This is an optimization exercise on Yosys and OpenROAD, whose aim is small area and a short achievable clock period, not a production implementation. At most, simulation tests tie the RTL to the original design; equivalence was not proved. Not every run is shown, and edits may drop behaviour that the tests do not exercise. The RTL of runs 3 and 4 was laid out without a check of its function.

--- flow/config.mk ---
export PLATFORM = sky130hd
export DESIGN_NAME = FFT_TOB
export DESIGN_NICKNAME = FFT_TOB
export VERILOG_FILES = /design/flow/design.v
export SDC_FILE = /design/flow/constraint.sdc
export NUM_CORES = 4
export LEC_CHECK = 0
export CAP_MARGIN = 20
export CORE_MARGIN = 2
export CORE_UTILIZATION = 40
export SLEW_MARGIN = 20
--- flow/constraint.sdc ---
create_clock -name core_clock -period 27.0 [get_ports {clk}]
set_input_delay 5.4000 -clock core_clock [delete_from_list [all_inputs] [get_ports {clk}]]
set_output_delay 5.4000 -clock core_clock [all_outputs]
set_load 0.01 [all_outputs]
--- flow/design.v ---
module rca #(parameter W = 16) (
  input  wire [W-1:0] a,
  input  wire [W-1:0] b,
  input  wire         ci,
  output wire [W-1:0] s
);
  wire [W:0] c;
  assign c[0] = ci;
  genvar i;
  generate
    for (i = 0; i < W; i = i + 1) begin : bit_
      assign s[i]   = a[i] ^ b[i] ^ c[i];
      assign c[i+1] = (a[i] & b[i]) | (a[i] & c[i]) | (b[i] & c[i]);
    end
  endgenerate
endmodule
module tw_csa (
  input  wire [16:0] u,
  input  wire [17:0] v,
  input  wire        rm,
  input  wire [26:0] cst,
  output wire [15:0] z
);
  wire n1 = (u[16] & rm) ^ u[15];
  wire n2 = (u[16] & rm) & u[15];
  wire n3 = ~(u[5] & rm) ^ u[4];
  wire n4 = ~(u[5] & rm) & u[4];
  wire n5 = ~(u[6] & rm) ^ u[5] ^ ~(u[3] & rm);
  wire n6 = (~(u[6] & rm) & u[5]) | (~(u[6] & rm) & ~(u[3] & rm)) | (u[5] & ~(u[3] & rm));
  wire n7 = ~u[1] ^ v[4];
  wire n8 = ~u[1] & v[4];
  wire n9 = ~(u[7] & rm) ^ u[6] ^ ~(u[4] & rm);
  wire n10 = (~(u[7] & rm) & u[6]) | (~(u[7] & rm) & ~(u[4] & rm)) | (u[6] & ~(u[4] & rm));
  wire n11 = ~u[2] ^ v[5];
  wire n12 = ~u[2] & v[5];
  wire n13 = ~(u[8] & rm) ^ u[7] ^ ~(u[5] & rm);
  wire n14 = (~(u[8] & rm) & u[7]) | (~(u[8] & rm) & ~(u[5] & rm)) | (u[7] & ~(u[5] & rm));
  wire n15 = ~u[3] ^ v[6] ^ ~v[2];
  wire n16 = (~u[3] & v[6]) | (~u[3] & ~v[2]) | (v[6] & ~v[2]);
  wire n17 = ~(u[9] & rm) ^ u[8] ^ ~(u[6] & rm);
  wire n18 = (~(u[9] & rm) & u[8]) | (~(u[9] & rm) & ~(u[6] & rm)) | (u[8] & ~(u[6] & rm));
  wire n19 = ~u[4] ^ u[0] ^ v[7];
  wire n20 = (~u[4] & u[0]) | (~u[4] & v[7]) | (u[0] & v[7]);
  wire n21 = ~v[3] ^ (v[1] & rm);
  wire n22 = ~v[3] & (v[1] & rm);
  wire n23 = ~(u[10] & rm) ^ u[9] ^ ~(u[7] & rm);
  wire n24 = (~(u[10] & rm) & u[9]) | (~(u[10] & rm) & ~(u[7] & rm)) | (u[9] & ~(u[7] & rm));
  wire n25 = ~u[5] ^ u[1] ^ v[8];
  wire n26 = (~u[5] & u[1]) | (~u[5] & v[8]) | (u[1] & v[8]);
  wire n27 = ~v[4] ^ (v[2] & rm) ^ cst[12];
  wire n28 = (~v[4] & (v[2] & rm)) | (~v[4] & cst[12]) | ((v[2] & rm) & cst[12]);
  wire n29 = ~(u[11] & rm) ^ u[10] ^ ~(u[8] & rm);
  wire n30 = (~(u[11] & rm) & u[10]) | (~(u[11] & rm) & ~(u[8] & rm)) | (u[10] & ~(u[8] & rm));
  wire n31 = ~u[6] ^ u[2] ^ v[9];
  wire n32 = (~u[6] & u[2]) | (~u[6] & v[9]) | (u[2] & v[9]);
  wire n33 = ~v[5] ^ (v[3] & rm) ^ cst[13];
  wire n34 = (~v[5] & (v[3] & rm)) | (~v[5] & cst[13]) | ((v[3] & rm) & cst[13]);
  wire n35 = ~(u[12] & rm) ^ u[11] ^ ~(u[9] & rm);
  wire n36 = (~(u[12] & rm) & u[11]) | (~(u[12] & rm) & ~(u[9] & rm)) | (u[11] & ~(u[9] & rm));
  wire n37 = ~u[7] ^ u[3] ^ v[10];
  wire n38 = (~u[7] & u[3]) | (~u[7] & v[10]) | (u[3] & v[10]);
  wire n39 = ~v[6] ^ (v[4] & rm) ^ cst[14];
  wire n40 = (~v[6] & (v[4] & rm)) | (~v[6] & cst[14]) | ((v[4] & rm) & cst[14]);
  wire n41 = ~(u[13] & rm) ^ u[12] ^ ~(u[10] & rm);
  wire n42 = (~(u[13] & rm) & u[12]) | (~(u[13] & rm) & ~(u[10] & rm)) | (u[12] & ~(u[10] & rm));
  wire n43 = ~u[8] ^ u[4] ^ v[11];
  wire n44 = (~u[8] & u[4]) | (~u[8] & v[11]) | (u[4] & v[11]);
  wire n45 = ~v[7] ^ (v[5] & rm) ^ cst[15];
  wire n46 = (~v[7] & (v[5] & rm)) | (~v[7] & cst[15]) | ((v[5] & rm) & cst[15]);
  wire n47 = ~(u[14] & rm) ^ u[13] ^ ~(u[11] & rm);
  wire n48 = (~(u[14] & rm) & u[13]) | (~(u[14] & rm) & ~(u[11] & rm)) | (u[13] & ~(u[11] & rm));
  wire n49 = ~u[9] ^ u[5] ^ v[12];
  wire n50 = (~u[9] & u[5]) | (~u[9] & v[12]) | (u[5] & v[12]);
  wire n51 = ~v[8] ^ (v[6] & rm) ^ cst[16];
  wire n52 = (~v[8] & (v[6] & rm)) | (~v[8] & cst[16]) | ((v[6] & rm) & cst[16]);
  wire n53 = ~(u[15] & rm) ^ u[14] ^ ~(u[12] & rm);
  wire n54 = (~(u[15] & rm) & u[14]) | (~(u[15] & rm) & ~(u[12] & rm)) | (u[14] & ~(u[12] & rm));
  wire n55 = ~u[10] ^ u[6] ^ v[13];
  wire n56 = (~u[10] & u[6]) | (~u[10] & v[13]) | (u[6] & v[13]);
  wire n57 = ~v[9] ^ (v[7] & rm) ^ cst[17];
  wire n58 = (~v[9] & (v[7] & rm)) | (~v[9] & cst[17]) | ((v[7] & rm) & cst[17]);
  wire n59 = ~(u[13] & rm) ^ ~u[11] ^ u[7];
  wire n60 = (~(u[13] & rm) & ~u[11]) | (~(u[13] & rm) & u[7]) | (~u[11] & u[7]);
  wire n61 = v[14] ^ ~v[10] ^ (v[8] & rm);
  wire n62 = (v[14] & ~v[10]) | (v[14] & (v[8] & rm)) | (~v[10] & (v[8] & rm));
  wire n63 = cst[18] ^ 1'b1 ^ n1;
  wire n64 = (cst[18] & 1'b1) | (cst[18] & n1) | (1'b1 & n1);
  wire n65 = ~u[16] ^ ~(u[14] & rm) ^ ~u[12];
  wire n66 = (~u[16] & ~(u[14] & rm)) | (~u[16] & ~u[12]) | (~(u[14] & rm) & ~u[12]);
  wire n67 = u[8] ^ v[15] ^ ~v[11];
  wire n68 = (u[8] & v[15]) | (u[8] & ~v[11]) | (v[15] & ~v[11]);
  wire n69 = (v[9] & rm) ^ cst[19] ^ n2;
  wire n70 = ((v[9] & rm) & cst[19]) | ((v[9] & rm) & n2) | (cst[19] & n2);
  wire n71 = ~(u[15] & rm) ^ ~u[13] ^ u[9];
  wire n72 = (~(u[15] & rm) & ~u[13]) | (~(u[15] & rm) & u[9]) | (~u[13] & u[9]);
  wire n73 = v[16] ^ ~v[12] ^ (v[10] & rm);
  wire n74 = (v[16] & ~v[12]) | (v[16] & (v[10] & rm)) | (~v[12] & (v[10] & rm));
  wire n75 = cst[20] ^ 1'b1;
  wire n76 = cst[20] & 1'b1;
  wire n77 = (u[16] & rm) ^ ~u[14] ^ u[10];
  wire n78 = ((u[16] & rm) & ~u[14]) | ((u[16] & rm) & u[10]) | (~u[14] & u[10]);
  wire n79 = ~v[17] ^ ~v[13] ^ (v[11] & rm);
  wire n80 = (~v[17] & ~v[13]) | (~v[17] & (v[11] & rm)) | (~v[13] & (v[11] & rm));
  wire n81 = cst[21] ^ 1'b1;
  wire n82 = cst[21] & 1'b1;
  wire n83 = ~u[15] ^ u[11] ^ ~v[14];
  wire n84 = (~u[15] & u[11]) | (~u[15] & ~v[14]) | (u[11] & ~v[14]);
  wire n85 = ~(u[3] & rm) ^ u[2] ^ ~(u[0] & rm);
  wire n86 = (~(u[3] & rm) & u[2]) | (~(u[3] & rm) & ~(u[0] & rm)) | (u[2] & ~(u[0] & rm));
  wire n87 = ~(u[4] & rm) ^ u[3] ^ ~(u[1] & rm);
  wire n88 = (~(u[4] & rm) & u[3]) | (~(u[4] & rm) & ~(u[1] & rm)) | (u[3] & ~(u[1] & rm));
  wire n89 = ~(u[2] & rm) ^ ~u[0] ^ v[3];
  wire n90 = (~(u[2] & rm) & ~u[0]) | (~(u[2] & rm) & v[3]) | (~u[0] & v[3]);
  wire n91 = cst[7] ^ 1'b1;
  wire n92 = cst[7] & 1'b1;
  wire n93 = ~v[0] ^ cst[8] ^ 1'b1;
  wire n94 = (~v[0] & cst[8]) | (~v[0] & 1'b1) | (cst[8] & 1'b1);
  wire n95 = n4 ^ n5 ^ n7;
  wire n96 = (n4 & n5) | (n4 & n7) | (n5 & n7);
  wire n97 = ~v[1] ^ cst[9] ^ n6;
  wire n98 = (~v[1] & cst[9]) | (~v[1] & n6) | (cst[9] & n6);
  wire n99 = n8 ^ n9 ^ n11;
  wire n100 = (n8 & n9) | (n8 & n11) | (n9 & n11);
  wire n101 = (v[0] & rm) ^ cst[10] ^ n10;
  wire n102 = ((v[0] & rm) & cst[10]) | ((v[0] & rm) & n10) | (cst[10] & n10);
  wire n103 = n12 ^ n13 ^ n15;
  wire n104 = (n12 & n13) | (n12 & n15) | (n13 & n15);
  wire n105 = cst[11] ^ n14 ^ n16;
  wire n106 = (cst[11] & n14) | (cst[11] & n16) | (n14 & n16);
  wire n107 = n17 ^ n19 ^ n21;
  wire n108 = (n17 & n19) | (n17 & n21) | (n19 & n21);
  wire n109 = n18 ^ n20 ^ n22;
  wire n110 = (n18 & n20) | (n18 & n22) | (n20 & n22);
  wire n111 = n23 ^ n25 ^ n27;
  wire n112 = (n23 & n25) | (n23 & n27) | (n25 & n27);
  wire n113 = n24 ^ n26 ^ n28;
  wire n114 = (n24 & n26) | (n24 & n28) | (n26 & n28);
  wire n115 = n29 ^ n31 ^ n33;
  wire n116 = (n29 & n31) | (n29 & n33) | (n31 & n33);
  wire n117 = n30 ^ n32 ^ n34;
  wire n118 = (n30 & n32) | (n30 & n34) | (n32 & n34);
  wire n119 = n35 ^ n37 ^ n39;
  wire n120 = (n35 & n37) | (n35 & n39) | (n37 & n39);
  wire n121 = n36 ^ n38 ^ n40;
  wire n122 = (n36 & n38) | (n36 & n40) | (n38 & n40);
  wire n123 = n41 ^ n43 ^ n45;
  wire n124 = (n41 & n43) | (n41 & n45) | (n43 & n45);
  wire n125 = n42 ^ n44 ^ n46;
  wire n126 = (n42 & n44) | (n42 & n46) | (n44 & n46);
  wire n127 = n47 ^ n49 ^ n51;
  wire n128 = (n47 & n49) | (n47 & n51) | (n49 & n51);
  wire n129 = n48 ^ n50 ^ n52;
  wire n130 = (n48 & n50) | (n48 & n52) | (n50 & n52);
  wire n131 = n53 ^ n55 ^ n57;
  wire n132 = (n53 & n55) | (n53 & n57) | (n55 & n57);
  wire n133 = n54 ^ n56 ^ n58;
  wire n134 = (n54 & n56) | (n54 & n58) | (n56 & n58);
  wire n135 = n59 ^ n61 ^ n63;
  wire n136 = (n59 & n61) | (n59 & n63) | (n61 & n63);
  wire n137 = n60 ^ n62 ^ n64;
  wire n138 = (n60 & n62) | (n60 & n64) | (n62 & n64);
  wire n139 = n65 ^ n67 ^ n69;
  wire n140 = (n65 & n67) | (n65 & n69) | (n67 & n69);
  wire n141 = n66 ^ n68 ^ n70;
  wire n142 = (n66 & n68) | (n66 & n70) | (n68 & n70);
  wire n143 = n71 ^ n73 ^ n75;
  wire n144 = (n71 & n73) | (n71 & n75) | (n73 & n75);
  wire n145 = n72 ^ n74 ^ n76;
  wire n146 = (n72 & n74) | (n72 & n76) | (n74 & n76);
  wire n147 = n77 ^ n79 ^ n81;
  wire n148 = (n77 & n79) | (n77 & n81) | (n79 & n81);
  wire n149 = (v[12] & rm) ^ cst[22] ^ n78;
  wire n150 = ((v[12] & rm) & cst[22]) | ((v[12] & rm) & n78) | (cst[22] & n78);
  wire n151 = n80 ^ n82 ^ n83;
  wire n152 = (n80 & n82) | (n80 & n83) | (n82 & n83);
  wire n153 = u[16] ^ u[12] ^ ~v[15];
  wire n154 = (u[16] & u[12]) | (u[16] & ~v[15]) | (u[12] & ~v[15]);
  wire n155 = (v[13] & rm) ^ cst[23] ^ n84;
  wire n156 = ((v[13] & rm) & cst[23]) | ((v[13] & rm) & n84) | (cst[23] & n84);
  wire n157 = u[13] ^ ~v[16] ^ (v[14] & rm);
  wire n158 = (u[13] & ~v[16]) | (u[13] & (v[14] & rm)) | (~v[16] & (v[14] & rm));
  wire n159 = cst[24] ^ 1'b1;
  wire n160 = cst[24] & 1'b1;
  wire n161 = u[14] ^ v[17] ^ (v[15] & rm);
  wire n162 = (u[14] & v[17]) | (u[14] & (v[15] & rm)) | (v[17] & (v[15] & rm));
  wire n163 = u[15] ^ (v[16] & rm);
  wire n164 = u[15] & (v[16] & rm);
  wire n165 = ~(u[2] & rm) ^ u[1];
  wire n166 = ~(u[2] & rm) & u[1];
  wire n167 = v[1] ^ cst[5] ^ 1'b1;
  wire n168 = (v[1] & cst[5]) | (v[1] & 1'b1) | (cst[5] & 1'b1);
  wire n169 = v[2] ^ cst[6] ^ n86;
  wire n170 = (v[2] & cst[6]) | (v[2] & n86) | (cst[6] & n86);
  wire n171 = n3 ^ n88 ^ n89;
  wire n172 = (n3 & n88) | (n3 & n89) | (n88 & n89);
  wire n173 = n90 ^ n92 ^ n93;
  wire n174 = (n90 & n92) | (n90 & n93) | (n92 & n93);
  wire n175 = n94 ^ n96 ^ n97;
  wire n176 = (n94 & n96) | (n94 & n97) | (n96 & n97);
  wire n177 = n98 ^ n100 ^ n101;
  wire n178 = (n98 & n100) | (n98 & n101) | (n100 & n101);
  wire n179 = n102 ^ n104 ^ n105;
  wire n180 = (n102 & n104) | (n102 & n105) | (n104 & n105);
  wire n181 = n106 ^ n108 ^ n109;
  wire n182 = (n106 & n108) | (n106 & n109) | (n108 & n109);
  wire n183 = n110 ^ n112 ^ n113;
  wire n184 = (n110 & n112) | (n110 & n113) | (n112 & n113);
  wire n185 = n114 ^ n116 ^ n117;
  wire n186 = (n114 & n116) | (n114 & n117) | (n116 & n117);
  wire n187 = n118 ^ n120 ^ n121;
  wire n188 = (n118 & n120) | (n118 & n121) | (n120 & n121);
  wire n189 = n122 ^ n124 ^ n125;
  wire n190 = (n122 & n124) | (n122 & n125) | (n124 & n125);
  wire n191 = n126 ^ n128 ^ n129;
  wire n192 = (n126 & n128) | (n126 & n129) | (n128 & n129);
  wire n193 = n130 ^ n132 ^ n133;
  wire n194 = (n130 & n132) | (n130 & n133) | (n132 & n133);
  wire n195 = n134 ^ n136 ^ n137;
  wire n196 = (n134 & n136) | (n134 & n137) | (n136 & n137);
  wire n197 = n138 ^ n140 ^ n141;
  wire n198 = (n138 & n140) | (n138 & n141) | (n140 & n141);
  wire n199 = n142 ^ n144 ^ n145;
  wire n200 = (n142 & n144) | (n142 & n145) | (n144 & n145);
  wire n201 = n146 ^ n148 ^ n149;
  wire n202 = (n146 & n148) | (n146 & n149) | (n148 & n149);
  wire n203 = n150 ^ n152 ^ n153;
  wire n204 = (n150 & n152) | (n150 & n153) | (n152 & n153);
  wire n205 = n154 ^ n156 ^ n157;
  wire n206 = (n154 & n156) | (n154 & n157) | (n156 & n157);
  wire n207 = cst[25] ^ n158 ^ n160;
  wire n208 = (cst[25] & n158) | (cst[25] & n160) | (n158 & n160);
  wire n209 = cst[26] ^ 1'b1 ^ n162;
  wire n210 = (cst[26] & 1'b1) | (cst[26] & n162) | (1'b1 & n162);
  wire n211 = ~(u[0] & rm) ^ cst[2];
  wire n212 = ~(u[0] & rm) & cst[2];
  wire n213 = ~(u[1] & rm) ^ u[0] ^ cst[3];
  wire n214 = (~(u[1] & rm) & u[0]) | (~(u[1] & rm) & cst[3]) | (u[0] & cst[3]);
  wire n215 = v[0] ^ cst[4] ^ n165;
  wire n216 = (v[0] & cst[4]) | (v[0] & n165) | (cst[4] & n165);
  wire n217 = n85 ^ n166 ^ n167;
  wire n218 = (n85 & n166) | (n85 & n167) | (n166 & n167);
  wire n219 = n87 ^ n168 ^ n169;
  wire n220 = (n87 & n168) | (n87 & n169) | (n168 & n169);
  wire n221 = n91 ^ n170 ^ n171;
  wire n222 = (n91 & n170) | (n91 & n171) | (n170 & n171);
  wire n223 = n95 ^ n172 ^ n173;
  wire n224 = (n95 & n172) | (n95 & n173) | (n172 & n173);
  wire n225 = n99 ^ n174 ^ n175;
  wire n226 = (n99 & n174) | (n99 & n175) | (n174 & n175);
  wire n227 = n103 ^ n176 ^ n177;
  wire n228 = (n103 & n176) | (n103 & n177) | (n176 & n177);
  wire n229 = n107 ^ n178 ^ n179;
  wire n230 = (n107 & n178) | (n107 & n179) | (n178 & n179);
  wire n231 = n111 ^ n180 ^ n181;
  wire n232 = (n111 & n180) | (n111 & n181) | (n180 & n181);
  wire n233 = n115 ^ n182 ^ n183;
  wire n234 = (n115 & n182) | (n115 & n183) | (n182 & n183);
  wire n235 = n119 ^ n184 ^ n185;
  wire n236 = (n119 & n184) | (n119 & n185) | (n184 & n185);
  wire n237 = n123 ^ n186 ^ n187;
  wire n238 = (n123 & n186) | (n123 & n187) | (n186 & n187);
  wire n239 = n127 ^ n188 ^ n189;
  wire n240 = (n127 & n188) | (n127 & n189) | (n188 & n189);
  wire n241 = n131 ^ n190 ^ n191;
  wire n242 = (n131 & n190) | (n131 & n191) | (n190 & n191);
  wire n243 = n135 ^ n192 ^ n193;
  wire n244 = (n135 & n192) | (n135 & n193) | (n192 & n193);
  wire n245 = n139 ^ n194 ^ n195;
  wire n246 = (n139 & n194) | (n139 & n195) | (n194 & n195);
  wire n247 = n143 ^ n196 ^ n197;
  wire n248 = (n143 & n196) | (n143 & n197) | (n196 & n197);
  wire n249 = n147 ^ n198 ^ n199;
  wire n250 = (n147 & n198) | (n147 & n199) | (n198 & n199);
  wire n251 = n151 ^ n200 ^ n201;
  wire n252 = (n151 & n200) | (n151 & n201) | (n200 & n201);
  wire n253 = n155 ^ n202 ^ n203;
  wire n254 = (n155 & n202) | (n155 & n203) | (n202 & n203);
  wire n255 = n159 ^ n204 ^ n205;
  wire n256 = (n159 & n204) | (n159 & n205) | (n204 & n205);
  wire n257 = n161 ^ n206 ^ n207;
  wire n258 = (n161 & n206) | (n161 & n207) | (n206 & n207);
  wire n259 = n163 ^ n208 ^ n209;
  wire n260 = (n163 & n208) | (n163 & n209) | (n208 & n209);
  wire n261 = 1'b1 ^ n211;
  wire n262 = 1'b1 & n211;
  wire n263 = n212 ^ n213 ^ n262;
  wire n264 = (n212 & n213) | (n212 & n262) | (n213 & n262);
  wire n265 = n214 ^ n215 ^ n264;
  wire n266 = (n214 & n215) | (n214 & n264) | (n215 & n264);
  wire n267 = n216 ^ n217 ^ n266;
  wire n268 = (n216 & n217) | (n216 & n266) | (n217 & n266);
  wire n269 = n218 ^ n219 ^ n268;
  wire n270 = (n218 & n219) | (n218 & n268) | (n219 & n268);
  wire n271 = n220 ^ n221 ^ n270;
  wire n272 = (n220 & n221) | (n220 & n270) | (n221 & n270);
  wire n273 = n222 ^ n223 ^ n272;
  wire n274 = (n222 & n223) | (n222 & n272) | (n223 & n272);
  wire n275 = n224 ^ n225 ^ n274;
  wire n276 = (n224 & n225) | (n224 & n274) | (n225 & n274);
  wire n277 = n226 ^ n227 ^ n276;
  wire n278 = (n226 & n227) | (n226 & n276) | (n227 & n276);
  wire n279 = n228 ^ n229 ^ n278;
  wire n280 = (n228 & n229) | (n228 & n278) | (n229 & n278);
  wire n281 = n230 ^ n231 ^ n280;
  wire n282 = (n230 & n231) | (n230 & n280) | (n231 & n280);
  wire n283 = n232 ^ n233 ^ n282;
  wire n284 = (n232 & n233) | (n232 & n282) | (n233 & n282);
  wire n285 = n234 ^ n235 ^ n284;
  wire n286 = (n234 & n235) | (n234 & n284) | (n235 & n284);
  wire n287 = n236 ^ n237 ^ n286;
  wire n288 = (n236 & n237) | (n236 & n286) | (n237 & n286);
  wire n289 = n238 ^ n239 ^ n288;
  wire n290 = (n238 & n239) | (n238 & n288) | (n239 & n288);
  wire n291 = n240 ^ n241 ^ n290;
  wire n292 = (n240 & n241) | (n240 & n290) | (n241 & n290);
  wire n293 = n242 ^ n243 ^ n292;
  wire n294 = (n242 & n243) | (n242 & n292) | (n243 & n292);
  wire n295 = n244 ^ n245 ^ n294;
  wire n296 = (n244 & n245) | (n244 & n294) | (n245 & n294);
  wire n297 = n246 ^ n247 ^ n296;
  wire n298 = (n246 & n247) | (n246 & n296) | (n247 & n296);
  wire n299 = n248 ^ n249 ^ n298;
  wire n300 = (n248 & n249) | (n248 & n298) | (n249 & n298);
  wire n301 = n250 ^ n251 ^ n300;
  wire n302 = (n250 & n251) | (n250 & n300) | (n251 & n300);
  wire n303 = n252 ^ n253 ^ n302;
  wire n304 = (n252 & n253) | (n252 & n302) | (n253 & n302);
  wire n305 = n254 ^ n255 ^ n304;
  wire n306 = (n254 & n255) | (n254 & n304) | (n255 & n304);
  wire n307 = n256 ^ n257 ^ n306;
  wire n308 = (n256 & n257) | (n256 & n306) | (n257 & n306);
  wire n309 = n258 ^ n259 ^ n308;
  wire n310 = (n258 & n259) | (n258 & n308) | (n259 & n308);
  assign z = {n309, n307, n305, n303, n301, n299, n297, n295, n293, n291, n289, n287, n285, n283, n281, n279};
endmodule
module tw_prep (
  input  wire [15:0] ar, ai,
  input  wire        w1, w3, w9, w2, w6,
  output wire [16:0] y0, y1,
  output wire        od_p, od_n, os_p, os_n
);
  wire [16:0] xr = {ar[15], ar}, xi = {ai[15], ai};
  wire [16:0] ts, g;
  rca #(17) u_ts (.a(xr), .b(xi), .ci(1'b0), .s(ts));    
  rca #(17) u_g  (.a(xi), .b(~xr), .ci(1'b0), .s(g));    
  assign od_p = g[16] & ~g[15];     
  assign od_n = ~g[16] & g[15];     
  assign os_p = ~ts[16] & ts[15];   
  assign os_n = ts[16] & ~ts[15];   
  assign y0 = w3 ? xi : w9 ? ~xr : w2 ? ts : w6 ? g : xr;
  assign y1 = w3 ? xr : w9 ? ~xi : w2 ? g : w6 ? ~ts : xi;
endmodule
module tw_mul (
  input  wire [16:0] y0, y1,
  input  wire        w1, w3, w9, w2, w6,
  input  wire        od_p, od_n, os_p, os_n,
  output wire [15:0] zr, zi
);
  wire rm = w1 | w3 | w9;
  wire [26:0] kr = w9 ? 27'd2676 : w6 ? 27'd1448 : 27'd0;
  wire [26:0] ki = w1 ? 27'd784 : (w3 | w9) ? 27'd1892 : (w2 | w6) ? 27'd1448 : 27'd0;
  wire [26:0] br = w1 ? 27'd1892 : w3 ? 27'd784 : w9 ? -27'd1892 : w2 ? 27'd1448 : w6 ? -27'd1448 : 27'd0;
  wire [26:0] bi = w1 ? -27'd784 : w3 ? -27'd1892 : w9 ? 27'd784 : (w2 | w6) ? -27'd1448 : 27'd0;
  wire [26:0] cr = kr + (od_p ? -(br << 16) : od_n ? (br << 16) : 27'd0);
  wire [26:0] ci = ki + (os_p ? -(bi << 16) : os_n ? (bi << 16) : 27'd0);
  wire [16:0] ui = y1 ^ {17{w3}};
  wire [16:0] vi = y0 ^ {17{~w3}};
  tw_csa u_re (.u(y0), .v(rm ? {y1[16], y1} : {y0, 1'b0}), .rm(rm), .cst(cr), .z(zr));
  tw_csa u_im (.u(ui), .v(rm ? {vi[16], vi} : {y1, 1'b0}), .rm(rm), .cst(ci), .z(zi));
endmodule
module FFT_TOB (
  input  wire signed [15:0] Input_re,
  input  wire signed [15:0] Input_Im,
  input  wire               cordic_Valid,
  input  wire               clk,
  input  wire               rst,
  output wire signed [15:0] Output_FFT_Re,
  output wire signed [15:0] Output_FFT_Im,
  output wire               Data_Valid
);
  reg [3:0] p;
  reg       dv;
  always @(posedge clk or negedge rst)
    if (!rst) begin
      p  <= 4'd0;
      dv <= 1'b0;
    end else begin
      if (cordic_Valid) p <= p + 4'd1;
      if (p == 4'd14)   dv <= 1'b1;
    end
  assign Data_Valid = dv;
  wire p3 = p[3], p2 = p[2], p1 = p[1], p0 = p[0];
  wire first = (p == 4'd0);
  wire last  = (p == 4'd15);
  reg [127:0] d1r, d1i;    
  reg [63:0]  d2r, d2i;    
  reg [31:0]  d3r, d3i;    
  reg [15:0]  d4r, d4i;    
  reg [15:0]  zr, zi;      
  reg [16:0]  y0, y1;      
  reg         yw1, yw3, yw9, yw2, yw6, yw4, yodp, yodn, yosp, yosn;
  reg [15:0]  ar, ai;      
  reg [15:0]  br, bi;      
  wire [15:0] xr = Input_re, xi = Input_Im;
  wire [15:0] r1r = d1r[127:112], r1i = d1i[127:112];
  wire [15:0] r2r = d2r[63:48],   r2i = d2i[63:48];
  wire [15:0] r3r = d3r[31:16],   r3i = d3i[31:16];
  wire [15:0] r4r = d4r,          r4i = d4i;
  wire [15:0] a1r, a1i, b1r, b1i;
  rca u_a1r (.a(r1r), .b(xr),  .ci(1'b0), .s(a1r));
  rca u_a1i (.a(r1i), .b(xi),  .ci(1'b0), .s(a1i));
  rca u_b1r (.a(r1r), .b(~xr), .ci(1'b1), .s(b1r));
  rca u_b1i (.a(r1i), .b(~xi), .ci(1'b1), .s(b1i));
  wire [15:0] s1r = p3 ? a1r : r1r;
  wire [15:0] s1i = p3 ? a1i : r1i;
  wire [15:0] w1r = p3 ? b1r : xr;
  wire [15:0] w1i = p3 ? b1i : xi;
  wire c2 = ~p3 & p2;
  wire [15:0] b2r, b2i, a2r, a2i;
  rca u_b2r (.a(r2r), .b(~(c2 ? r1i : s1r)),      .ci(1'b1), .s(b2r));
  rca u_b2i (.a(r2i), .b(c2 ? r1r : ~s1i),        .ci(~c2),  .s(b2i));
  wire [15:0] w2r = p2 ? b2r : s1r;
  wire [15:0] w2i = p2 ? b2i : s1i;
  rca u_a2r (.a(r2r), .b(s1r), .ci(1'b0), .s(a2r));
  rca u_a2i (.a(r2i), .b(s1i), .ci(1'b0), .s(a2i));
  wire [3:0]  q   = p + 4'd2;
  wire [15:0] t2r = d2r[31:16], t2i = d2i[31:16];
  wire [15:0] t1r = d1r[95:80], t1i = d1i[95:80];
  wire        qsw = ~q[3] & q[2];
  wire [15:0] yr, yi;
  rca u_yr (.a(t2r), .b(qsw ? t1i : 16'd0),  .ci(1'b0), .s(yr));
  rca u_yi (.a(t2i), .b(qsw ? ~t1r : 16'd0), .ci(qsw), .s(yi));
  wire qw1 = (q == 4'd5);
  wire qw3 = (q == 4'd7) | (q == 4'd9);
  wire qw9 = (q == 4'd11);
  wire qw2 = (q == 4'd1) | (q == 4'd6);
  wire qw6 = (q == 4'd3) | (q == 4'd10);
  wire qw4 = (q == 4'd2);
  wire [16:0] py0, py1;
  wire        podp, podn, posp, posn;
  tw_prep u_prep (.ar(yr), .ai(yi), .w1(qw1), .w3(qw3), .w9(qw9), .w2(qw2), .w6(qw6),
                  .y0(py0), .y1(py1), .od_p(podp), .od_n(podn), .os_p(posp), .os_n(posn));
  wire [15:0] er, ei;
  tw_mul u_mul (.y0(y0), .y1(y1), .w1(yw1), .w3(yw3), .w9(yw9), .w2(yw2), .w6(yw6),
                .od_p(yodp), .od_n(yodn), .os_p(yosp), .os_n(yosn), .zr(er), .zi(ei));
  wire ymul = yw1 | yw3 | yw9 | yw2 | yw6;
  wire [15:0] ny0;
  rca u_ny0 (.a(~y0[15:0]), .b(16'd0), .ci(1'b1), .s(ny0));
  wire        x3  = p3 & p2;
  wire [15:0] mr  = x3 ? a2r : zr;
  wire [15:0] mi  = x3 ? a2i : zi;
  wire [15:0] b3r, b3i;
  rca u_b3r (.a(r3r), .b(~mr), .ci(1'b1), .s(b3r));
  rca u_b3i (.a(r3i), .b(~mi), .ci(1'b1), .s(b3i));
  wire [15:0] w3r = p1 ? b3r : mr;
  wire [15:0] w3i = p1 ? b3i : mi;
  wire c5 = p0 & ~p1;
  wire [15:0] s3or, s3oi, sumr, sumi, a8r, a8i;
  out_add u_or (.acc(first ? 16'd0 : ar), .x(xr), .r4(r4r), .r3(r3r), .r3s(r3i), .z(zr),
                .p1(p1), .p0(p0), .c5(c5), .neg(1'b0), .last(last),
                .sum(sumr), .s3(s3or), .y(Output_FFT_Re));
  out_add u_oi (.acc(first ? 16'd0 : ai), .x(xi), .r4(r4i), .r3(r3i), .r3s(r3r), .z(zi),
                .p1(p1), .p0(p0), .c5(c5), .neg(1'b1), .last(last),
                .sum(sumi), .s3(s3oi), .y(Output_FFT_Im));
  wire [15:0] i4r = c5 ? r3i : s3or;
  wire [15:0] b4r, b4i;
  rca u_b4r (.a(r4r), .b(~i4r), .ci(1'b1), .s(b4r));
  rca u_b4i (.a(r4i), .b(c5 ? r3r : ~s3oi), .ci(~c5), .s(b4i));
  rca u_a8r (.a(first ? 16'd0 : br), .b(xr ^ {16{p0}}), .ci(p0), .s(a8r));
  rca u_a8i (.a(first ? 16'd0 : bi), .b(xi ^ {16{p0}}), .ci(p0), .s(a8i));
  wire [15:0] w4r = last ? a8r : p0 ? b4r : s3or;
  wire [15:0] w4i = last ? a8i : p0 ? b4i : s3oi;
  always @(posedge clk) begin
    d1r <= {d1r[111:0], w1r};  d1i <= {d1i[111:0], w1i};
    d2r <= {d2r[47:0],  w2r};  d2i <= {d2i[47:0],  w2i};
    d3r <= {d3r[15:0],  w3r};  d3i <= {d3i[15:0],  w3i};
    d4r <= w4r;                d4i <= w4i;
    y0  <= py0;                y1  <= py1;
    yw1 <= qw1; yw3 <= qw3; yw9 <= qw9; yw2 <= qw2; yw6 <= qw6; yw4 <= qw4;
    yodp <= podp; yodn <= podn; yosp <= posp; yosn <= posn;
    zr  <= ymul ? er : yw4 ? y1[15:0] : y0[15:0];
    zi  <= ymul ? ei : yw4 ? ny0 : y1[15:0];
    ar  <= sumr;               ai  <= sumi;
    br  <= a8r;                bi  <= a8i;
  end
endmodule
module out_add (
  input  wire [15:0] acc, x, r4, r3, r3s, z,
  input  wire        p1, p0, c5, neg, last,
  output wire [15:0] sum,
  output wire [15:0] s3,
  output wire [15:0] y
);
  assign sum = acc + x;
  assign s3  = p1 ? r3 + z : r3;
  wire [15:0] o4 = ~p0 ? r4 : ~c5 ? r4 + s3 : neg ? r4 - r3s : r4 + r3s;
  assign y = last ? sum : o4;
endmodule
--- flow/run.sh ---
#!/bin/bash
# synth_recipe.tcl (not shown) runs the flow's synth.tcl, then flattens the netlist and writes it again
# the make line also repeats each setting of config.mk as NAME=value (left out here)
make -C /OpenROAD-flow-scripts/flow DESIGN_CONFIG=/design/flow/config.mk WORK_HOME=/design/flow/orfs CLKGATE_MAP_FILE= SYNTH_SCRIPT=/design/flow/synth_recipe.tcl finish
==> flow_summary.yaml, run 1 <==
critical_path:
  startpoint_type: "input pin"
  end_kind: "output port"
  r2r_slack_ps: 14940
drt:
  drtPass1Iterations: 5
  avgViaCountPerCell: 5.05
grt:
  busiest_layer: "met2"
  gr-usage-met2_pct: 34.6
timing:
  finalWorstSetupSlack_ps: 12380
  hold_slack_ps: 293
  drv_slew: 0
  fin_crit_sh_pct: 54.1
  timing.fmax_mhz: 68.4
cells_and_area:
  fillers: 9062
  final_util_pct: 45.1
  fin_nets: 4475
floorplan:
  die_h_um: 314
  start_util_pct: 40.4
run_status:
  status: "no timing/DRC/antenna violations"
min_path:
  min_path_cells: 0
  hold_start: "d2i[2]$_DFF_P_"
synth:
  synth_edf_count: 0
  synth.distinct_cells: 89
placed_design:
  gp_congestion: 0.905
run 1: cells by family (layout without fill, tap and decap cells):
| group | Yosys count | count (layout) | synth area share, % |
|---|---|---|---|
| xor gates and xnor gates | 199 | 199 | 4.54 |
| other | 0 | 2 | 0 |
| adders and majority gates | 671 | 671 | 31.7 |
| muxes | 206 | 206 | 5.61 |
| buffers and inverters | 661 | 743 | 6.53 |
| AOI/OAI and AO/OA | 649 | 649 | 10.4 |
| DFF | 625 | 625 | 32.7 |
| and+or+nand+nor | 737 | 737 | 8.58 |
run 1: layout make-up:
class	count	area share (%)
multi-input combinational	2462	54.4
clock buffer	81	4.20
timing repair buffer	111	2.34
inverter	513	4.49
tap	1265	3.69
sequential	625	29.3
clock inverter	38	1.54
antenna	2	0.0117
run 1: per-layer routing:
layer	vias to the layer above	part of all wire, %
li1	12200	-
met5	-	0
met2	585	47
met4	0	2.3
met1	12800	46
met3	118	4.8
run 1: worst max-delay path, delay by kind of cell:
family          cells  cell delay [ps]
simple gates        2              330
compound gates      9             2000
buf+inv             2             1190
fa+ha+maj           1              300
run 1: Yosys cell counts (5+ instances only):
cell	n	area share, %
and2_1	47	0.77
and3_1	17	0.28
o31ai_1	6	0.12
dfrtp_1	5	0.33
or2_2	5	0.082
a21o_1	43	0.84
o21ai_0	196	2.6
xor2_1	66	1.5
nor2b_1	13	0.21
o22ai_1	6	0.098
a31oi_1	18	0.29
o21bai_1	7	0.14
o21a_1	12	0.23
fa_1	501	26
or3_1	9	0.15
a22oi_1	7	0.14
buf_1	18	0.18
o41ai_1	7	0.16
mux2_2	55	1.6
ha_1	160	5.2
nand4_1	5	0.082
dfxtp_1	620	32
a211oi_1	11	0.22
maj3_2	6	0.18
nand2b_1	34	0.55
nor2_1	251	2.5
mux2i_1	148	3.9
a21oi_1	217	2.8
nand2_1	288	2.8
a2111oi_0	26	0.59
nand3_1	21	0.27
nor3_1	20	0.26
xnor2_1	133	3.0
clkbuf_1	125	1.2
a221oi_1	17	0.39
inv_1	509	5.0
o211ai_1	22	0.43
run 1: layout by cell type (no fill, tap or decap), drive strengths merged, types with 44 or more instances in the layout:
master,instances
nor2,251
a21oi,219
xor2,66
clkdlybuf4s50,67
and2,47
inv,513
dfxtp,620
o21ai,200
nand2,288
xnor2,133
fa,501
buf,44
clkbuf,81
mux2i,149
mux2,57
ha,160
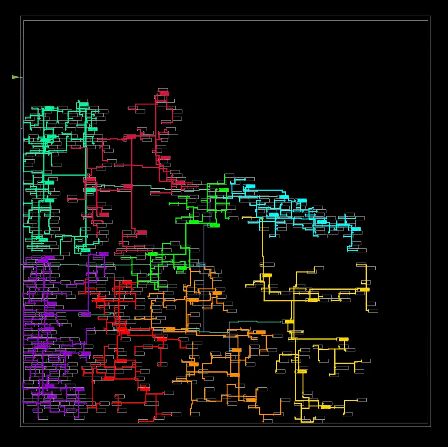
(run_1/cts_layout.png)
Sink Count: 625
CTS Root Cell: clkbuf_16
FF+latch count: 625
H-tree depth: 3

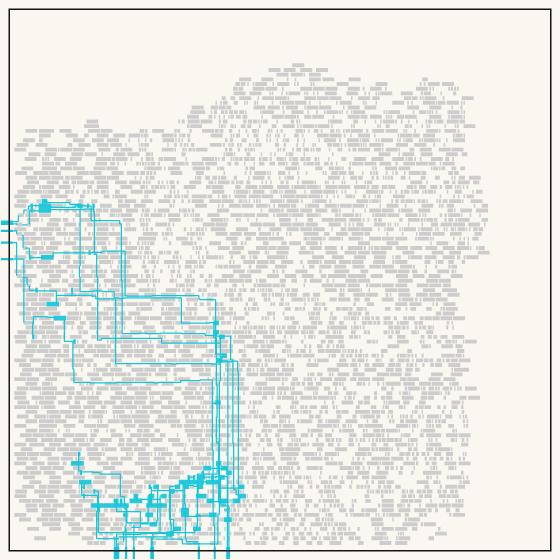
(run_1/port_nets.png)
Input_Im -> cyan  # direction input, end cells 81, buffers 21, wire 2770 um
port bufs: 67
I/O pins: 68

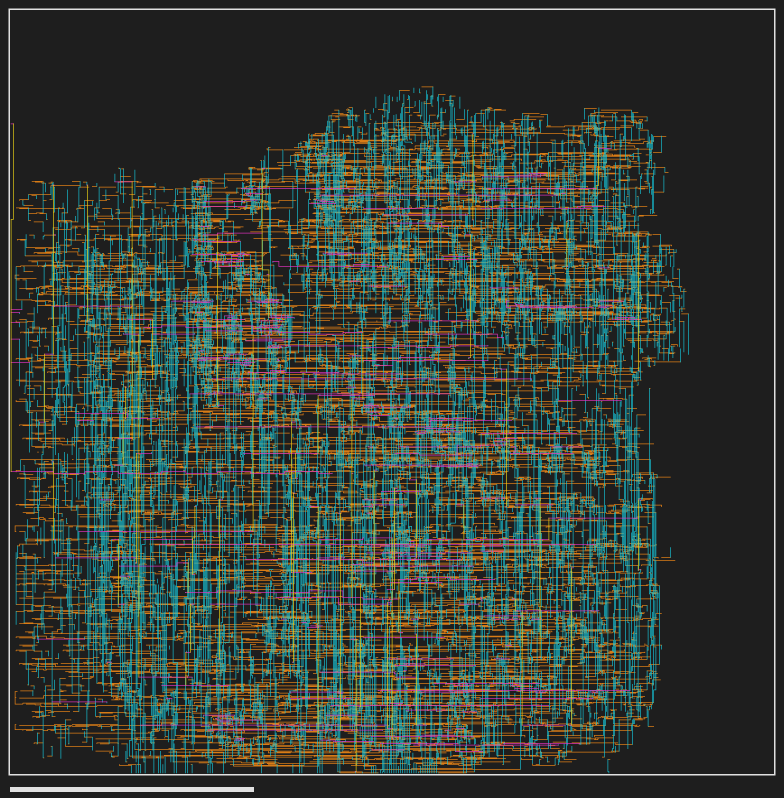
(run_1/metal_stack.png)
Scale bar: 100 um.
met4 -> yellow  # wire length 2400 um
met3 -> magenta  # wire length 4910 um
met2 -> cyan  # wire length 48.2 mm
met1 -> orange  # wire length 47.0 mm
total routed wirelength: 102 mm
DR WL/cell: 20.1 um
vias: 25700
GRT Util Overall: 21.2%

==> run_1/wire_density.png <==
The die is cut into 31 by 31 equal tiles; dark purple is low, yellow is high, scaled to the fullest tile. Values are wire area over tile area, all layers added.
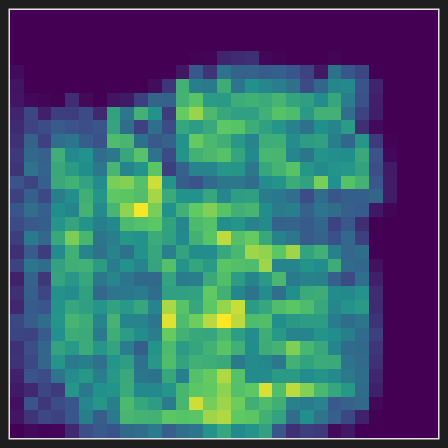

==> run 2: changes to the inputs <==
--- a/flow/config.mk
+++ b/flow/config.mk
@@ -10,2 +10,3 @@
 export CORE_UTILIZATION = 40
 export SLEW_MARGIN = 20
+export SYNTH_HIERARCHICAL = 1
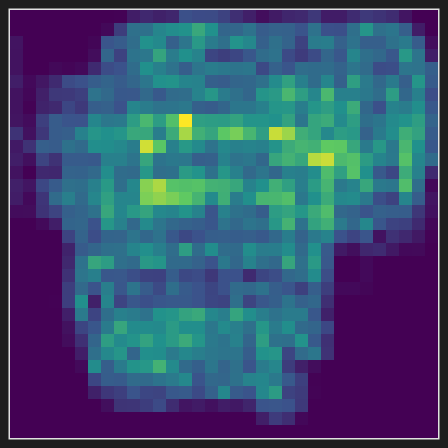
(run_2/wire_density.png)
The die is cut into 33 by 33 equal tiles; dark purple is low, yellow is high, scaled to the fullest tile. Values are wire area over tile area, all layers added.
nearly empty tiles = 24%
emptiest ninth of the die = south-east
tiles over half the peak = 15%
vias: 26900
total routed wirelength: 102 mm
DR WL/cell: 18.7 um

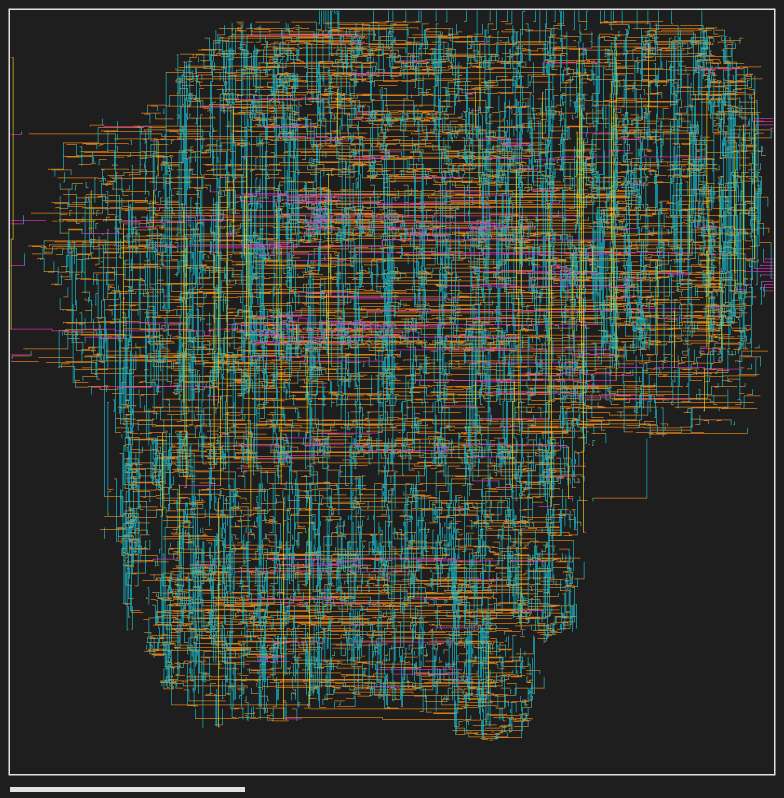
(run_2/metal_stack.png)
Scale bar: 100 um.
met1 -> orange  # wire length 46.6 mm
met3 -> magenta  # wire length 4850 um
met4 -> yellow  # wire length 3580 um
met2 -> cyan  # wire length 46.7 mm
GRT Util Overall: 19.6%

==> run 2 against run 1 <==
Against the previous run: still clean on timing, DRC and antenna; clock skew fell by 29 ps; non-clock buffer count down 8; final cell count up 6.8%; utilization is 0.43 points lower; first-iteration DRC count fell by 11%; cell area is 6.4% higher; count of clock-buffer cells in the layout up 6; critical path type unchanged.
==> flow_summary.yaml, run 2 <==
run_status:
  status: "no timing/DRC/antenna violations"
timing:
  fin_crit_sh_pct: 53.9
cells_and_area:
  num_antenna_cells: 0
  layout_commonest_cell: "dfxtp_1"
  mostFrequentLayoutCells: "dfxtp_1 (620), inv_1 (564), fa_1 (549)"
  fin_nets: 4731
  fillers: 9635
synth:
  synth_top_cell_area_share_pct: 30.1
  synth_common_cells: "dfxtp_1 (620), inv_1 (565), fa_1 (549)"
  synth.distinct_cells: 91
  synth.area.top_cells: "dfxtp_1 (30%), fa_1 (27%), inv_1 (5.1%)"
  yosysTopAreaCell: "dfxtp_1"
cts:
  h-tree-depth: 3
  cts-root-buf: "clkbuf_16"
  cts_sinks: 625
placed_design:
  numPortBuffers: 67
  gp_congestion: 0.907
drt:
  drtPass1Iterations: 5
critical_path:
  end_kind: "output port"
  r2r_slack_ps: 15020
floorplan:
  start_util_pct: 40.5
  die_h_um: 325
  num_io_pins: 68
min_path:
  hold_start: "d1r[102]$_DFF_P_"
## run 2: changes by cell type after synthesis, sizes merged, moves of 53 or more
cell and change:
nor2b +70, nor2 -106, nand2 +69, buf +71, inv +60, mux2 +79, a21oi -55, o21ai +53
## run 2: per-stage QoR
stage	std cells	cell area (um2)	worst slack (ps)	util (%)	hold WS, ps
floorplan	4033	41400	13980	-	310
global placement	5323	43200	12430	42.3	310
detailed placement	5323	43200	12450	42.3	312
CTS	5444	45600	12410	44.7	310
global route	5444	45600	12090	44.7	314
finish	5444	45600	12440	44.7	310
## run 2: worst max-delay path, delay by kind of cell
kind / cells / cell delay (ps)
XOR/XNOR: 1 / 160
AND/OR/NAND/NOR: 3 / 300
AO/OA/AOI/OAI: 7 / 1870
adder cells (fa/ha/maj): 1 / 280
buffers and inverters: 2 / 1150
## run 2: layer usage
metal	wire length, um	global-route usage [%]	up-vias
li1	-	-	12900
met1	46600	27.1	13200
met2	46700	31.1	572
met3	4850	3.08	151
met4	3580	6.83	0
met5	0	0	-
## run 2: kinds of logic after synthesis
logic type	count (synthesis)	share of synthesized area, %
and+or+nand+nor	842	10.0
adders and majority gates	671	30.3
buffers and inverters	752	7.54
other	4	0.0363
xor gates and xnor gates	197	4.87
AOI/OAI and AO/OA	621	9.35
DFF	625	30.4
muxes	280	7.49
## run 2: Yosys stat by module, one instance, submodules excluded, excerpt
module	copies in the design	cells inside	area, um2
tw_mul	1	214	1300
FFT_TOB	1	1404	17800
rca	17	21	343
tw_prep	1	233	1290
out_add	2	492	3440
tw_csa	2	378	3720
## run 2: layout make-up
cell class	count	area share (%)
Tap cell	1368	3.76
Timing Repair Buffer	103	2.06
Multi-Input combinational cell	2656	56.7
Clock inverter	34	1.06
Inverter	571	4.70
Clock buffer	87	4.15
Sequential cell	625	27.5
==> run_2/port_nets.png <==
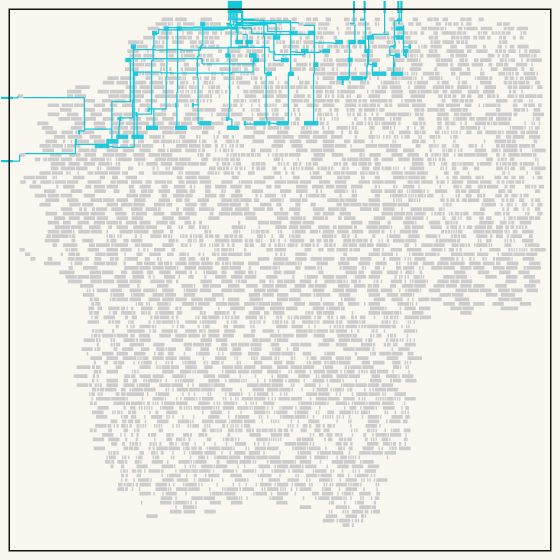

## Run 3: files that changed since run 2, shown whole
==> flow/design.v <==
module tw_engine (
  input  wire [15:0] ar,
  input  wire [15:0] ai,
  input  wire        w1, w3, w9, w2, w6,
  output wire [15:0] zr,
  output wire [15:0] zi
);
  wire rm = w1 | w3 | w9;             
  wire [16:0] ts = {ar[15], ar} + {ai[15], ai};           
  wire [16:0] g  = {ai[15], ai} + ~{ar[15], ar};          
  wire od_p = g[16] & ~g[15];    
  wire od_n = ~g[16] & g[15];    
  wire os_p = ~ts[16] & ts[15];  
  wire os_n = ts[16] & ~ts[15];  
  wire [26:0] ar_x = {{11{ar[15]}}, ar};
  wire [26:0] ai_x = {{11{ai[15]}}, ai};
  wire [26:0] ts_x = {{10{ts[16]}}, ts};
  wire [26:0] g_x  = {{10{g[16]}}, g};
  wire [26:0] ru = w1 ? ar_x : w3 ? ai_x : ~ar_x;
  wire [26:0] rv = w1 ? ai_x : w3 ? ar_x : ~ai_x;
  wire [26:0] rt = w2 ? ts_x : g_x;
  wire [26:0] rc = (w9 ? 27'd2676 : 27'd0) + (w6 ? 27'd1448 : 27'd0);
  wire [26:0] rbr = w1 ? 27'd1892 : w3 ? 27'd784 : w9 ? -27'd1892 : w2 ? 27'd1448 : -27'd1448;
  wire [26:0] rcor = od_p ? -(rbr << 16) : od_n ? (rbr << 16) : 27'd0;
  wire [26:0] iu = w1 ? ai_x : w3 ? ~ar_x : ~ai_x;
  wire [26:0] iv = w1 ? ~ar_x : w3 ? ai_x : ar_x;
  wire [26:0] it = w2 ? g_x : ~ts_x;
  wire [26:0] ic = (w1 ? 27'd784 : 27'd0) + (w3 ? 27'd1892 : 27'd0) + (w9 ? 27'd1892 : 27'd0) + ((w2|w6) ? 27'd1448 : 27'd0);
  wire [26:0] ibi = w1 ? -27'd784 : w3 ? -27'd1892 : w9 ? 27'd784 : -27'd1448;
  wire [26:0] icor = os_p ? -(ibi << 16) : os_n ? (ibi << 16) : 27'd0;
  wire [26:0] rk, ik;
  tw_rows u_r (.rm(rm), .u(ru), .v(rv), .t(rt), .c(rc + rcor), .k(rk));
  tw_rows u_i (.rm(rm), .u(iu), .v(iv), .t(it), .c(ic + icor), .k(ik));
  assign zr = rk[26:11];
  assign zi = ik[26:11];
endmodule
module tw_rows (
  input  wire        rm,
  input  wire [26:0] u, v, t, c,
  output wire [26:0] k
);
  wire [26:0] a11 = rm ? u : t;
  wire [26:0] a75 = rm ? u : (t << 2);
  wire [26:0] a2  = rm ? u : (t << 1);
  wire [26:0] b98 = rm ? v : 27'd0;
  wire [26:0] b4  = rm ? v : (t << 1);
  assign k = (a11 << 11) - (a75 << 7) - (a75 << 5) + (a2 << 2)
           + (b98 << 9) + (b98 << 8) + (b4 << 4) + c;
endmodule
module FFT_TOB (
  input  wire signed [15:0] Input_re,
  input  wire signed [15:0] Input_Im,
  input  wire               cordic_Valid,
  input  wire               clk,
  input  wire               rst,
  output wire signed [15:0] Output_FFT_Re,
  output wire signed [15:0] Output_FFT_Im,
  output wire               Data_Valid
);
  reg [3:0] p;
  reg       dv;
  always @(posedge clk or negedge rst)
    if (!rst) begin
      p  <= 4'd0;
      dv <= 1'b0;
    end else begin
      if (cordic_Valid) p <= p + 4'd1;
      if (p == 4'd14)   dv <= 1'b1;
    end
  assign Data_Valid = dv;
  wire p3 = p[3], p2 = p[2], p1 = p[1], p0 = p[0];
  reg [127:0] d1r, d1i;    
  reg [63:0]  d2r, d2i;    
  reg [31:0]  d3r, d3i;    
  reg [15:0]  d4r, d4i;    
  reg [15:0]  zr, zi;      
  reg [15:0]  ar, ai;      
  wire [15:0] xr = Input_re, xi = Input_Im;
  wire [15:0] r1r = d1r[127:112], r1i = d1i[127:112];
  wire [15:0] r2r = d2r[63:48],   r2i = d2i[63:48];
  wire [15:0] r3r = d3r[31:16],   r3i = d3i[31:16];
  wire [15:0] r4r = d4r,          r4i = d4i;
  wire [15:0] s1r = p3 ? r1r + xr : r1r;
  wire [15:0] s1i = p3 ? r1i + xi : r1i;
  wire [15:0] w1r = p3 ? r1r - xr : xr;
  wire [15:0] w1i = p3 ? r1i - xi : xi;
  wire c2 = ~p3 & p2;
  wire [15:0] w2r = p2 ? (c2 ? r2r - r1i : r2r - s1r) : s1r;
  wire [15:0] w2i = p2 ? (c2 ? r2i + r1r : r2i - s1i) : s1i;
  wire [15:0] s2r = r2r + s1r;
  wire [15:0] s2i = r2i + s1i;
  wire [3:0]  q   = p + 4'd1;
  wire [15:0] t2r = d2r[47:32], t2i = d2i[47:32];
  wire [15:0] t1r = d1r[111:96], t1i = d1i[111:96];
  wire        qsw = ~q[3] & q[2];
  wire [15:0] yr  = qsw ? t2r + t1i : t2r;
  wire [15:0] yi  = qsw ? t2i - t1r : t2i;
  wire qw1 = (q == 4'd5);
  wire qw3 = (q == 4'd7) | (q == 4'd9);
  wire qw9 = (q == 4'd11);
  wire qw2 = (q == 4'd1) | (q == 4'd6);
  wire qw6 = (q == 4'd3) | (q == 4'd10);
  wire qw4 = (q == 4'd2);
  wire qmul = qw1 | qw3 | qw9 | qw2 | qw6;
  wire [15:0] er, ei;
  tw_engine u_tw (.ar(yr), .ai(yi), .w1(qw1), .w3(qw3), .w9(qw9), .w2(qw2), .w6(qw6),
                  .zr(er), .zi(ei));
  wire        x3  = p3 & p2;                 
  wire [15:0] mr  = x3 ? s2r : zr;
  wire [15:0] mi  = x3 ? s2i : zi;
  wire [15:0] w3r = p1 ? r3r - mr : mr;
  wire [15:0] w3i = p1 ? r3i - mi : mi;
  wire [15:0] s3or = p1 ? r3r + zr : r3r;
  wire [15:0] s3oi = p1 ? r3i + zi : r3i;
  wire [15:0] s3tr = p1 ? r3r + mr : r3r;
  wire [15:0] s3ti = p1 ? r3i + mi : r3i;
  wire c5 = p0 & ~p1;
  wire [15:0] i4or = c5 ? r3i : s3or;
  wire [15:0] i4oi = c5 ? -r3r : s3oi;
  wire [15:0] i4tr = c5 ? r3i : s3tr;
  wire [15:0] i4ti = c5 ? -r3r : s3ti;
  wire [15:0] w4r = p0 ? r4r - i4tr : i4tr;
  wire [15:0] w4i = p0 ? r4i - i4ti : i4ti;
  wire [15:0] o4r = p0 ? r4r + i4or : r4r;
  wire [15:0] o4i = p0 ? r4i + i4oi : r4i;
  wire        first = (p == 4'd0);
  wire [15:0] sumr = (first ? 16'd0 : ar) + xr;
  wire [15:0] sumi = (first ? 16'd0 : ai) + xi;
  wire        last = (p == 4'd15);
  assign Output_FFT_Re = last ? sumr : o4r;
  assign Output_FFT_Im = last ? sumi : o4i;
  always @(posedge clk) begin
    d1r <= {d1r[111:0], w1r};  d1i <= {d1i[111:0], w1i};
    d2r <= {d2r[47:0],  w2r};  d2i <= {d2i[47:0],  w2i};
    d3r <= {d3r[15:0],  w3r};  d3i <= {d3i[15:0],  w3i};
    d4r <= w4r;                d4i <= w4i;
    zr  <= qmul ? er : qw4 ? yi : yr;
    zi  <= qmul ? ei : qw4 ? -yr : yi;
    ar  <= sumr;               ai  <= sumi;
  end
endmodule
==> flow/config.mk <==
export PLATFORM = sky130hd
export DESIGN_NAME = FFT_TOB
export DESIGN_NICKNAME = FFT_TOB
export VERILOG_FILES = /design/flow/design.v
export SDC_FILE = /design/flow/constraint.sdc
export NUM_CORES = 4
export LEC_CHECK = 0
export CAP_MARGIN = 20
export CORE_MARGIN = 2
export CORE_UTILIZATION = 40
export SLEW_MARGIN = 20
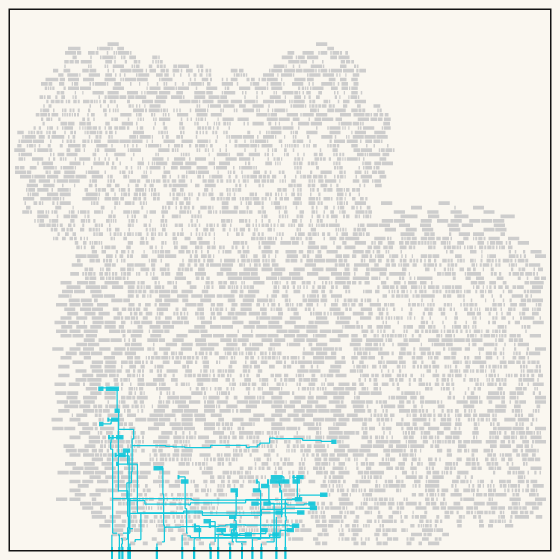
(run_3/port_nets.png)
Input_Im -> cyan  # direction input, end cells 54, buffers 16, wire 1770 um

==> run 3 against run 2 <==
Against the previous run: still clean; fmax decreased by 4.6%; via count increased by 29%; flip-flop and latch count decreased by 76; non-clock buffer count unchanged; synthesized cell count increased by 26%; setup slack got worse by 700 ps; register-to-register slack improved by 730 ps; first-iteration DRC count increased by 54%; global-route usage increased by 4.0 points; clock skew decreased by 3.2 ps.
==> flow_summary.yaml, run 3 <==
synth:
  yosysTopAreaCell: "dfxtp_1"
  synth_top_family_by_area: "adder cells"
  synth_simple_gate_area_share_pct: 14.2
  synth_xor_area_share_pct: 7.40
  synth.distinct_cells: 111
  yosys.area_share.adder_pct: 24.8
  synth.most_common_cell: "inv_1"
  synth.mux.area_fraction_pct: 3.24
  synth_common_cells: "inv_1 (567), dfxtp_1 (544), ha_1 (484)"
  synth.area.top_cells: "dfxtp_1 (25%), ha_1 (14%), fa_1 (11%)"
  synth_edf_count: 0
critical_path:
  end_kind: "output port"
  cp.buffers_inverters: 2
  cp.depth: 16
placed_design:
  dp.cells: 6381
  numPortBuffers: 67
  gp_congestion: 0.955
cells_and_area:
  mostFrequentLayoutCells: "inv_1 (565), dfxtp_1 (544), ha_1 (483)"
  layout.cells.non_filler: 6479
  final_util_pct: 43.9
  fillers: 10600
  fin_nets: 5783
drt:
  wl_per_cell_um: 20.4
  avgViaCountPerCell: 5.37
  drtPass1Iterations: 7
  vias: 34800
timing:
  drv_slew: 0
  fin_crit_sh_pct: 56.5
min_path:
  hold_start: "d2i[0]$_DFF_P_"
  min_path_cells: 0
floorplan:
  start_util_pct: 40.3
run_status:
  status: "no timing/DRC/antenna violations"
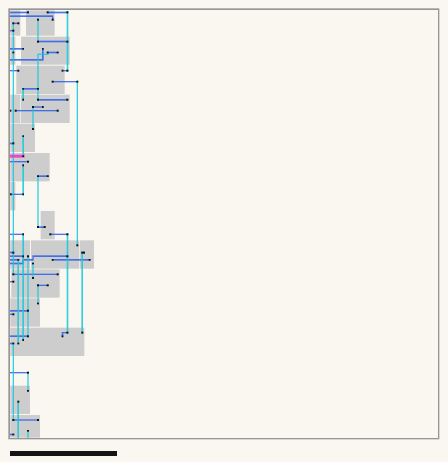
(run_3/zoom.png)
Scale bar: 10 um. Window x 229 to 269, y 229 to 269 um. Cells in gray, sequential cells in the stronger gray; small squares are vias.
met2 -> cyan
met3 -> magenta
met1 -> blue
sequential cells in the window = 0
cells with their middle in the window = 14
most frequent = ha_1 (7), inv_1 (3), fa_1 (2)

run 3: changes by cell type after synthesis, moves of 45 or more:
cell | previous run | this run
fa_1 | 549 | 233
a21o_1 | 25 | 95
a21oi_1 | 154 | 427
nor2_1 | 144 | 393
nor3_1 | 39 | 84
o21bai_1 | 2 | 54
mux2i_1 | 144 | 95
dfxtp_1 | 620 | 544
mux2_2 | 104 | 28
xnor2_1 | 85 | 257
o21a_1 | 6 | 58
ha_1 | 122 | 484
nand2_1 | 357 | 423
o21ai_0 | 236 | 300
run 3: layer usage:
| layer | GRT usage [%] | vias to the layer above | part of all wire (%) | wire length, um |
|---|---|---|---|---|
| li1 | - | 17100 | - | - |
| met1 | 32.4 | 16600 | 45 | 60000 |
| met2 | 38.3 | 933 | 45 | 59900 |
| met3 | 3.15 | 186 | 6.2 | 8170 |
| met4 | 7.50 | 0 | 3.3 | 4310 |
| met5 | 0 | - | 0 | 0 |
run 3: through the flow:
step | hold WS (ps) | area [um2] | worst slack (ps)
after detailed placement | 312 | 45200 | 11840
final | 314 | 47000 | 11750
after global routing | 329 | 47000 | 11480
after global placement | 310 | 45200 | 11830
after CTS | 319 | 47000 | 11820
after floorplan | 310 | 43100 | 13650
run 3: kinds of logic after synthesis:
| family | Yosys count |
|---|---|
| fa+ha+maj | 717 |
| compound gates | 1248 |
| mux | 129 |
| buf+inv | 740 |
| flops | 549 |
| simple gates | 1301 |
| xor+xnor | 359 |
run 3: cell type report:
| cell class | count | area (um2) | area share, % |
|---|---|---|---|
| Clock inverter | 32 | 355 | 0.757 |
| Timing Repair Buffer | 103 | 938 | 2.00 |
| Inverter | 572 | 2150 | 4.57 |
| Clock buffer | 62 | 1370 | 2.91 |
| Sequential cell | 549 | 11000 | 23.5 |
| Antenna cell | 4 | 10.0 | 0.0213 |
| Tap cell | 1403 | 1760 | 3.74 |
| Multi-Input combinational cell | 3754 | 29400 | 62.5 |
==> run_3/final_all.png <==
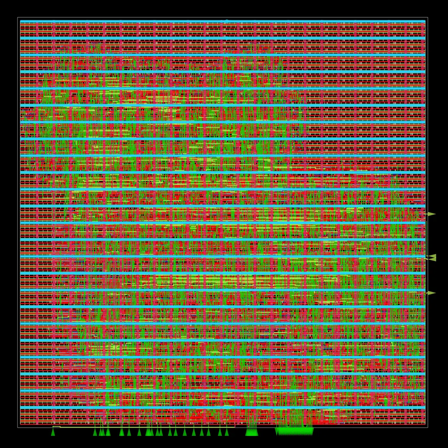

--- run 4 (changed files replaced; the others as in run 3) ---
==> flow/design.v <==
module  MUX2x1_ASYNC #  ( parameter  WIDTH = 16 )
  (
  input    wire signed [WIDTH-1:0]           Input_One   ,
  input    wire signed [WIDTH-1:0]           Input_Two   ,
  input    wire                              Selection   ,
  output   wire        [WIDTH-1:0]           Output_Mux 
  );
assign  Output_Mux  = (Selection) ? Input_One:Input_Two;
endmodule
module  Register_File # ( parameter WIDTH = 16            , 
                                    DEPTH = 8             
                                    )
  (
    input     wire    signed    [WIDTH-1:0]   Input_Re    ,
    input     wire    signed    [WIDTH-1:0]   Input_Im    ,
    input     wire                            clk         ,
    input     wire                            rst         ,
    input     wire                            Enable      ,
    output    wire    signed    [WIDTH-1:0]   Output_Re   ,
    output    wire    signed    [WIDTH-1:0]   Output_Im     
  );
  reg signed  [WIDTH-1:0] reg_re [DEPTH-1:0];
  reg signed  [WIDTH-1:0] reg_im [DEPTH-1:0];
integer I;
assign Output_Re = reg_re [DEPTH-1];
assign Output_Im = reg_im [DEPTH-1];
  always @  ( posedge  clk  or  negedge rst )
  begin
    if(~rst)
      begin
        for (  I = 0  ;  I <  DEPTH ; I = I+1 )
        begin
          reg_re[I] <=  'b0 ;
          reg_im[I] <=  'b0 ;
        end
      end
    else
      begin
        if(Enable)
          begin
            reg_re[0] <=  Input_Re ;
            reg_im[0] <=  Input_Im ;
            for(  I = 1 ; I < DEPTH ; I = I+1  )
            begin
             reg_re[I] <=  reg_re[I-1];
             reg_im[I] <=  reg_im[I-1];
            end
          end
        else
          begin
             for (  I = 0  ;  I <  DEPTH ; I = I+1 )
              begin
                reg_re[I] <=  'b0 ;
                reg_im[I] <=  'b0 ;
             end
          end
      end
  end
endmodule
module Swap # ( parameter WIDTH = 16  )
  (
  input   wire    signed  [ WIDTH-1  : 0 ]    Input_Re        ,
  input   wire    signed  [ WIDTH-1  : 0 ]    Input_Im        ,
  input   wire                                Control_signal  ,
  output  wire    signed  [ WIDTH-1  : 0 ]    Output_Re       ,
  output  wire    signed  [ WIDTH-1  : 0 ]    Output_Im       
  );
  wire    signed  [ WIDTH-1  : 0 ]    input_re_complement       ;  
  wire    signed  [ WIDTH-1  : 0 ]    input_im_complement       ;  
assign input_re_complement  =    Input_Im ;
assign input_im_complement  =    (~Input_Re )+1'b1;
MUX2x1_ASYNC #(.WIDTH(WIDTH)) U5_MUX_Re
(
.Input_One  (input_re_complement)               ,
.Input_Two  (Input_Re)    ,
.Selection  (Control_signal)         ,
.Output_Mux (Output_Re)
);
MUX2x1_ASYNC #(.WIDTH(WIDTH)) U6_MUX_Im
(
.Input_One  (input_im_complement)               ,
.Input_Two  (Input_Im)    ,
.Selection  (Control_signal)         ,
.Output_Mux (Output_Im)
);
endmodule
module Butterfly #    ( parameter         WIDTH    = 16 ,
                                          DEPTH    = 8  
                                          )
  (
  input   wire    signed    [WIDTH-1:0]   Input_Re      ,
  input   wire    signed    [WIDTH-1:0]   Input_Im      ,
  input   wire                            clk           ,
  input   wire                            rst           ,
  input   wire                            ctrl_signal   ,
  input   wire                            cordic_valid  ,
  output  wire    signed    [WIDTH-1:-0]  Output_Re     ,
  output  wire    signed    [WIDTH-1:0]   Output_Im
  );
  wire  signed [WIDTH-1:0]    reg_re_out      ;
  wire  signed [WIDTH-1:0]    reg_im_out      ;
  wire  signed [WIDTH-1:0]    mux_out_one     ; 
  wire  signed [WIDTH-1:0]    mux_out_two     ; 
  wire  signed [WIDTH-1:0]    mux_one_in      ; 
  wire  signed [WIDTH-1:0]    mux_two_in      ; 
  wire  signed [WIDTH-1:0]    mux_three_in    ; 
  wire  signed [WIDTH-1:0]    mux_four_in     ; 
  assign mux_two_in   =  reg_re_out - Input_Re  ;
  assign mux_one_in   =  reg_im_out - Input_Im  ;
  assign mux_three_in =  Input_Im + reg_im_out;
  assign mux_four_in  =  Input_Re + reg_re_out;
  Register_File #(.WIDTH(16),.DEPTH(DEPTH)) U1_REGFILE
(
.Input_Re   (mux_out_two)   ,
.Input_Im   (mux_out_one)   , 
.clk        (clk)           ,
.rst        (rst)           ,
.Output_Re  (reg_re_out)    ,
.Enable     (cordic_valid)  ,
.Output_Im  (reg_im_out)   
);
MUX2x1_ASYNC #(.WIDTH(WIDTH)) U1_MUX 
(
.Input_One  (mux_one_in)      ,
.Input_Two  (Input_Im)        ,
.Selection  (ctrl_signal)     ,
.Output_Mux (mux_out_one)
);
MUX2x1_ASYNC #(.WIDTH(WIDTH)) U2_MUX 
(
.Input_One  (mux_two_in)      ,
.Input_Two  (Input_Re)        ,
.Selection  (ctrl_signal)     ,
.Output_Mux (mux_out_two)
);
MUX2x1_ASYNC #(.WIDTH(WIDTH)) U3_MUX 
(
.Input_One  (mux_three_in)    ,
.Input_Two  (reg_im_out)      ,
.Selection  (ctrl_signal)     ,
.Output_Mux (Output_Im)
);
MUX2x1_ASYNC #(.WIDTH(WIDTH)) U4_MUX 
(
.Input_One  (mux_four_in)    ,
.Input_Two  (reg_re_out)     ,
.Selection  (ctrl_signal)    ,
.Output_Mux (Output_Re)
);  
endmodule
module multiplier #(parameter WIDTH       =16        ,
                              FIXED_POINT =11
                              )
(
  input   wire signed   [WIDTH-1:0]     In_One_Re    ,
  input   wire signed   [WIDTH-1:0]     In_One_Im    ,
  input   wire signed   [WIDTH-1:0]     In_Two_Re    ,
  input   wire signed   [WIDTH-1:0]     In_Two_Im    ,
  input   wire                          clk          ,
  input   wire                          rst          ,
  input   wire                          Enable       ,
  output  reg  signed   [WIDTH-1:0]     Out_Re       ,
  output  reg  signed   [WIDTH-1:0]     Out_Im
  );
  wire  signed [WIDTH-1:0]      subtractor_one;  
  wire  signed [WIDTH-1:0]      subtractor_two;  
  wire  signed [WIDTH-1:0]      add_one       ;  
  wire  signed [(2*WIDTH)-1:0]  multi_one     ;  
  wire  signed [(2*WIDTH)-1:0]  multi_two     ;  
  wire  signed [(2*WIDTH)-1:0]  multi_three   ;  
  wire  signed [2*WIDTH:0]      add_re        ;  
  wire  signed [2*WIDTH:0]      add_im        ;  
assign subtractor_one   =   In_One_Re-In_One_Im;
assign subtractor_two   =   In_Two_Re-In_Two_Im;
assign add_one          =   In_One_Re+In_One_Im;
assign multi_one     =   In_Two_Re  * subtractor_one;
assign multi_two     =   In_One_Im  * subtractor_two;
assign multi_three   =   In_Two_Im  * add_one       ;
assign add_re       =    multi_one   + multi_two      ;
assign add_im       =    multi_three + multi_two      ;
always @ (*)
begin
     if(Enable)
       begin
        Out_Re = add_re[WIDTH+FIXED_POINT-1:FIXED_POINT] ;
        Out_Im = add_im[WIDTH+FIXED_POINT-1:FIXED_POINT] ;
       end
     else
      begin
        Out_Re  =  'b0;
        Out_Im  =  'b0;  
      end
end
endmodule
module  exponential # ( parameter   WIDTH=16 )
  (
  input   wire            Multiplier_Enable   ,
  input   wire            clk                 ,
  input   wire            rst                 ,
  output  reg             mux_selection       ,
  output  reg [WIDTH-1:0] br                  ,
  output  reg [WIDTH-1:0] bi                  
  );
  reg [3:0] counter;
  localparam       [WIDTH-1:0]        w2R = 'b0000010110101000 ,
								                      W2I = 'b1111101001011000 ,
								                     	W4R = 'b0000000000000000 ,
								                     	W4I = 'b1111100000000000 ,
								                     	W6R = 'b1111101001011000 ,
								                     	W6I = 'b1111101001011000 ,
								                     	W1R = 'b0000011101100100 ,
								                     	W1I = 'b1111110011110000 ,
								                     	W3R = 'b0000001100010000 ,
								                     	W3I = 'b1111100010011100 ,
								                     	W9R = 'b1111100010011100 ,
								                     	W9I = 'b0000001100010000 ;
always  @ ( posedge clk or  negedge rst)
begin
   if(!rst)
    begin
      counter <=  'b0;
    end
   else
    begin
      if(Multiplier_Enable)
         begin
          counter <= counter +1'b1;
        end
     else
        begin
         counter <=counter;
        end
    end
end
always @(*)
begin
	if(counter =='d5 || counter == 'd10)
	begin
		br = w2R;
		bi = W2I;
		mux_selection = 'b1;
	end
	else if(counter =='d6)
	begin
		br = W4R;
		bi = W4I;
		mux_selection = 'b1;
	end
	else if (counter =='d7 || counter == 'd14)
	begin
		br = W6R;
		bi = W6I;
		mux_selection = 'b1;
	end
	else if (counter =='d9 )
	begin
		br = W1R;
		bi = W1I;
		mux_selection = 'b1;
	end
	else if (counter =='d11 || counter == 'd13)
	begin
		br = W3R;
		bi = W3I;
		mux_selection = 'b1;
	end
	else if (counter =='d15 )
	begin
		br = W9R;
		bi = W9I;
		mux_selection = 'b1;
	end
	else
	begin
		br = 'b1;
		bi = 'b1;
		mux_selection = 'b0;
	end
end
endmodule
module Control_Unit # ( parameter   WIDTH     = 16  ,
                                    STAGES    = 6   
                                    )
  (
  input   wire                clk                 ,   
  input   wire                rst                 ,
  input   wire                Cordic_Valid        ,
  output  reg                 Multiplier_Enable   ,
  output  reg                 FFT_Valid           ,
  output  wire   [STAGES-1:0] Control_Signal_Out
  );
  reg   [4:0] counter ; 
  wire     c1,c2,c3,c4,c5,c6;
  assign Control_Signal_Out = {c6,c5,c4,c3,c2,c1} ;
  always @(posedge clk or negedge rst)
begin
    if(!rst)
    begin
        FFT_Valid <= 'b0;
        Multiplier_Enable <= 'b0;
    end
    else
    begin
        if(counter == 'd14)
          begin
            FFT_Valid <= 'b1;
          end
        else
          begin
            FFT_Valid <=FFT_Valid;  
          end
        if(counter == 'd11)
        begin
            Multiplier_Enable <= 'b1;
        end
    end
end
always  @ ( posedge clk or  negedge rst)
begin
  if(!rst)
   begin
     counter  <=  'b0;
   end  
  else
    begin
      if(Cordic_Valid)
        begin
          counter <= counter  + 'b1;   
        end
      else
        begin
          counter <=  counter ;
        end
    end
end
assign c6 = counter[0]                                    ;
assign c5= counter[0] &(!counter[1])                      ;
assign c4 = counter[1]                                    ;
assign c3 = counter[2]                                    ;
assign c2 = (~counter[3]&counter[2])                        ; 
assign c1 = counter[3]                                    ;      
endmodule
module FFT_TOB  # ( parameter   DEPTH_BUTTER_ONE    = 8    ,
                                DEPTH_BUTTER_TWO    = 4    ,
                                DEPTH_BUTTER_THREE  = 2    ,
                                DEPTH_BTTER_FOUR    = 1    ,  
                                WIDTH               = 16   ,
                                STAGES              = 6    ,
                                FIXED_POINT         = 11   )
( 
input     wire    signed      [WIDTH-1:0]     Input_re          ,
input     wire    signed      [WIDTH-1:0]     Input_Im          ,
input     wire                                cordic_Valid      ,
input     wire                                clk               ,
input     wire                                rst               ,
output    wire    signed      [WIDTH-1:0]     Output_FFT_Re     ,
output    wire    signed      [WIDTH-1:0]     Output_FFT_Im     ,
output    wire                                Data_Valid    
);
wire   [STAGES-1:0]   control_output        ;
wire                  multiplier_enable     ;
wire                  mux_selection         ;
wire     [WIDTH-1:0]  output_re_stage_one   ;
wire     [WIDTH-1:0]  output_im_stage_one   ;
wire     [WIDTH-1:0]  output_re_stage_two   ;
wire     [WIDTH-1:0]  output_im_stage_two   ;
wire     [WIDTH-1:0]  output_re_stage_three ;
wire     [WIDTH-1:0]  output_im_stage_three ;
wire     [WIDTH-1:0]  output_re_swap_one    ;
wire     [WIDTH-1:0]  output_im_swap_one    ;
wire     [WIDTH-1:0]  output_re_swap_two    ;
wire     [WIDTH-1:0]  output_im_swap_two    ;
wire     [WIDTH-1:0]  output_re_twiddle     ;
wire     [WIDTH-1:0]  output_im_twiddle     ;
wire     [WIDTH-1:0]  output_re_multiplier  ;
wire     [WIDTH-1:0]  output_im_multiplier  ;
wire     [WIDTH-1:0]  output_re_mux         ;
wire     [WIDTH-1:0]  output_im_mux         ;
Control_Unit #(.WIDTH(WIDTH),.STAGES(STAGES)) U1_Control
(
.clk                 (clk)                  ,   
.rst                 (rst)                  ,
.Cordic_Valid        (cordic_Valid)         ,
.Multiplier_Enable   (multiplier_enable)    ,
.FFT_Valid           (Data_Valid)           ,
.Control_Signal_Out  (control_output)
);
Butterfly #(.WIDTH(WIDTH),.DEPTH(DEPTH_BUTTER_ONE)) U1_Butterfly
(
.Input_Re      (Input_re)                   ,
.Input_Im      (Input_Im)                   ,
.clk           (clk)                        ,
.rst           (rst)                        ,
.ctrl_signal   (control_output[0])          ,
.cordic_valid  (cordic_Valid)               ,
.Output_Re     (output_re_stage_one)        ,
.Output_Im     (output_im_stage_one)
);
Swap #(.WIDTH(WIDTH)) U1_Swap
(
.Input_Re         (output_re_stage_one)    ,
.Input_Im         (output_im_stage_one)    ,
.Control_signal   (control_output[1])      ,
.Output_Re        (output_re_swap_one)     ,
.Output_Im        (output_im_swap_one)
);
Butterfly #(.WIDTH(WIDTH),.DEPTH(DEPTH_BUTTER_TWO)) U2_Butterfly
(
.Input_Re      (output_re_swap_one)        ,
.Input_Im      (output_im_swap_one)        ,
.clk           (clk)                       ,
.rst           (rst)                       ,
.ctrl_signal   (control_output[2])         ,
.cordic_valid  (cordic_Valid)              ,
.Output_Re     (output_re_stage_two)       , 
.Output_Im     (output_im_stage_two)
);
exponential #(.WIDTH(WIDTH)) U1_Exponential
(
.Multiplier_Enable   (multiplier_enable)                   ,
.clk                 (clk)                ,
.rst                 (rst)                ,
.mux_selection       (mux_selection)      ,
.br                  (output_re_twiddle)  ,
.bi                  (output_im_twiddle) 
);
multiplier #(.WIDTH(WIDTH),.FIXED_POINT(FIXED_POINT)) U1_Multiplier
(
.In_One_Re   (output_re_stage_two)        ,
.In_One_Im   (output_im_stage_two)        ,
.In_Two_Re   (output_re_twiddle)          ,
.In_Two_Im   (output_im_twiddle)          ,
.clk         (clk)                        ,
.rst         (rst)                        ,
.Enable      (multiplier_enable)          ,
.Out_Re      (output_re_multiplier)       ,
.Out_Im      (output_im_multiplier)
);
MUX2x1_ASYNC #(.WIDTH(WIDTH))  U1_Mux_Re_Multiplier
(
.Input_One  (output_re_multiplier)        ,    
.Input_Two  (output_re_stage_two)         ,
.Selection  (mux_selection)               ,
.Output_Mux (output_re_mux)
);
MUX2x1_ASYNC #(.WIDTH(WIDTH))  U1_Mux_Im_Multiplier
(
.Input_One  (output_im_multiplier)        ,
.Input_Two  (output_im_stage_two)         ,
.Selection  (mux_selection)               ,
.Output_Mux (output_im_mux)
);
Butterfly #(.WIDTH(WIDTH),.DEPTH(DEPTH_BUTTER_THREE)) U3_Butterfly
(
.Input_Re      (output_re_mux)            ,
.Input_Im      (output_im_mux)            ,
.clk           (clk)                      ,
.rst           (rst)                      ,
.ctrl_signal   (control_output[3])        ,
.cordic_valid  (cordic_Valid)             ,
.Output_Re     (output_re_stage_three)    ,
.Output_Im     (output_im_stage_three)
 );
Swap #(.WIDTH(WIDTH)) U2_Swap
(
.Input_Re         (output_re_stage_three) ,
.Input_Im         (output_im_stage_three) ,
.Control_signal   (control_output[4])     ,
.Output_Re        (output_re_swap_two)    ,
.Output_Im        (output_im_swap_two)
);
Butterfly #(.WIDTH(WIDTH),.DEPTH(DEPTH_BTTER_FOUR)) U4_Butterfly
(
.Input_Re      (output_re_swap_two)     ,  
.Input_Im      (output_im_swap_two)     ,
.clk           (clk)                    ,
.rst           (rst)                    ,
.ctrl_signal   (control_output[5])      ,
.cordic_valid  (cordic_Valid)           ,
.Output_Re     (Output_FFT_Re)          ,
.Output_Im     (Output_FFT_Im)
);
endmodule
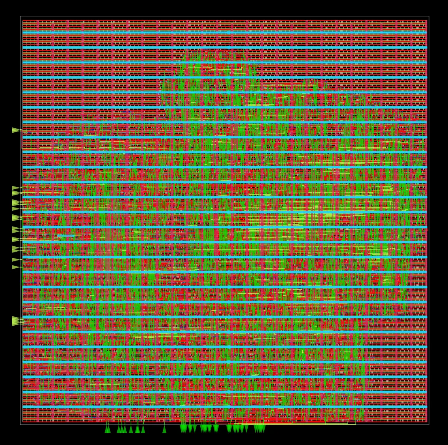
(run_4/final_all.png)
row count: 134
cell area after layout: 65000 um2
die area: 138000 um2
chip width: 371 um
Final Non-Filler Cells: 8269

==> run 4 against run 3 <==
Against the previous run: count of clock-buffer cells in the layout is 18 higher; worst hold slack better by 110 ps; flip-flop and latch count is 58 lower; die area is 25% higher; fmax is 42% lower; still clean on timing, DRC and antenna; critical path type unchanged; final cell count is 28% higher; clock skew is 42 ps higher.
==> flow_summary.yaml, run 4 <==
synth:
  synth_compound_area_share_pct: 10.8
  synth_top_cell_area_share_pct: 22.8
  synth_edf_count: 0
  synth_xor_area_share_pct: 6.00
  synth.mux.area_fraction_pct: 1.97
  synth.distinct_cells: 109
  synth_common_cells: "inv_1 (978), fa_1 (615), nor2_1 (590)"
  synth_simple_gate_area_share_pct: 14.6
  synth.most_common_cell: "inv_1"
  async_flop_share_pct: 100
  synth.area.top_cells: "fa_1 (23%), dfrtp_1 (23%), ha_1 (13%)"
  synth_top_family_by_area: "adder cells"
  yosysTopAreaCell: "fa_1"
  yosys.area_share.adder_pct: 35.4
cells_and_area:
  fin_nets: 7648
  final_util_pct: 48.6
  mostFrequentLayoutCells: "inv_1 (961), buf_4 (706), fa_1 (613)"
  layout_commonest_cell: "inv_1"
timing:
  fin_crit_sh_pct: 97.9
  tightest_slew_ps: 1230
  timing.fmax_mhz: 37.8
  finalWorstSetupSlack_ps: 559
  drv_slew: 0
  finClkSkew_ps: 66.0
critical_path:
  end_kind: "output port"
  startpoint_type: "input pin"
  r2r_start: "U1_Exponential.counter[0]$_DFFE_PN0P_"
  r2r_slack_ps: 10080
  crit_fanout: 5
min_path:
  hold_start: "U2_Butterfly.U1_REGFILE.reg_re[1][12]$_DFF_PN0_"
  min_path_cells: 1
grt:
  grt_pass1_vias: 43500
  track_usage_pct: 22.9
cts:
  h-tree-depth: 2
  cts-root-buf: "clkbuf_16"
  clk_latency_ps: 680
  cts_sinks: 491
placed_design:
  gp_congestion: 0.971
  numPortBuffers: 67
floorplan:
  start_util_pct: 40.4
  num_io_pins: 68
  core_area_um2: 134000
drt:
  routed_wl_mm: 156
  avgViaCountPerCell: 5.02
  drtPass1Iterations: 5
  vias: 41500
  wl_per_cell_um: 18.9
run_status:
  status: "no timing/DRC/antenna violations"
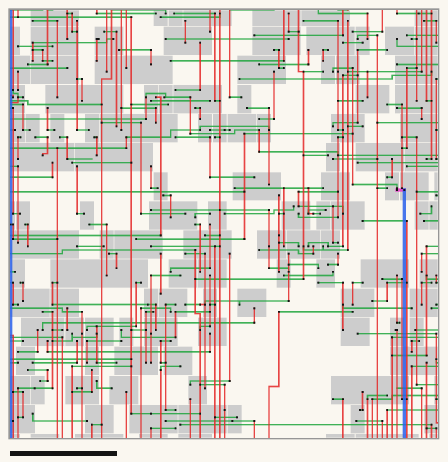
(run_4/zoom.png)
Scale bar: 10 um. Window x 258 to 298, y 258 to 298 um. Cells in gray, sequential cells in the stronger gray; small squares are vias.
met2 -> red
met1 -> green
met3 -> magenta
met4 -> blue
sequential cells in the window = 0
most frequent = ha_1 (24), inv_1 (23), buf_4 (14)
cells with their middle in the window = 106

[run 4: layout make-up]
class	instances	area, um2
antenna	1	2.50
timing repair buffer	781	6090
sequential	491	12300
clock buffer	80	1610
clock inverter	22	422
tap	1768	2210
fill	12600	68700
inverter	992	3740
multi-input combinational	4134	38600
[run 4: metrics by stage]
stage          hold WS, ps  area (um2)  instances  setup TNS [ps]
2_1_floorplan          434       53900       5829               0
3_5_place_dp           439       61100       8122           -9010
4_1_cts                409       63700       8241               0
5_1_grt                442       65000       8268            -389
3_3_place_gp           435       61100       8122           -6440
6_report               419       65000       8269               0
[run 4: layer usage]
| layer | global-route usage [%] | share of wire [%] | vias up |
|---|---|---|---|
| met5 | 0 | 0.0083 | - |
| met4 | 6.27 | 3.2 | 2 |
| met3 | 2.86 | 4.5 | 226 |
| met2 | 39.0 | 49 | 839 |
| met1 | 30.5 | 44 | 20800 |
| li1 | - | - | 19600 |
[run 4: repair_timing]
item,4_1_cts,5_1_grt
gates resized for setup,115,243
buffers inserted,17,31
endpoints found under the setup margin,16,16
pin swaps,34,172
[run 4: worst max-delay path by stage]
| stage | slack (ps) | cells after the start | to |
|---|---|---|---|
| final | 560 | 70 | Output_FFT_Re[14] |
| after global routing | -140 | 78 | Output_FFT_Im[15] |
| after CTS | 6 | 72 | Output_FFT_Re[14] |
| after detailed placement | -1160 | 74 | Output_FFT_Re[15] |
| after global placement | -1010 | 70 | Output_FFT_Re[15] |
| after floorplan | 770 | 68 | Output_FFT_Im[15] |
[run 4: cell families (layout without fill, tap and decap cells)]
kind of cell	after synthesis	count (layout)
buf+inv	1204	1875
fa+ha+maj	1158	1158
xor+xnor	367	367
mux	101	101
compound gates	882	882
other cells	0	1
flops	491	491
simple gates	1626	1626
[run 4: critical path, delay by kind of cell]
| kind | cells | cell delay (ps) |
|---|---|---|
| buffers and inverters | 21 | 2540 |
| xor gates and xnor gates | 4 | 400 |
| muxes | 4 | 1140 |
| adders and majority gates | 18 | 7280 |
| AOI/OAI and AO/OA | 11 | 2110 |
| and+or+nand+nor | 12 | 2140 |
==> run_4/cts_layout.png <==
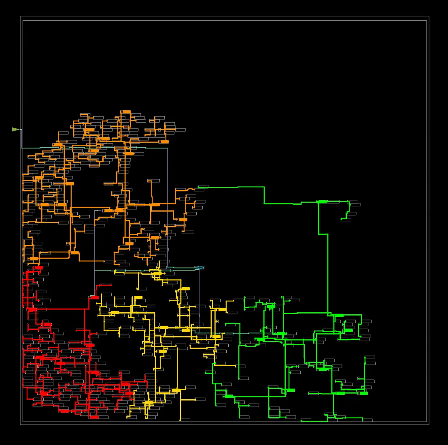

==> run 5: too many edits to list; what changed since run 4 <==
flow/design.v: 483 -> 501 lines; modules unchanged: 0
  rca: new, 16 lines
  tw_csa: new, 319 lines
  tw_prep: new, 17 lines
  tw_mul: new, 18 lines
  FFT_TOB: edited, 141 -> 120 lines
  out_add: new, 11 lines
  removed: MUX2x1_ASYNC, Register_File, Swap, Butterfly, multiplier, exponential, Control_Unit
==> module rca as of run 5 <==
module rca #(parameter W = 16) (
  input  wire [W-1:0] a,
  input  wire [W-1:0] b,
  input  wire         ci,
  output wire [W-1:0] s
);
  wire [W:0] c;
  assign c[0] = ci;
  genvar i;
  generate
    for (i = 0; i < W; i = i + 1) begin : bit_
      assign s[i]   = a[i] ^ b[i] ^ c[i];
      assign c[i+1] = (a[i] & b[i]) | (a[i] & c[i]) | (b[i] & c[i]);
    end
  endgenerate
endmodule
==> module tw_prep as of run 5 <==
module tw_prep (
  input  wire [15:0] ar, ai,
  input  wire        w1, w3, w9, w2, w6,
  output wire [16:0] y0, y1,
  output wire        od_p, od_n, os_p, os_n
);
  wire [16:0] xr = {ar[15], ar}, xi = {ai[15], ai};
  wire [16:0] ts, g;
  rca #(17) u_ts (.a(xr), .b(xi), .ci(1'b0), .s(ts));    
  rca #(17) u_g  (.a(xi), .b(~xr), .ci(1'b0), .s(g));    
  assign od_p = g[16] & ~g[15];     
  assign od_n = ~g[16] & g[15];     
  assign os_p = ~ts[16] & ts[15];   
  assign os_n = ts[16] & ~ts[15];   
  assign y0 = w3 ? xi : w9 ? ~xr : w2 ? ts : w6 ? g : xr;
  assign y1 = w3 ? xr : w9 ? ~xi : w2 ? g : w6 ? ~ts : xi;
endmodule
==> module FFT_TOB as of run 5 <==
module FFT_TOB (
  input  wire signed [15:0] Input_re,
  input  wire signed [15:0] Input_Im,
  input  wire               cordic_Valid,
  input  wire               clk,
  input  wire               rst,
  output wire signed [15:0] Output_FFT_Re,
  output wire signed [15:0] Output_FFT_Im,
  output wire               Data_Valid
);
  reg [3:0] p;
  reg       dv;
  always @(posedge clk or negedge rst)
    if (!rst) begin
      p  <= 4'd0;
      dv <= 1'b0;
    end else begin
      if (cordic_Valid) p <= p + 4'd1;
      if (p == 4'd14)   dv <= 1'b1;
    end
  assign Data_Valid = dv;
  wire p3 = p[3], p2 = p[2], p1 = p[1], p0 = p[0];
  wire first = (p == 4'd0);
  wire last  = (p == 4'd15);
  reg [127:0] d1r, d1i;    
  reg [63:0]  d2r, d2i;    
  reg [31:0]  d3r, d3i;    
  reg [15:0]  d4r, d4i;    
  reg [15:0]  zr, zi;      
  reg [16:0]  y0, y1;      
  reg         yw1, yw3, yw9, yw2, yw6, yw4, yodp, yodn, yosp, yosn;
  reg [15:0]  ar, ai;      
  reg [15:0]  br, bi;      
  wire [15:0] xr = Input_re, xi = Input_Im;
  wire [15:0] r1r = d1r[127:112], r1i = d1i[127:112];
  wire [15:0] r2r = d2r[63:48],   r2i = d2i[63:48];
  wire [15:0] r3r = d3r[31:16],   r3i = d3i[31:16];
  wire [15:0] r4r = d4r,          r4i = d4i;
  wire [15:0] a1r, a1i, b1r, b1i;
  rca u_a1r (.a(r1r), .b(xr),  .ci(1'b0), .s(a1r));
  rca u_a1i (.a(r1i), .b(xi),  .ci(1'b0), .s(a1i));
  rca u_b1r (.a(r1r), .b(~xr), .ci(1'b1), .s(b1r));
  rca u_b1i (.a(r1i), .b(~xi), .ci(1'b1), .s(b1i));
  wire [15:0] s1r = p3 ? a1r : r1r;
  wire [15:0] s1i = p3 ? a1i : r1i;
  wire [15:0] w1r = p3 ? b1r : xr;
  wire [15:0] w1i = p3 ? b1i : xi;
  wire c2 = ~p3 & p2;
  wire [15:0] b2r, b2i, a2r, a2i;
  rca u_b2r (.a(r2r), .b(~(c2 ? r1i : s1r)),      .ci(1'b1), .s(b2r));
  rca u_b2i (.a(r2i), .b(c2 ? r1r : ~s1i),        .ci(~c2),  .s(b2i));
  wire [15:0] w2r = p2 ? b2r : s1r;
  wire [15:0] w2i = p2 ? b2i : s1i;
  rca u_a2r (.a(r2r), .b(s1r), .ci(1'b0), .s(a2r));
  rca u_a2i (.a(r2i), .b(s1i), .ci(1'b0), .s(a2i));
  wire [3:0]  q   = p + 4'd2;
  wire [15:0] t2r = d2r[31:16], t2i = d2i[31:16];
  wire [15:0] t1r = d1r[95:80], t1i = d1i[95:80];
  wire        qsw = ~q[3] & q[2];
  wire [15:0] yr, yi;
  rca u_yr (.a(t2r), .b(qsw ? t1i : 16'd0),  .ci(1'b0), .s(yr));
  rca u_yi (.a(t2i), .b(qsw ? ~t1r : 16'd0), .ci(qsw), .s(yi));
  wire qw1 = (q == 4'd5);
  wire qw3 = (q == 4'd7) | (q == 4'd9);
  wire qw9 = (q == 4'd11);
  wire qw2 = (q == 4'd1) | (q == 4'd6);
  wire qw6 = (q == 4'd3) | (q == 4'd10);
  wire qw4 = (q == 4'd2);
  wire [16:0] py0, py1;
  wire        podp, podn, posp, posn;
  tw_prep u_prep (.ar(yr), .ai(yi), .w1(qw1), .w3(qw3), .w9(qw9), .w2(qw2), .w6(qw6),
                  .y0(py0), .y1(py1), .od_p(podp), .od_n(podn), .os_p(posp), .os_n(posn));
  wire [15:0] er, ei;
  tw_mul u_mul (.y0(y0), .y1(y1), .w1(yw1), .w3(yw3), .w9(yw9), .w2(yw2), .w6(yw6),
                .od_p(yodp), .od_n(yodn), .os_p(yosp), .os_n(yosn), .zr(er), .zi(ei));
  wire ymul = yw1 | yw3 | yw9 | yw2 | yw6;
  wire [15:0] ny0;
  rca u_ny0 (.a(~y0[15:0]), .b(16'd0), .ci(1'b1), .s(ny0));
  wire        x3  = p3 & p2;
  wire [15:0] mr  = x3 ? a2r : zr;
  wire [15:0] mi  = x3 ? a2i : zi;
  wire [15:0] b3r, b3i;
  rca u_b3r (.a(r3r), .b(~mr), .ci(1'b1), .s(b3r));
  rca u_b3i (.a(r3i), .b(~mi), .ci(1'b1), .s(b3i));
  wire [15:0] w3r = p1 ? b3r : mr;
  wire [15:0] w3i = p1 ? b3i : mi;
  wire c5 = p0 & ~p1;
  wire [15:0] s3r, s3i, a3r, a3i, o4r, o4i, e4r, e4i, sumr, sumi, a8r, a8i;
  rca u_a3r (.a(r3r), .b(zr), .ci(1'b0), .s(a3r));
  rca u_a3i (.a(r3i), .b(zi), .ci(1'b0), .s(a3i));
  wire [15:0] s3or = p1 ? a3r : r3r;
  wire [15:0] s3oi = p1 ? a3i : r3i;
  rca u_e4r (.a(r4r), .b(c5 ? r3i : s3or),  .ci(1'b0), .s(e4r));
  rca u_e4i (.a(r4i), .b(c5 ? ~r3r : s3oi), .ci(c5),   .s(e4i));
  assign o4r = p0 ? e4r : r4r;
  assign o4i = p0 ? e4i : r4i;
  out_add u_or (.acc(first ? 16'd0 : ar), .x(xr), .o(o4r), .last(last), .sum(sumr), .y(Output_FFT_Re));
  out_add u_oi (.acc(first ? 16'd0 : ai), .x(xi), .o(o4i), .last(last), .sum(sumi), .y(Output_FFT_Im));
  wire [15:0] i4r = c5 ? r3i : s3or;
  wire [15:0] b4r, b4i;
  rca u_b4r (.a(r4r), .b(~i4r), .ci(1'b1), .s(b4r));
  rca u_b4i (.a(r4i), .b(c5 ? r3r : ~s3oi), .ci(~c5), .s(b4i));
  rca u_a8r (.a(first ? 16'd0 : br), .b(xr ^ {16{p0}}), .ci(p0), .s(a8r));
  rca u_a8i (.a(first ? 16'd0 : bi), .b(xi ^ {16{p0}}), .ci(p0), .s(a8i));
  wire [15:0] w4r = last ? a8r : p0 ? b4r : s3or;
  wire [15:0] w4i = last ? a8i : p0 ? b4i : s3oi;
  always @(posedge clk) begin
    d1r <= {d1r[111:0], w1r};  d1i <= {d1i[111:0], w1i};
    d2r <= {d2r[47:0],  w2r};  d2i <= {d2i[47:0],  w2i};
    d3r <= {d3r[15:0],  w3r};  d3i <= {d3i[15:0],  w3i};
    d4r <= w4r;                d4i <= w4i;
    y0  <= py0;                y1  <= py1;
    yw1 <= qw1; yw3 <= qw3; yw9 <= qw9; yw2 <= qw2; yw6 <= qw6; yw4 <= qw4;
    yodp <= podp; yodn <= podn; yosp <= posp; yosn <= posn;
    zr  <= ymul ? er : yw4 ? y1[15:0] : y0[15:0];
    zi  <= ymul ? ei : yw4 ? ny0 : y1[15:0];
    ar  <= sumr;               ai  <= sumi;
    br  <= a8r;                bi  <= a8i;
  end
endmodule
==> module tw_mul as of run 5 <==
module tw_mul (
  input  wire [16:0] y0, y1,
  input  wire        w1, w3, w9, w2, w6,
  input  wire        od_p, od_n, os_p, os_n,
  output wire [15:0] zr, zi
);
  wire rm = w1 | w3 | w9;
  wire [26:0] kr = w9 ? 27'd2676 : w6 ? 27'd1448 : 27'd0;
  wire [26:0] ki = w1 ? 27'd784 : (w3 | w9) ? 27'd1892 : (w2 | w6) ? 27'd1448 : 27'd0;
  wire [26:0] br = w1 ? 27'd1892 : w3 ? 27'd784 : w9 ? -27'd1892 : w2 ? 27'd1448 : w6 ? -27'd1448 : 27'd0;
  wire [26:0] bi = w1 ? -27'd784 : w3 ? -27'd1892 : w9 ? 27'd784 : (w2 | w6) ? -27'd1448 : 27'd0;
  wire [26:0] cr = kr + (od_p ? -(br << 16) : od_n ? (br << 16) : 27'd0);
  wire [26:0] ci = ki + (os_p ? -(bi << 16) : os_n ? (bi << 16) : 27'd0);
  wire [16:0] ui = y1 ^ {17{w3}};
  wire [16:0] vi = y0 ^ {17{~w3}};
  tw_csa u_re (.u(y0), .v(rm ? {y1[16], y1} : {y0, 1'b0}), .rm(rm), .cst(cr), .z(zr));
  tw_csa u_im (.u(ui), .v(rm ? {vi[16], vi} : {y1, 1'b0}), .rm(rm), .cst(ci), .z(zi));
endmodule
==> module out_add as of run 5 <==
module out_add (
  input  wire [15:0] acc,
  input  wire [15:0] x,
  input  wire [15:0] o,
  input  wire        last,
  output wire [15:0] sum,
  output wire [15:0] y
);
  assign sum = acc + x;
  assign y   = last ? sum : o;
endmodule
--- a/flow/config.mk
+++ b/flow/config.mk
@@ -8,4 +8,4 @@
 export CAP_MARGIN = 20
 export CORE_MARGIN = 2
-export CORE_UTILIZATION = 40
+export CORE_UTILIZATION = 65
 export SLEW_MARGIN = 20
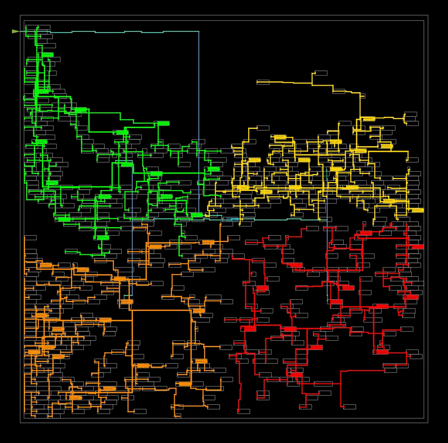
(run_5/cts_layout.png)
H-tree depth: 2
total CTS buffers: 61

==> run 5 against run 4 <==
Against the previous run: global-route usage grew 11 points; setup slack gained 11000 ps; synthesized cell count shrank 39%; via count shrank 40%; non-clock buffer count shrank 685.
==> flow_summary.yaml, run 5 <==
run_status:
  status: "no timing/DRC/antenna violations"
timing:
  drv_slew: 0
  fin_crit_sh_pct: 56.1
  post-route-min-period_ps: 15150
  grt_setup_unrepaired: "false"
  tightest_slew_ps: 1160
  tns_ps: 0
  finClkSkew_ps: 36.9
  timing.fmax_mhz: 66.0
floorplan:
  num_io_pins: 68
  dieWidth_um: 243
  core_area_um2: 56300
  row_count: 87
  die_area_um2: 58800
  start_util_pct: 65.7
cts:
  post_cts_buffers: 0
  cts-root-buf: "clkbuf_16"
  cts_sinks: 625
  cts_resized: 0
  clk_latency_ps: 650
grt:
  grt-ovfl-total: 0
  grt_pass1_vias: 26700
drt:
  highest-signal-layer: "met4"
  met1_length_mm: 40.6
  drtPass1Iterations: 5
  wl_met3_mm: 6.67
  avgViaCountPerCell: 5.72
  wl_met2_mm: 45.9
placed_design:
  gp_congestion: 0.957
  numPortBuffers: 67
critical_path:
  end_kind: "output port"
  r2r_start: "yw9$_DFF_P_"
  startpoint_type: "register"
  crit_fanout: 62
cells_and_area:
  fin_nets: 4266
  fillers: 4035
  mostFrequentLayoutCells: "dfxtp_1 (619), inv_1 (584), fa_1 (550)"
  multi_input_area_um2: 21700
  seq_area_um2: 12500
  layout_commonest_cell: "dfxtp_1"
  num_antenna_cells: 0
synth:
  synth_common_cells: "dfxtp_1 (620), inv_1 (584), fa_1 (550)"
  synth_edf_count: 0
  yosysTopAreaCell: "dfxtp_1"
  synth.distinct_cells: 67
  synth.most_common_cell: "dfxtp_1"
  synth_top_cell_area_share_pct: 33.6
  synth.area.top_cells: "dfxtp_1 (34%), fa_1 (30%), inv_1 (5.9%)"
min_path:
  min_path_cells: 0
  hold_start: "d1i[31]$_DFF_P_"
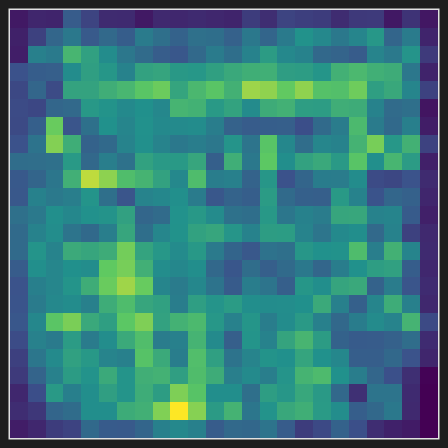
(run_5/wire_density.png)
The die is cut into 24 by 24 equal tiles; dark purple is low, yellow is high, scaled to the fullest tile. Values are wire area over tile area, all layers added.
nearly empty tiles = 0.70%
mean over tiles = 0.27
tiles over half the peak = 35%
total routed wirelength: 96.5 mm
GRT Util Overall: 34.0%
vias: 25100
DR WL/cell: 22.0 um

run 5: worst max path at each step:
stage / cells after the start / slack (ps) / to / start
final: 22 / 11850 / Output_FFT_Im[15] / p[0]$_DFFE_PN0P_
after CTS: 22 / 11890 / Output_FFT_Im[15] / p[0]$_DFFE_PN0P_
after global placement: 25 / 12700 / Output_FFT_Im[15] / d3i[16]$_DFF_P_
after detailed placement: 12 / 12590 / Output_FFT_Re[12] / Input_re[0]
after floorplan: 30 / 12510 / Output_FFT_Im[15] / p[1]$_DFFE_PN0P_
after global routing: 22 / 11510 / Output_FFT_Im[15] / p[0]$_DFFE_PN0P_
run 5: worst max-delay path: stages (launching register included):
cell and delay (ps):
dfrtp_4 890, ha_2 510, buf_4 610, a21oi_1 190, fa_1 470, fa_1 440
fa_1 400, fa_1 390, fa_1 390, fa_1 390, fa_1 390, fa_1 380
fa_1 400, fa_1 400, fa_1 390, fa_1 390, fa_1 390, fa_1 380
xor2_1 160, nand2_1 80, xnor2_1 270, mux2_2 200, clkdlybuf4s50_1 530
run 5: layer usage:
metal | up-vias | GRT usage (%)
met5 | - | 0
met4 | 0 | 11.3
met3 | 201 | 5.63
met2 | 926 | 55.1
met1 | 12600 | 46.9
li1 | 11300 | -
run 5: kinds of logic after synthesis:
group / count (synthesis) / synth area share (%)
adder cells (fa/ha/maj): 657 / 33.4
buffers and inverters: 743 / 7.59
AND/OR/NAND/NOR: 626 / 7.36
AO/OA/AOI/OAI: 632 / 10.3
flip-flops: 625 / 33.9
XOR/XNOR: 133 / 3.17
multiplexers: 155 / 4.28
run 5: per-stage QoR:
stage	hold WS [ps]	setup slack, ps	cell area, um2	utilization (%)	cells
final	314	11850	40500	72.0	4383
after global routing	319	11510	40500	72.0	4383
after CTS	316	11890	40500	72.0	4382
after detailed placement	312	12590	38200	68.0	4267
after global placement	309	12700	38200	68.0	4267
after floorplan	310	12510	37000	-	3571
run 5: final cells by class:
cell class,instances,share of cell area (%)
Clock buffer,77,4.09
Clock inverter,38,1.49
Inverter,588,5.45
Multi-Input combinational cell,2203,53.5
Sequential cell,625,31.0
Tap cell,756,2.33
Timing Repair Buffer,96,2.22
==> run_5/metal_stack.png <==
Scale bar: 50 um.
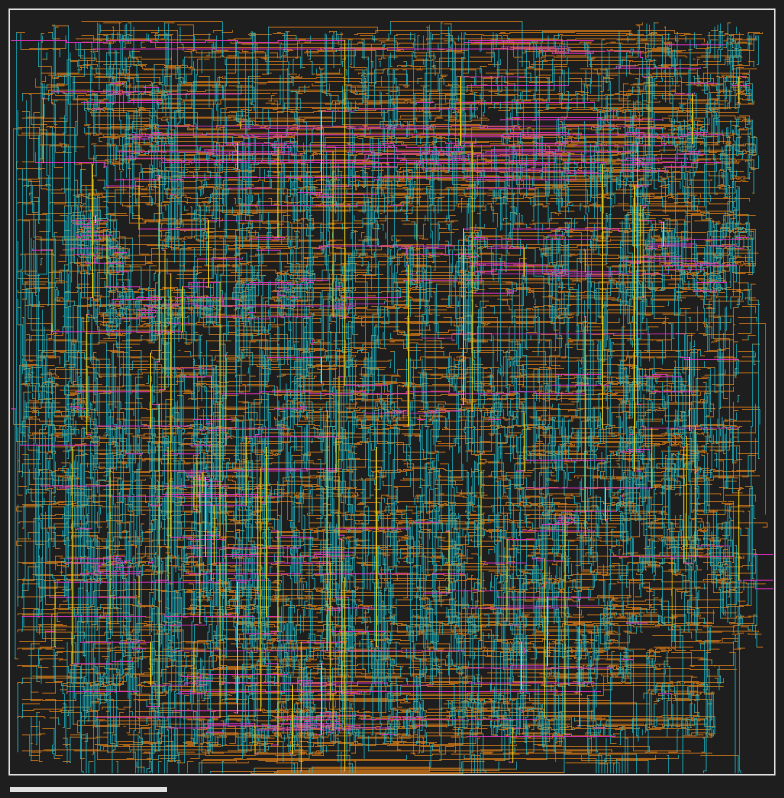

==> run 6: changes to the inputs <==
--- a/flow/config.mk
+++ b/flow/config.mk
@@ -8,4 +8,4 @@
 export CAP_MARGIN = 20
 export CORE_MARGIN = 2
-export CORE_UTILIZATION = 65
+export CORE_UTILIZATION = 40
 export SLEW_MARGIN = 20
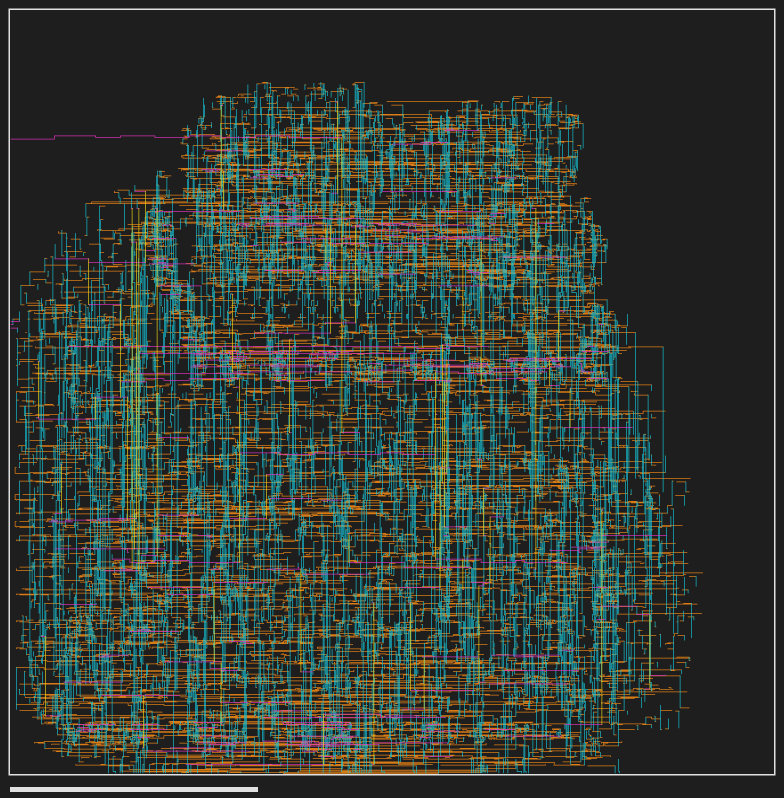
(run_6/metal_stack.png)
Scale bar: 100 um.
met4 -> yellow  # wire length 2270 um
met1 -> orange  # wire length 41.4 mm
met2 -> cyan  # wire length 43.0 mm
met3 -> magenta  # wire length 3900 um
total routed wirelength: 90.5 mm
GRT Util Overall: 19.8%
vias: 23800
DR WL/cell: 18.8 um

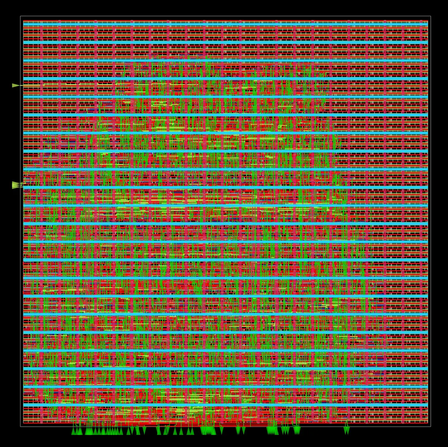
(run_6/final_all.png)
die area: 94900 um2
Final Non-Filler Cells: 4815
chip width: 308 um

==> run 6 against run 5 <==
Against the previous run: setup slack got worse by 150 ps; critical path type unchanged; largest cell class unchanged; die area increased by 61%; sequential share of layout area decreased by 0.45 points; flip-flop and latch count unchanged; highest routed layer unchanged.
==> flow_summary.yaml, run 6 <==
run_status:
  status: "no timing/DRC/antenna violations"
critical_path:
  startpoint_type: "register"
  timing.critical_path.mode_cell: "fa_1"
  r2r_slack_ps: 14730
  path_delay_family: "adder cells"
  r2r_start: "yw3$_DFF_P_"
  slowest_delay_ps: 610
floorplan:
  start_util_pct: 40.4
  core_area_um2: 91700
  num_io_pins: 68
cts:
  cts_sinks: 625
  numCtsBuffers: 66
  post_cts_buffers: 0
  cts-root-buf: "clkbuf_16"
  cts_resized: 0
synth:
  synth.most_common_cell: "dfxtp_1"
  synth.distinct_cells: 67
  synth_common_cells: "dfxtp_1 (620), inv_1 (584), fa_1 (550)"
  synth_edf_count: 0
  yosysTopAreaCell: "dfxtp_1"
  async_flop_share_pct: 0.800
  synth.area.top_cells: "dfxtp_1 (34%), fa_1 (30%), inv_1 (5.9%)"
cells_and_area:
  fillers: 8651
grt:
  grt_pass1_vias: 24500
  grt-ovfl-total: 0
timing:
  post-route-min-period_ps: 15300
  grt_setup_unrepaired: "false"
  tightest_slew_ps: 896
  finalWorstSetupSlack_ps: 11700
  tns_ps: 0
  timing.fmax_mhz: 65.4
min_path:
  hold_start: "d2i[3]$_DFF_P_"
drt:
  avgViaCountPerCell: 4.95
  drtPass1Iterations: 6
placed_design:
  dp.cells: 4698
  gp_congestion: 0.879
run 6: cell families (layout without fill, tap and decap cells):
logic type / after synthesis / in the layout / share of synthesized area, %
buffers and inverters: 743 / 801 / 7.59
adders and majority gates: 657 / 657 / 33.4
AOI/OAI and AO/OA: 632 / 632 / 10.3
and+or+nand+nor: 626 / 626 / 7.36
DFF: 625 / 625 / 33.9
muxes: 155 / 155 / 4.28
xor gates and xnor gates: 133 / 133 / 3.17
run 6: final cells by class:
class	instances	area, um2	area share, %
clock inverters	38	554	1.35
clock buffers	79	1790	4.35
flip-flops and latches	625	12500	30.5
well taps	1186	1480	3.61
inverters	588	2210	5.36
repair buffers	96	888	2.16
multi-input cells	2203	21700	52.7
run 6: per-layer routing:
metal / share of wire (%) / global-route usage (%) / up-vias
met5: 0 / 0 / -
met4: 2.5 / 5.29 / 0
met3: 4.3 / 2.50 / 117
met2: 47 / 32.7 / 535
met1: 46 / 27.6 / 11800
li1: - / - / 11300
run 6: worst register-to-register path, delay by kind of cell (launching register included):
family / cells / cell delay [ps]
compound gates: 3 / 420
fa+ha+maj: 19 / 7860
buf+inv: 7 / 2460
xor+xnor: 3 / 500
simple gates: 4 / 580
flops: 1 / 310
run 6: metrics by stage:
step	hold WS (ps)	util [%]
finish	313	44.9
global route	327	44.9
floorplan	310	-
global placement	310	42.3
CTS	308	44.9
detailed placement	312	42.3
run 6: worst paths after layout:
check                                         end  cells after the start
worst max register to register     zi[15]$_DFF_P_                     36
min in group asynchronous          dv$_DFFE_PN0N_                      1
worst min-delay path              d2i[19]$_DFF_P_                      0
max in group asynchronous        p[0]$_DFFE_PN0P_                      1
worst min register to register    d2i[19]$_DFF_P_                      0
worst max-delay path            Output_FFT_Re[15]                     26

## Gallery

A small window of the routed layout.
Plate I
Scale bar: 10 um. Window x 224 to 264, y 224 to 264 um. Cells in gray, sequential cells in the stronger gray; small squares are vias.
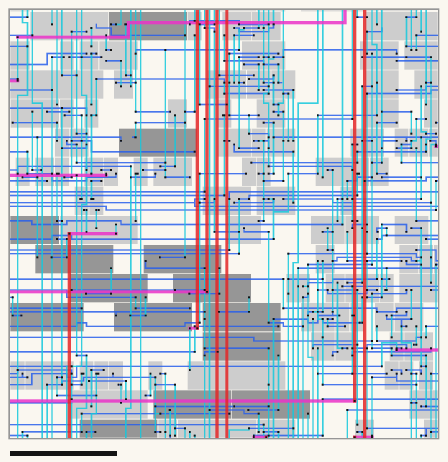
Plate II
Scale bar: 10 um. Window x 215 to 255, y 215 to 255 um. Cells in gray, sequential cells in the stronger gray; small squares are vias.
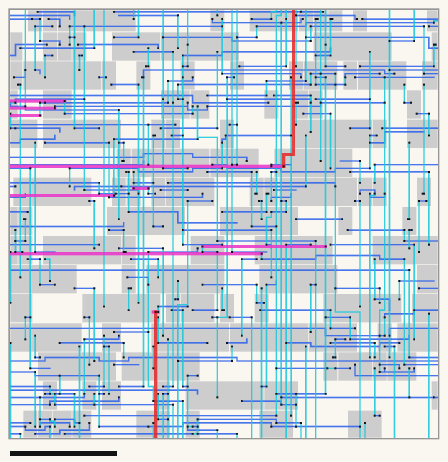
Plate III
Scale bar: 10 um. Window x 211 to 251, y 211 to 251 um. Cells in gray, sequential cells in the stronger gray; small squares are vias.
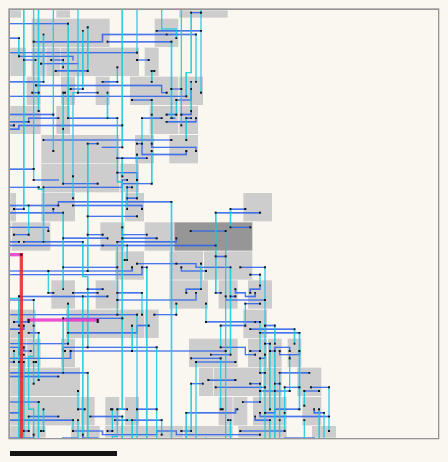
Plate IV
Scale bar: 10 um. Window x 162 to 202, y 162 to 202 um. Cells in gray, sequential cells in the stronger gray; small squares are vias.
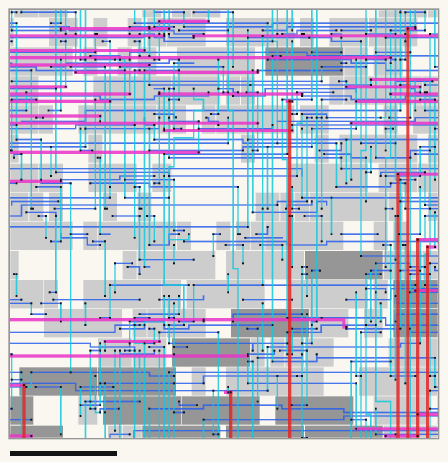
Of these, smallest die: Plate IV
run 5: Plate IV
run 2: Plate I
run 6: Plate III
run 1: Plate II

Key to Plate II:
met4 -> red
met2 -> cyan
met1 -> blue
met3 -> magenta
most frequent = inv_1 (35), fa_1 (27)
cells with their middle in the window = 103
sequential cells in the window = 0


==> notes/layouts.md <==
Pictures saved along the way, in no particular order.

Top view of the die.
(a)
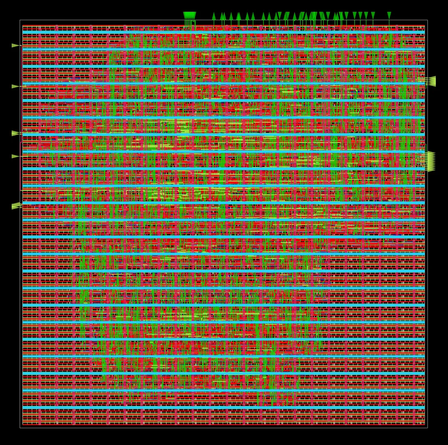
(b)
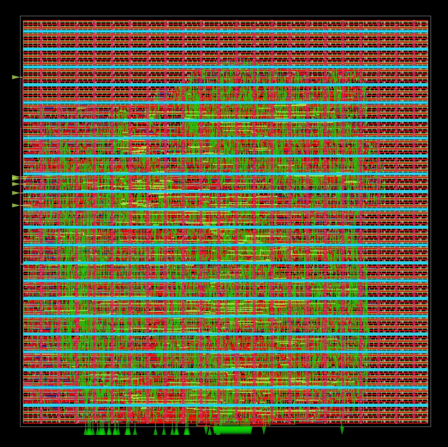
(c)
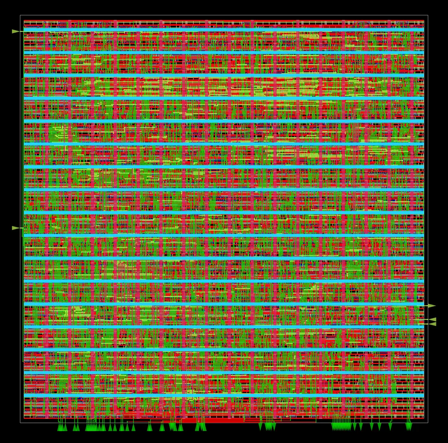
Run 2 is (a).
Run 1 is (b).
Run 5 is (c).
Of these, fewest cells: (c)

## afterwards: timing with drivers on the ports
The flow's constraints put no driver on any port. The routed layouts listed below were extracted and timed again, unchanged, in two steps. Step 1 (the two cells are an assumption about what drives the block):
set clk [get_ports {clk}]
set_driving_cell -lib_cell sky130_fd_sc_hd__clkbuf_16 $clk
set_driving_cell -lib_cell sky130_fd_sc_hd__buf_2 [delete_from_list [all_inputs] $clk]
Step 2 also shifts input and output timing later by t, the mid clock arrival at the registers, as if the neighbouring blocks saw the same clock. a / b / c = no drivers / after step 1 / after step 2; a / b = the first two.
run | t, ns | setup WS [ns] | hold slack, ns | worst setup path after step 2 | worst data-port slew with drivers (ns)
run 1 | 0.674 | 12.382 / 12.339 / 12.339 | 0.293 / 0.293 / 0.293 | input to output | 0.08
run 2 | 0.674 | 12.444 / 12.419 / 12.419 | 0.310 / 0.310 / 0.310 | input to output | 0.07
run 3 | 0.667 | 11.748 / 11.716 / 11.716 | 0.314 / 0.314 / 0.314 | input to output | 0.06
run 4 | 0.711 | 0.559 / 0.531 / 0.531 | 0.419 / 0.419 / 0.419 | input to output | 0.07
run 5 | 0.698 | 11.849 / 11.788 / 12.485 | 0.314 / 0.314 / 0.314 | register to output | 0.17
run 6 | 0.657 | 11.704 / 11.639 / 12.296 | 0.313 / 0.313 / 0.313 | register to output | 0.10
After both steps every run listed still meets setup and hold. The setup slack of run 1, which loses most, moves by -0.043 ns with the drivers and by -0.043 ns with both steps.
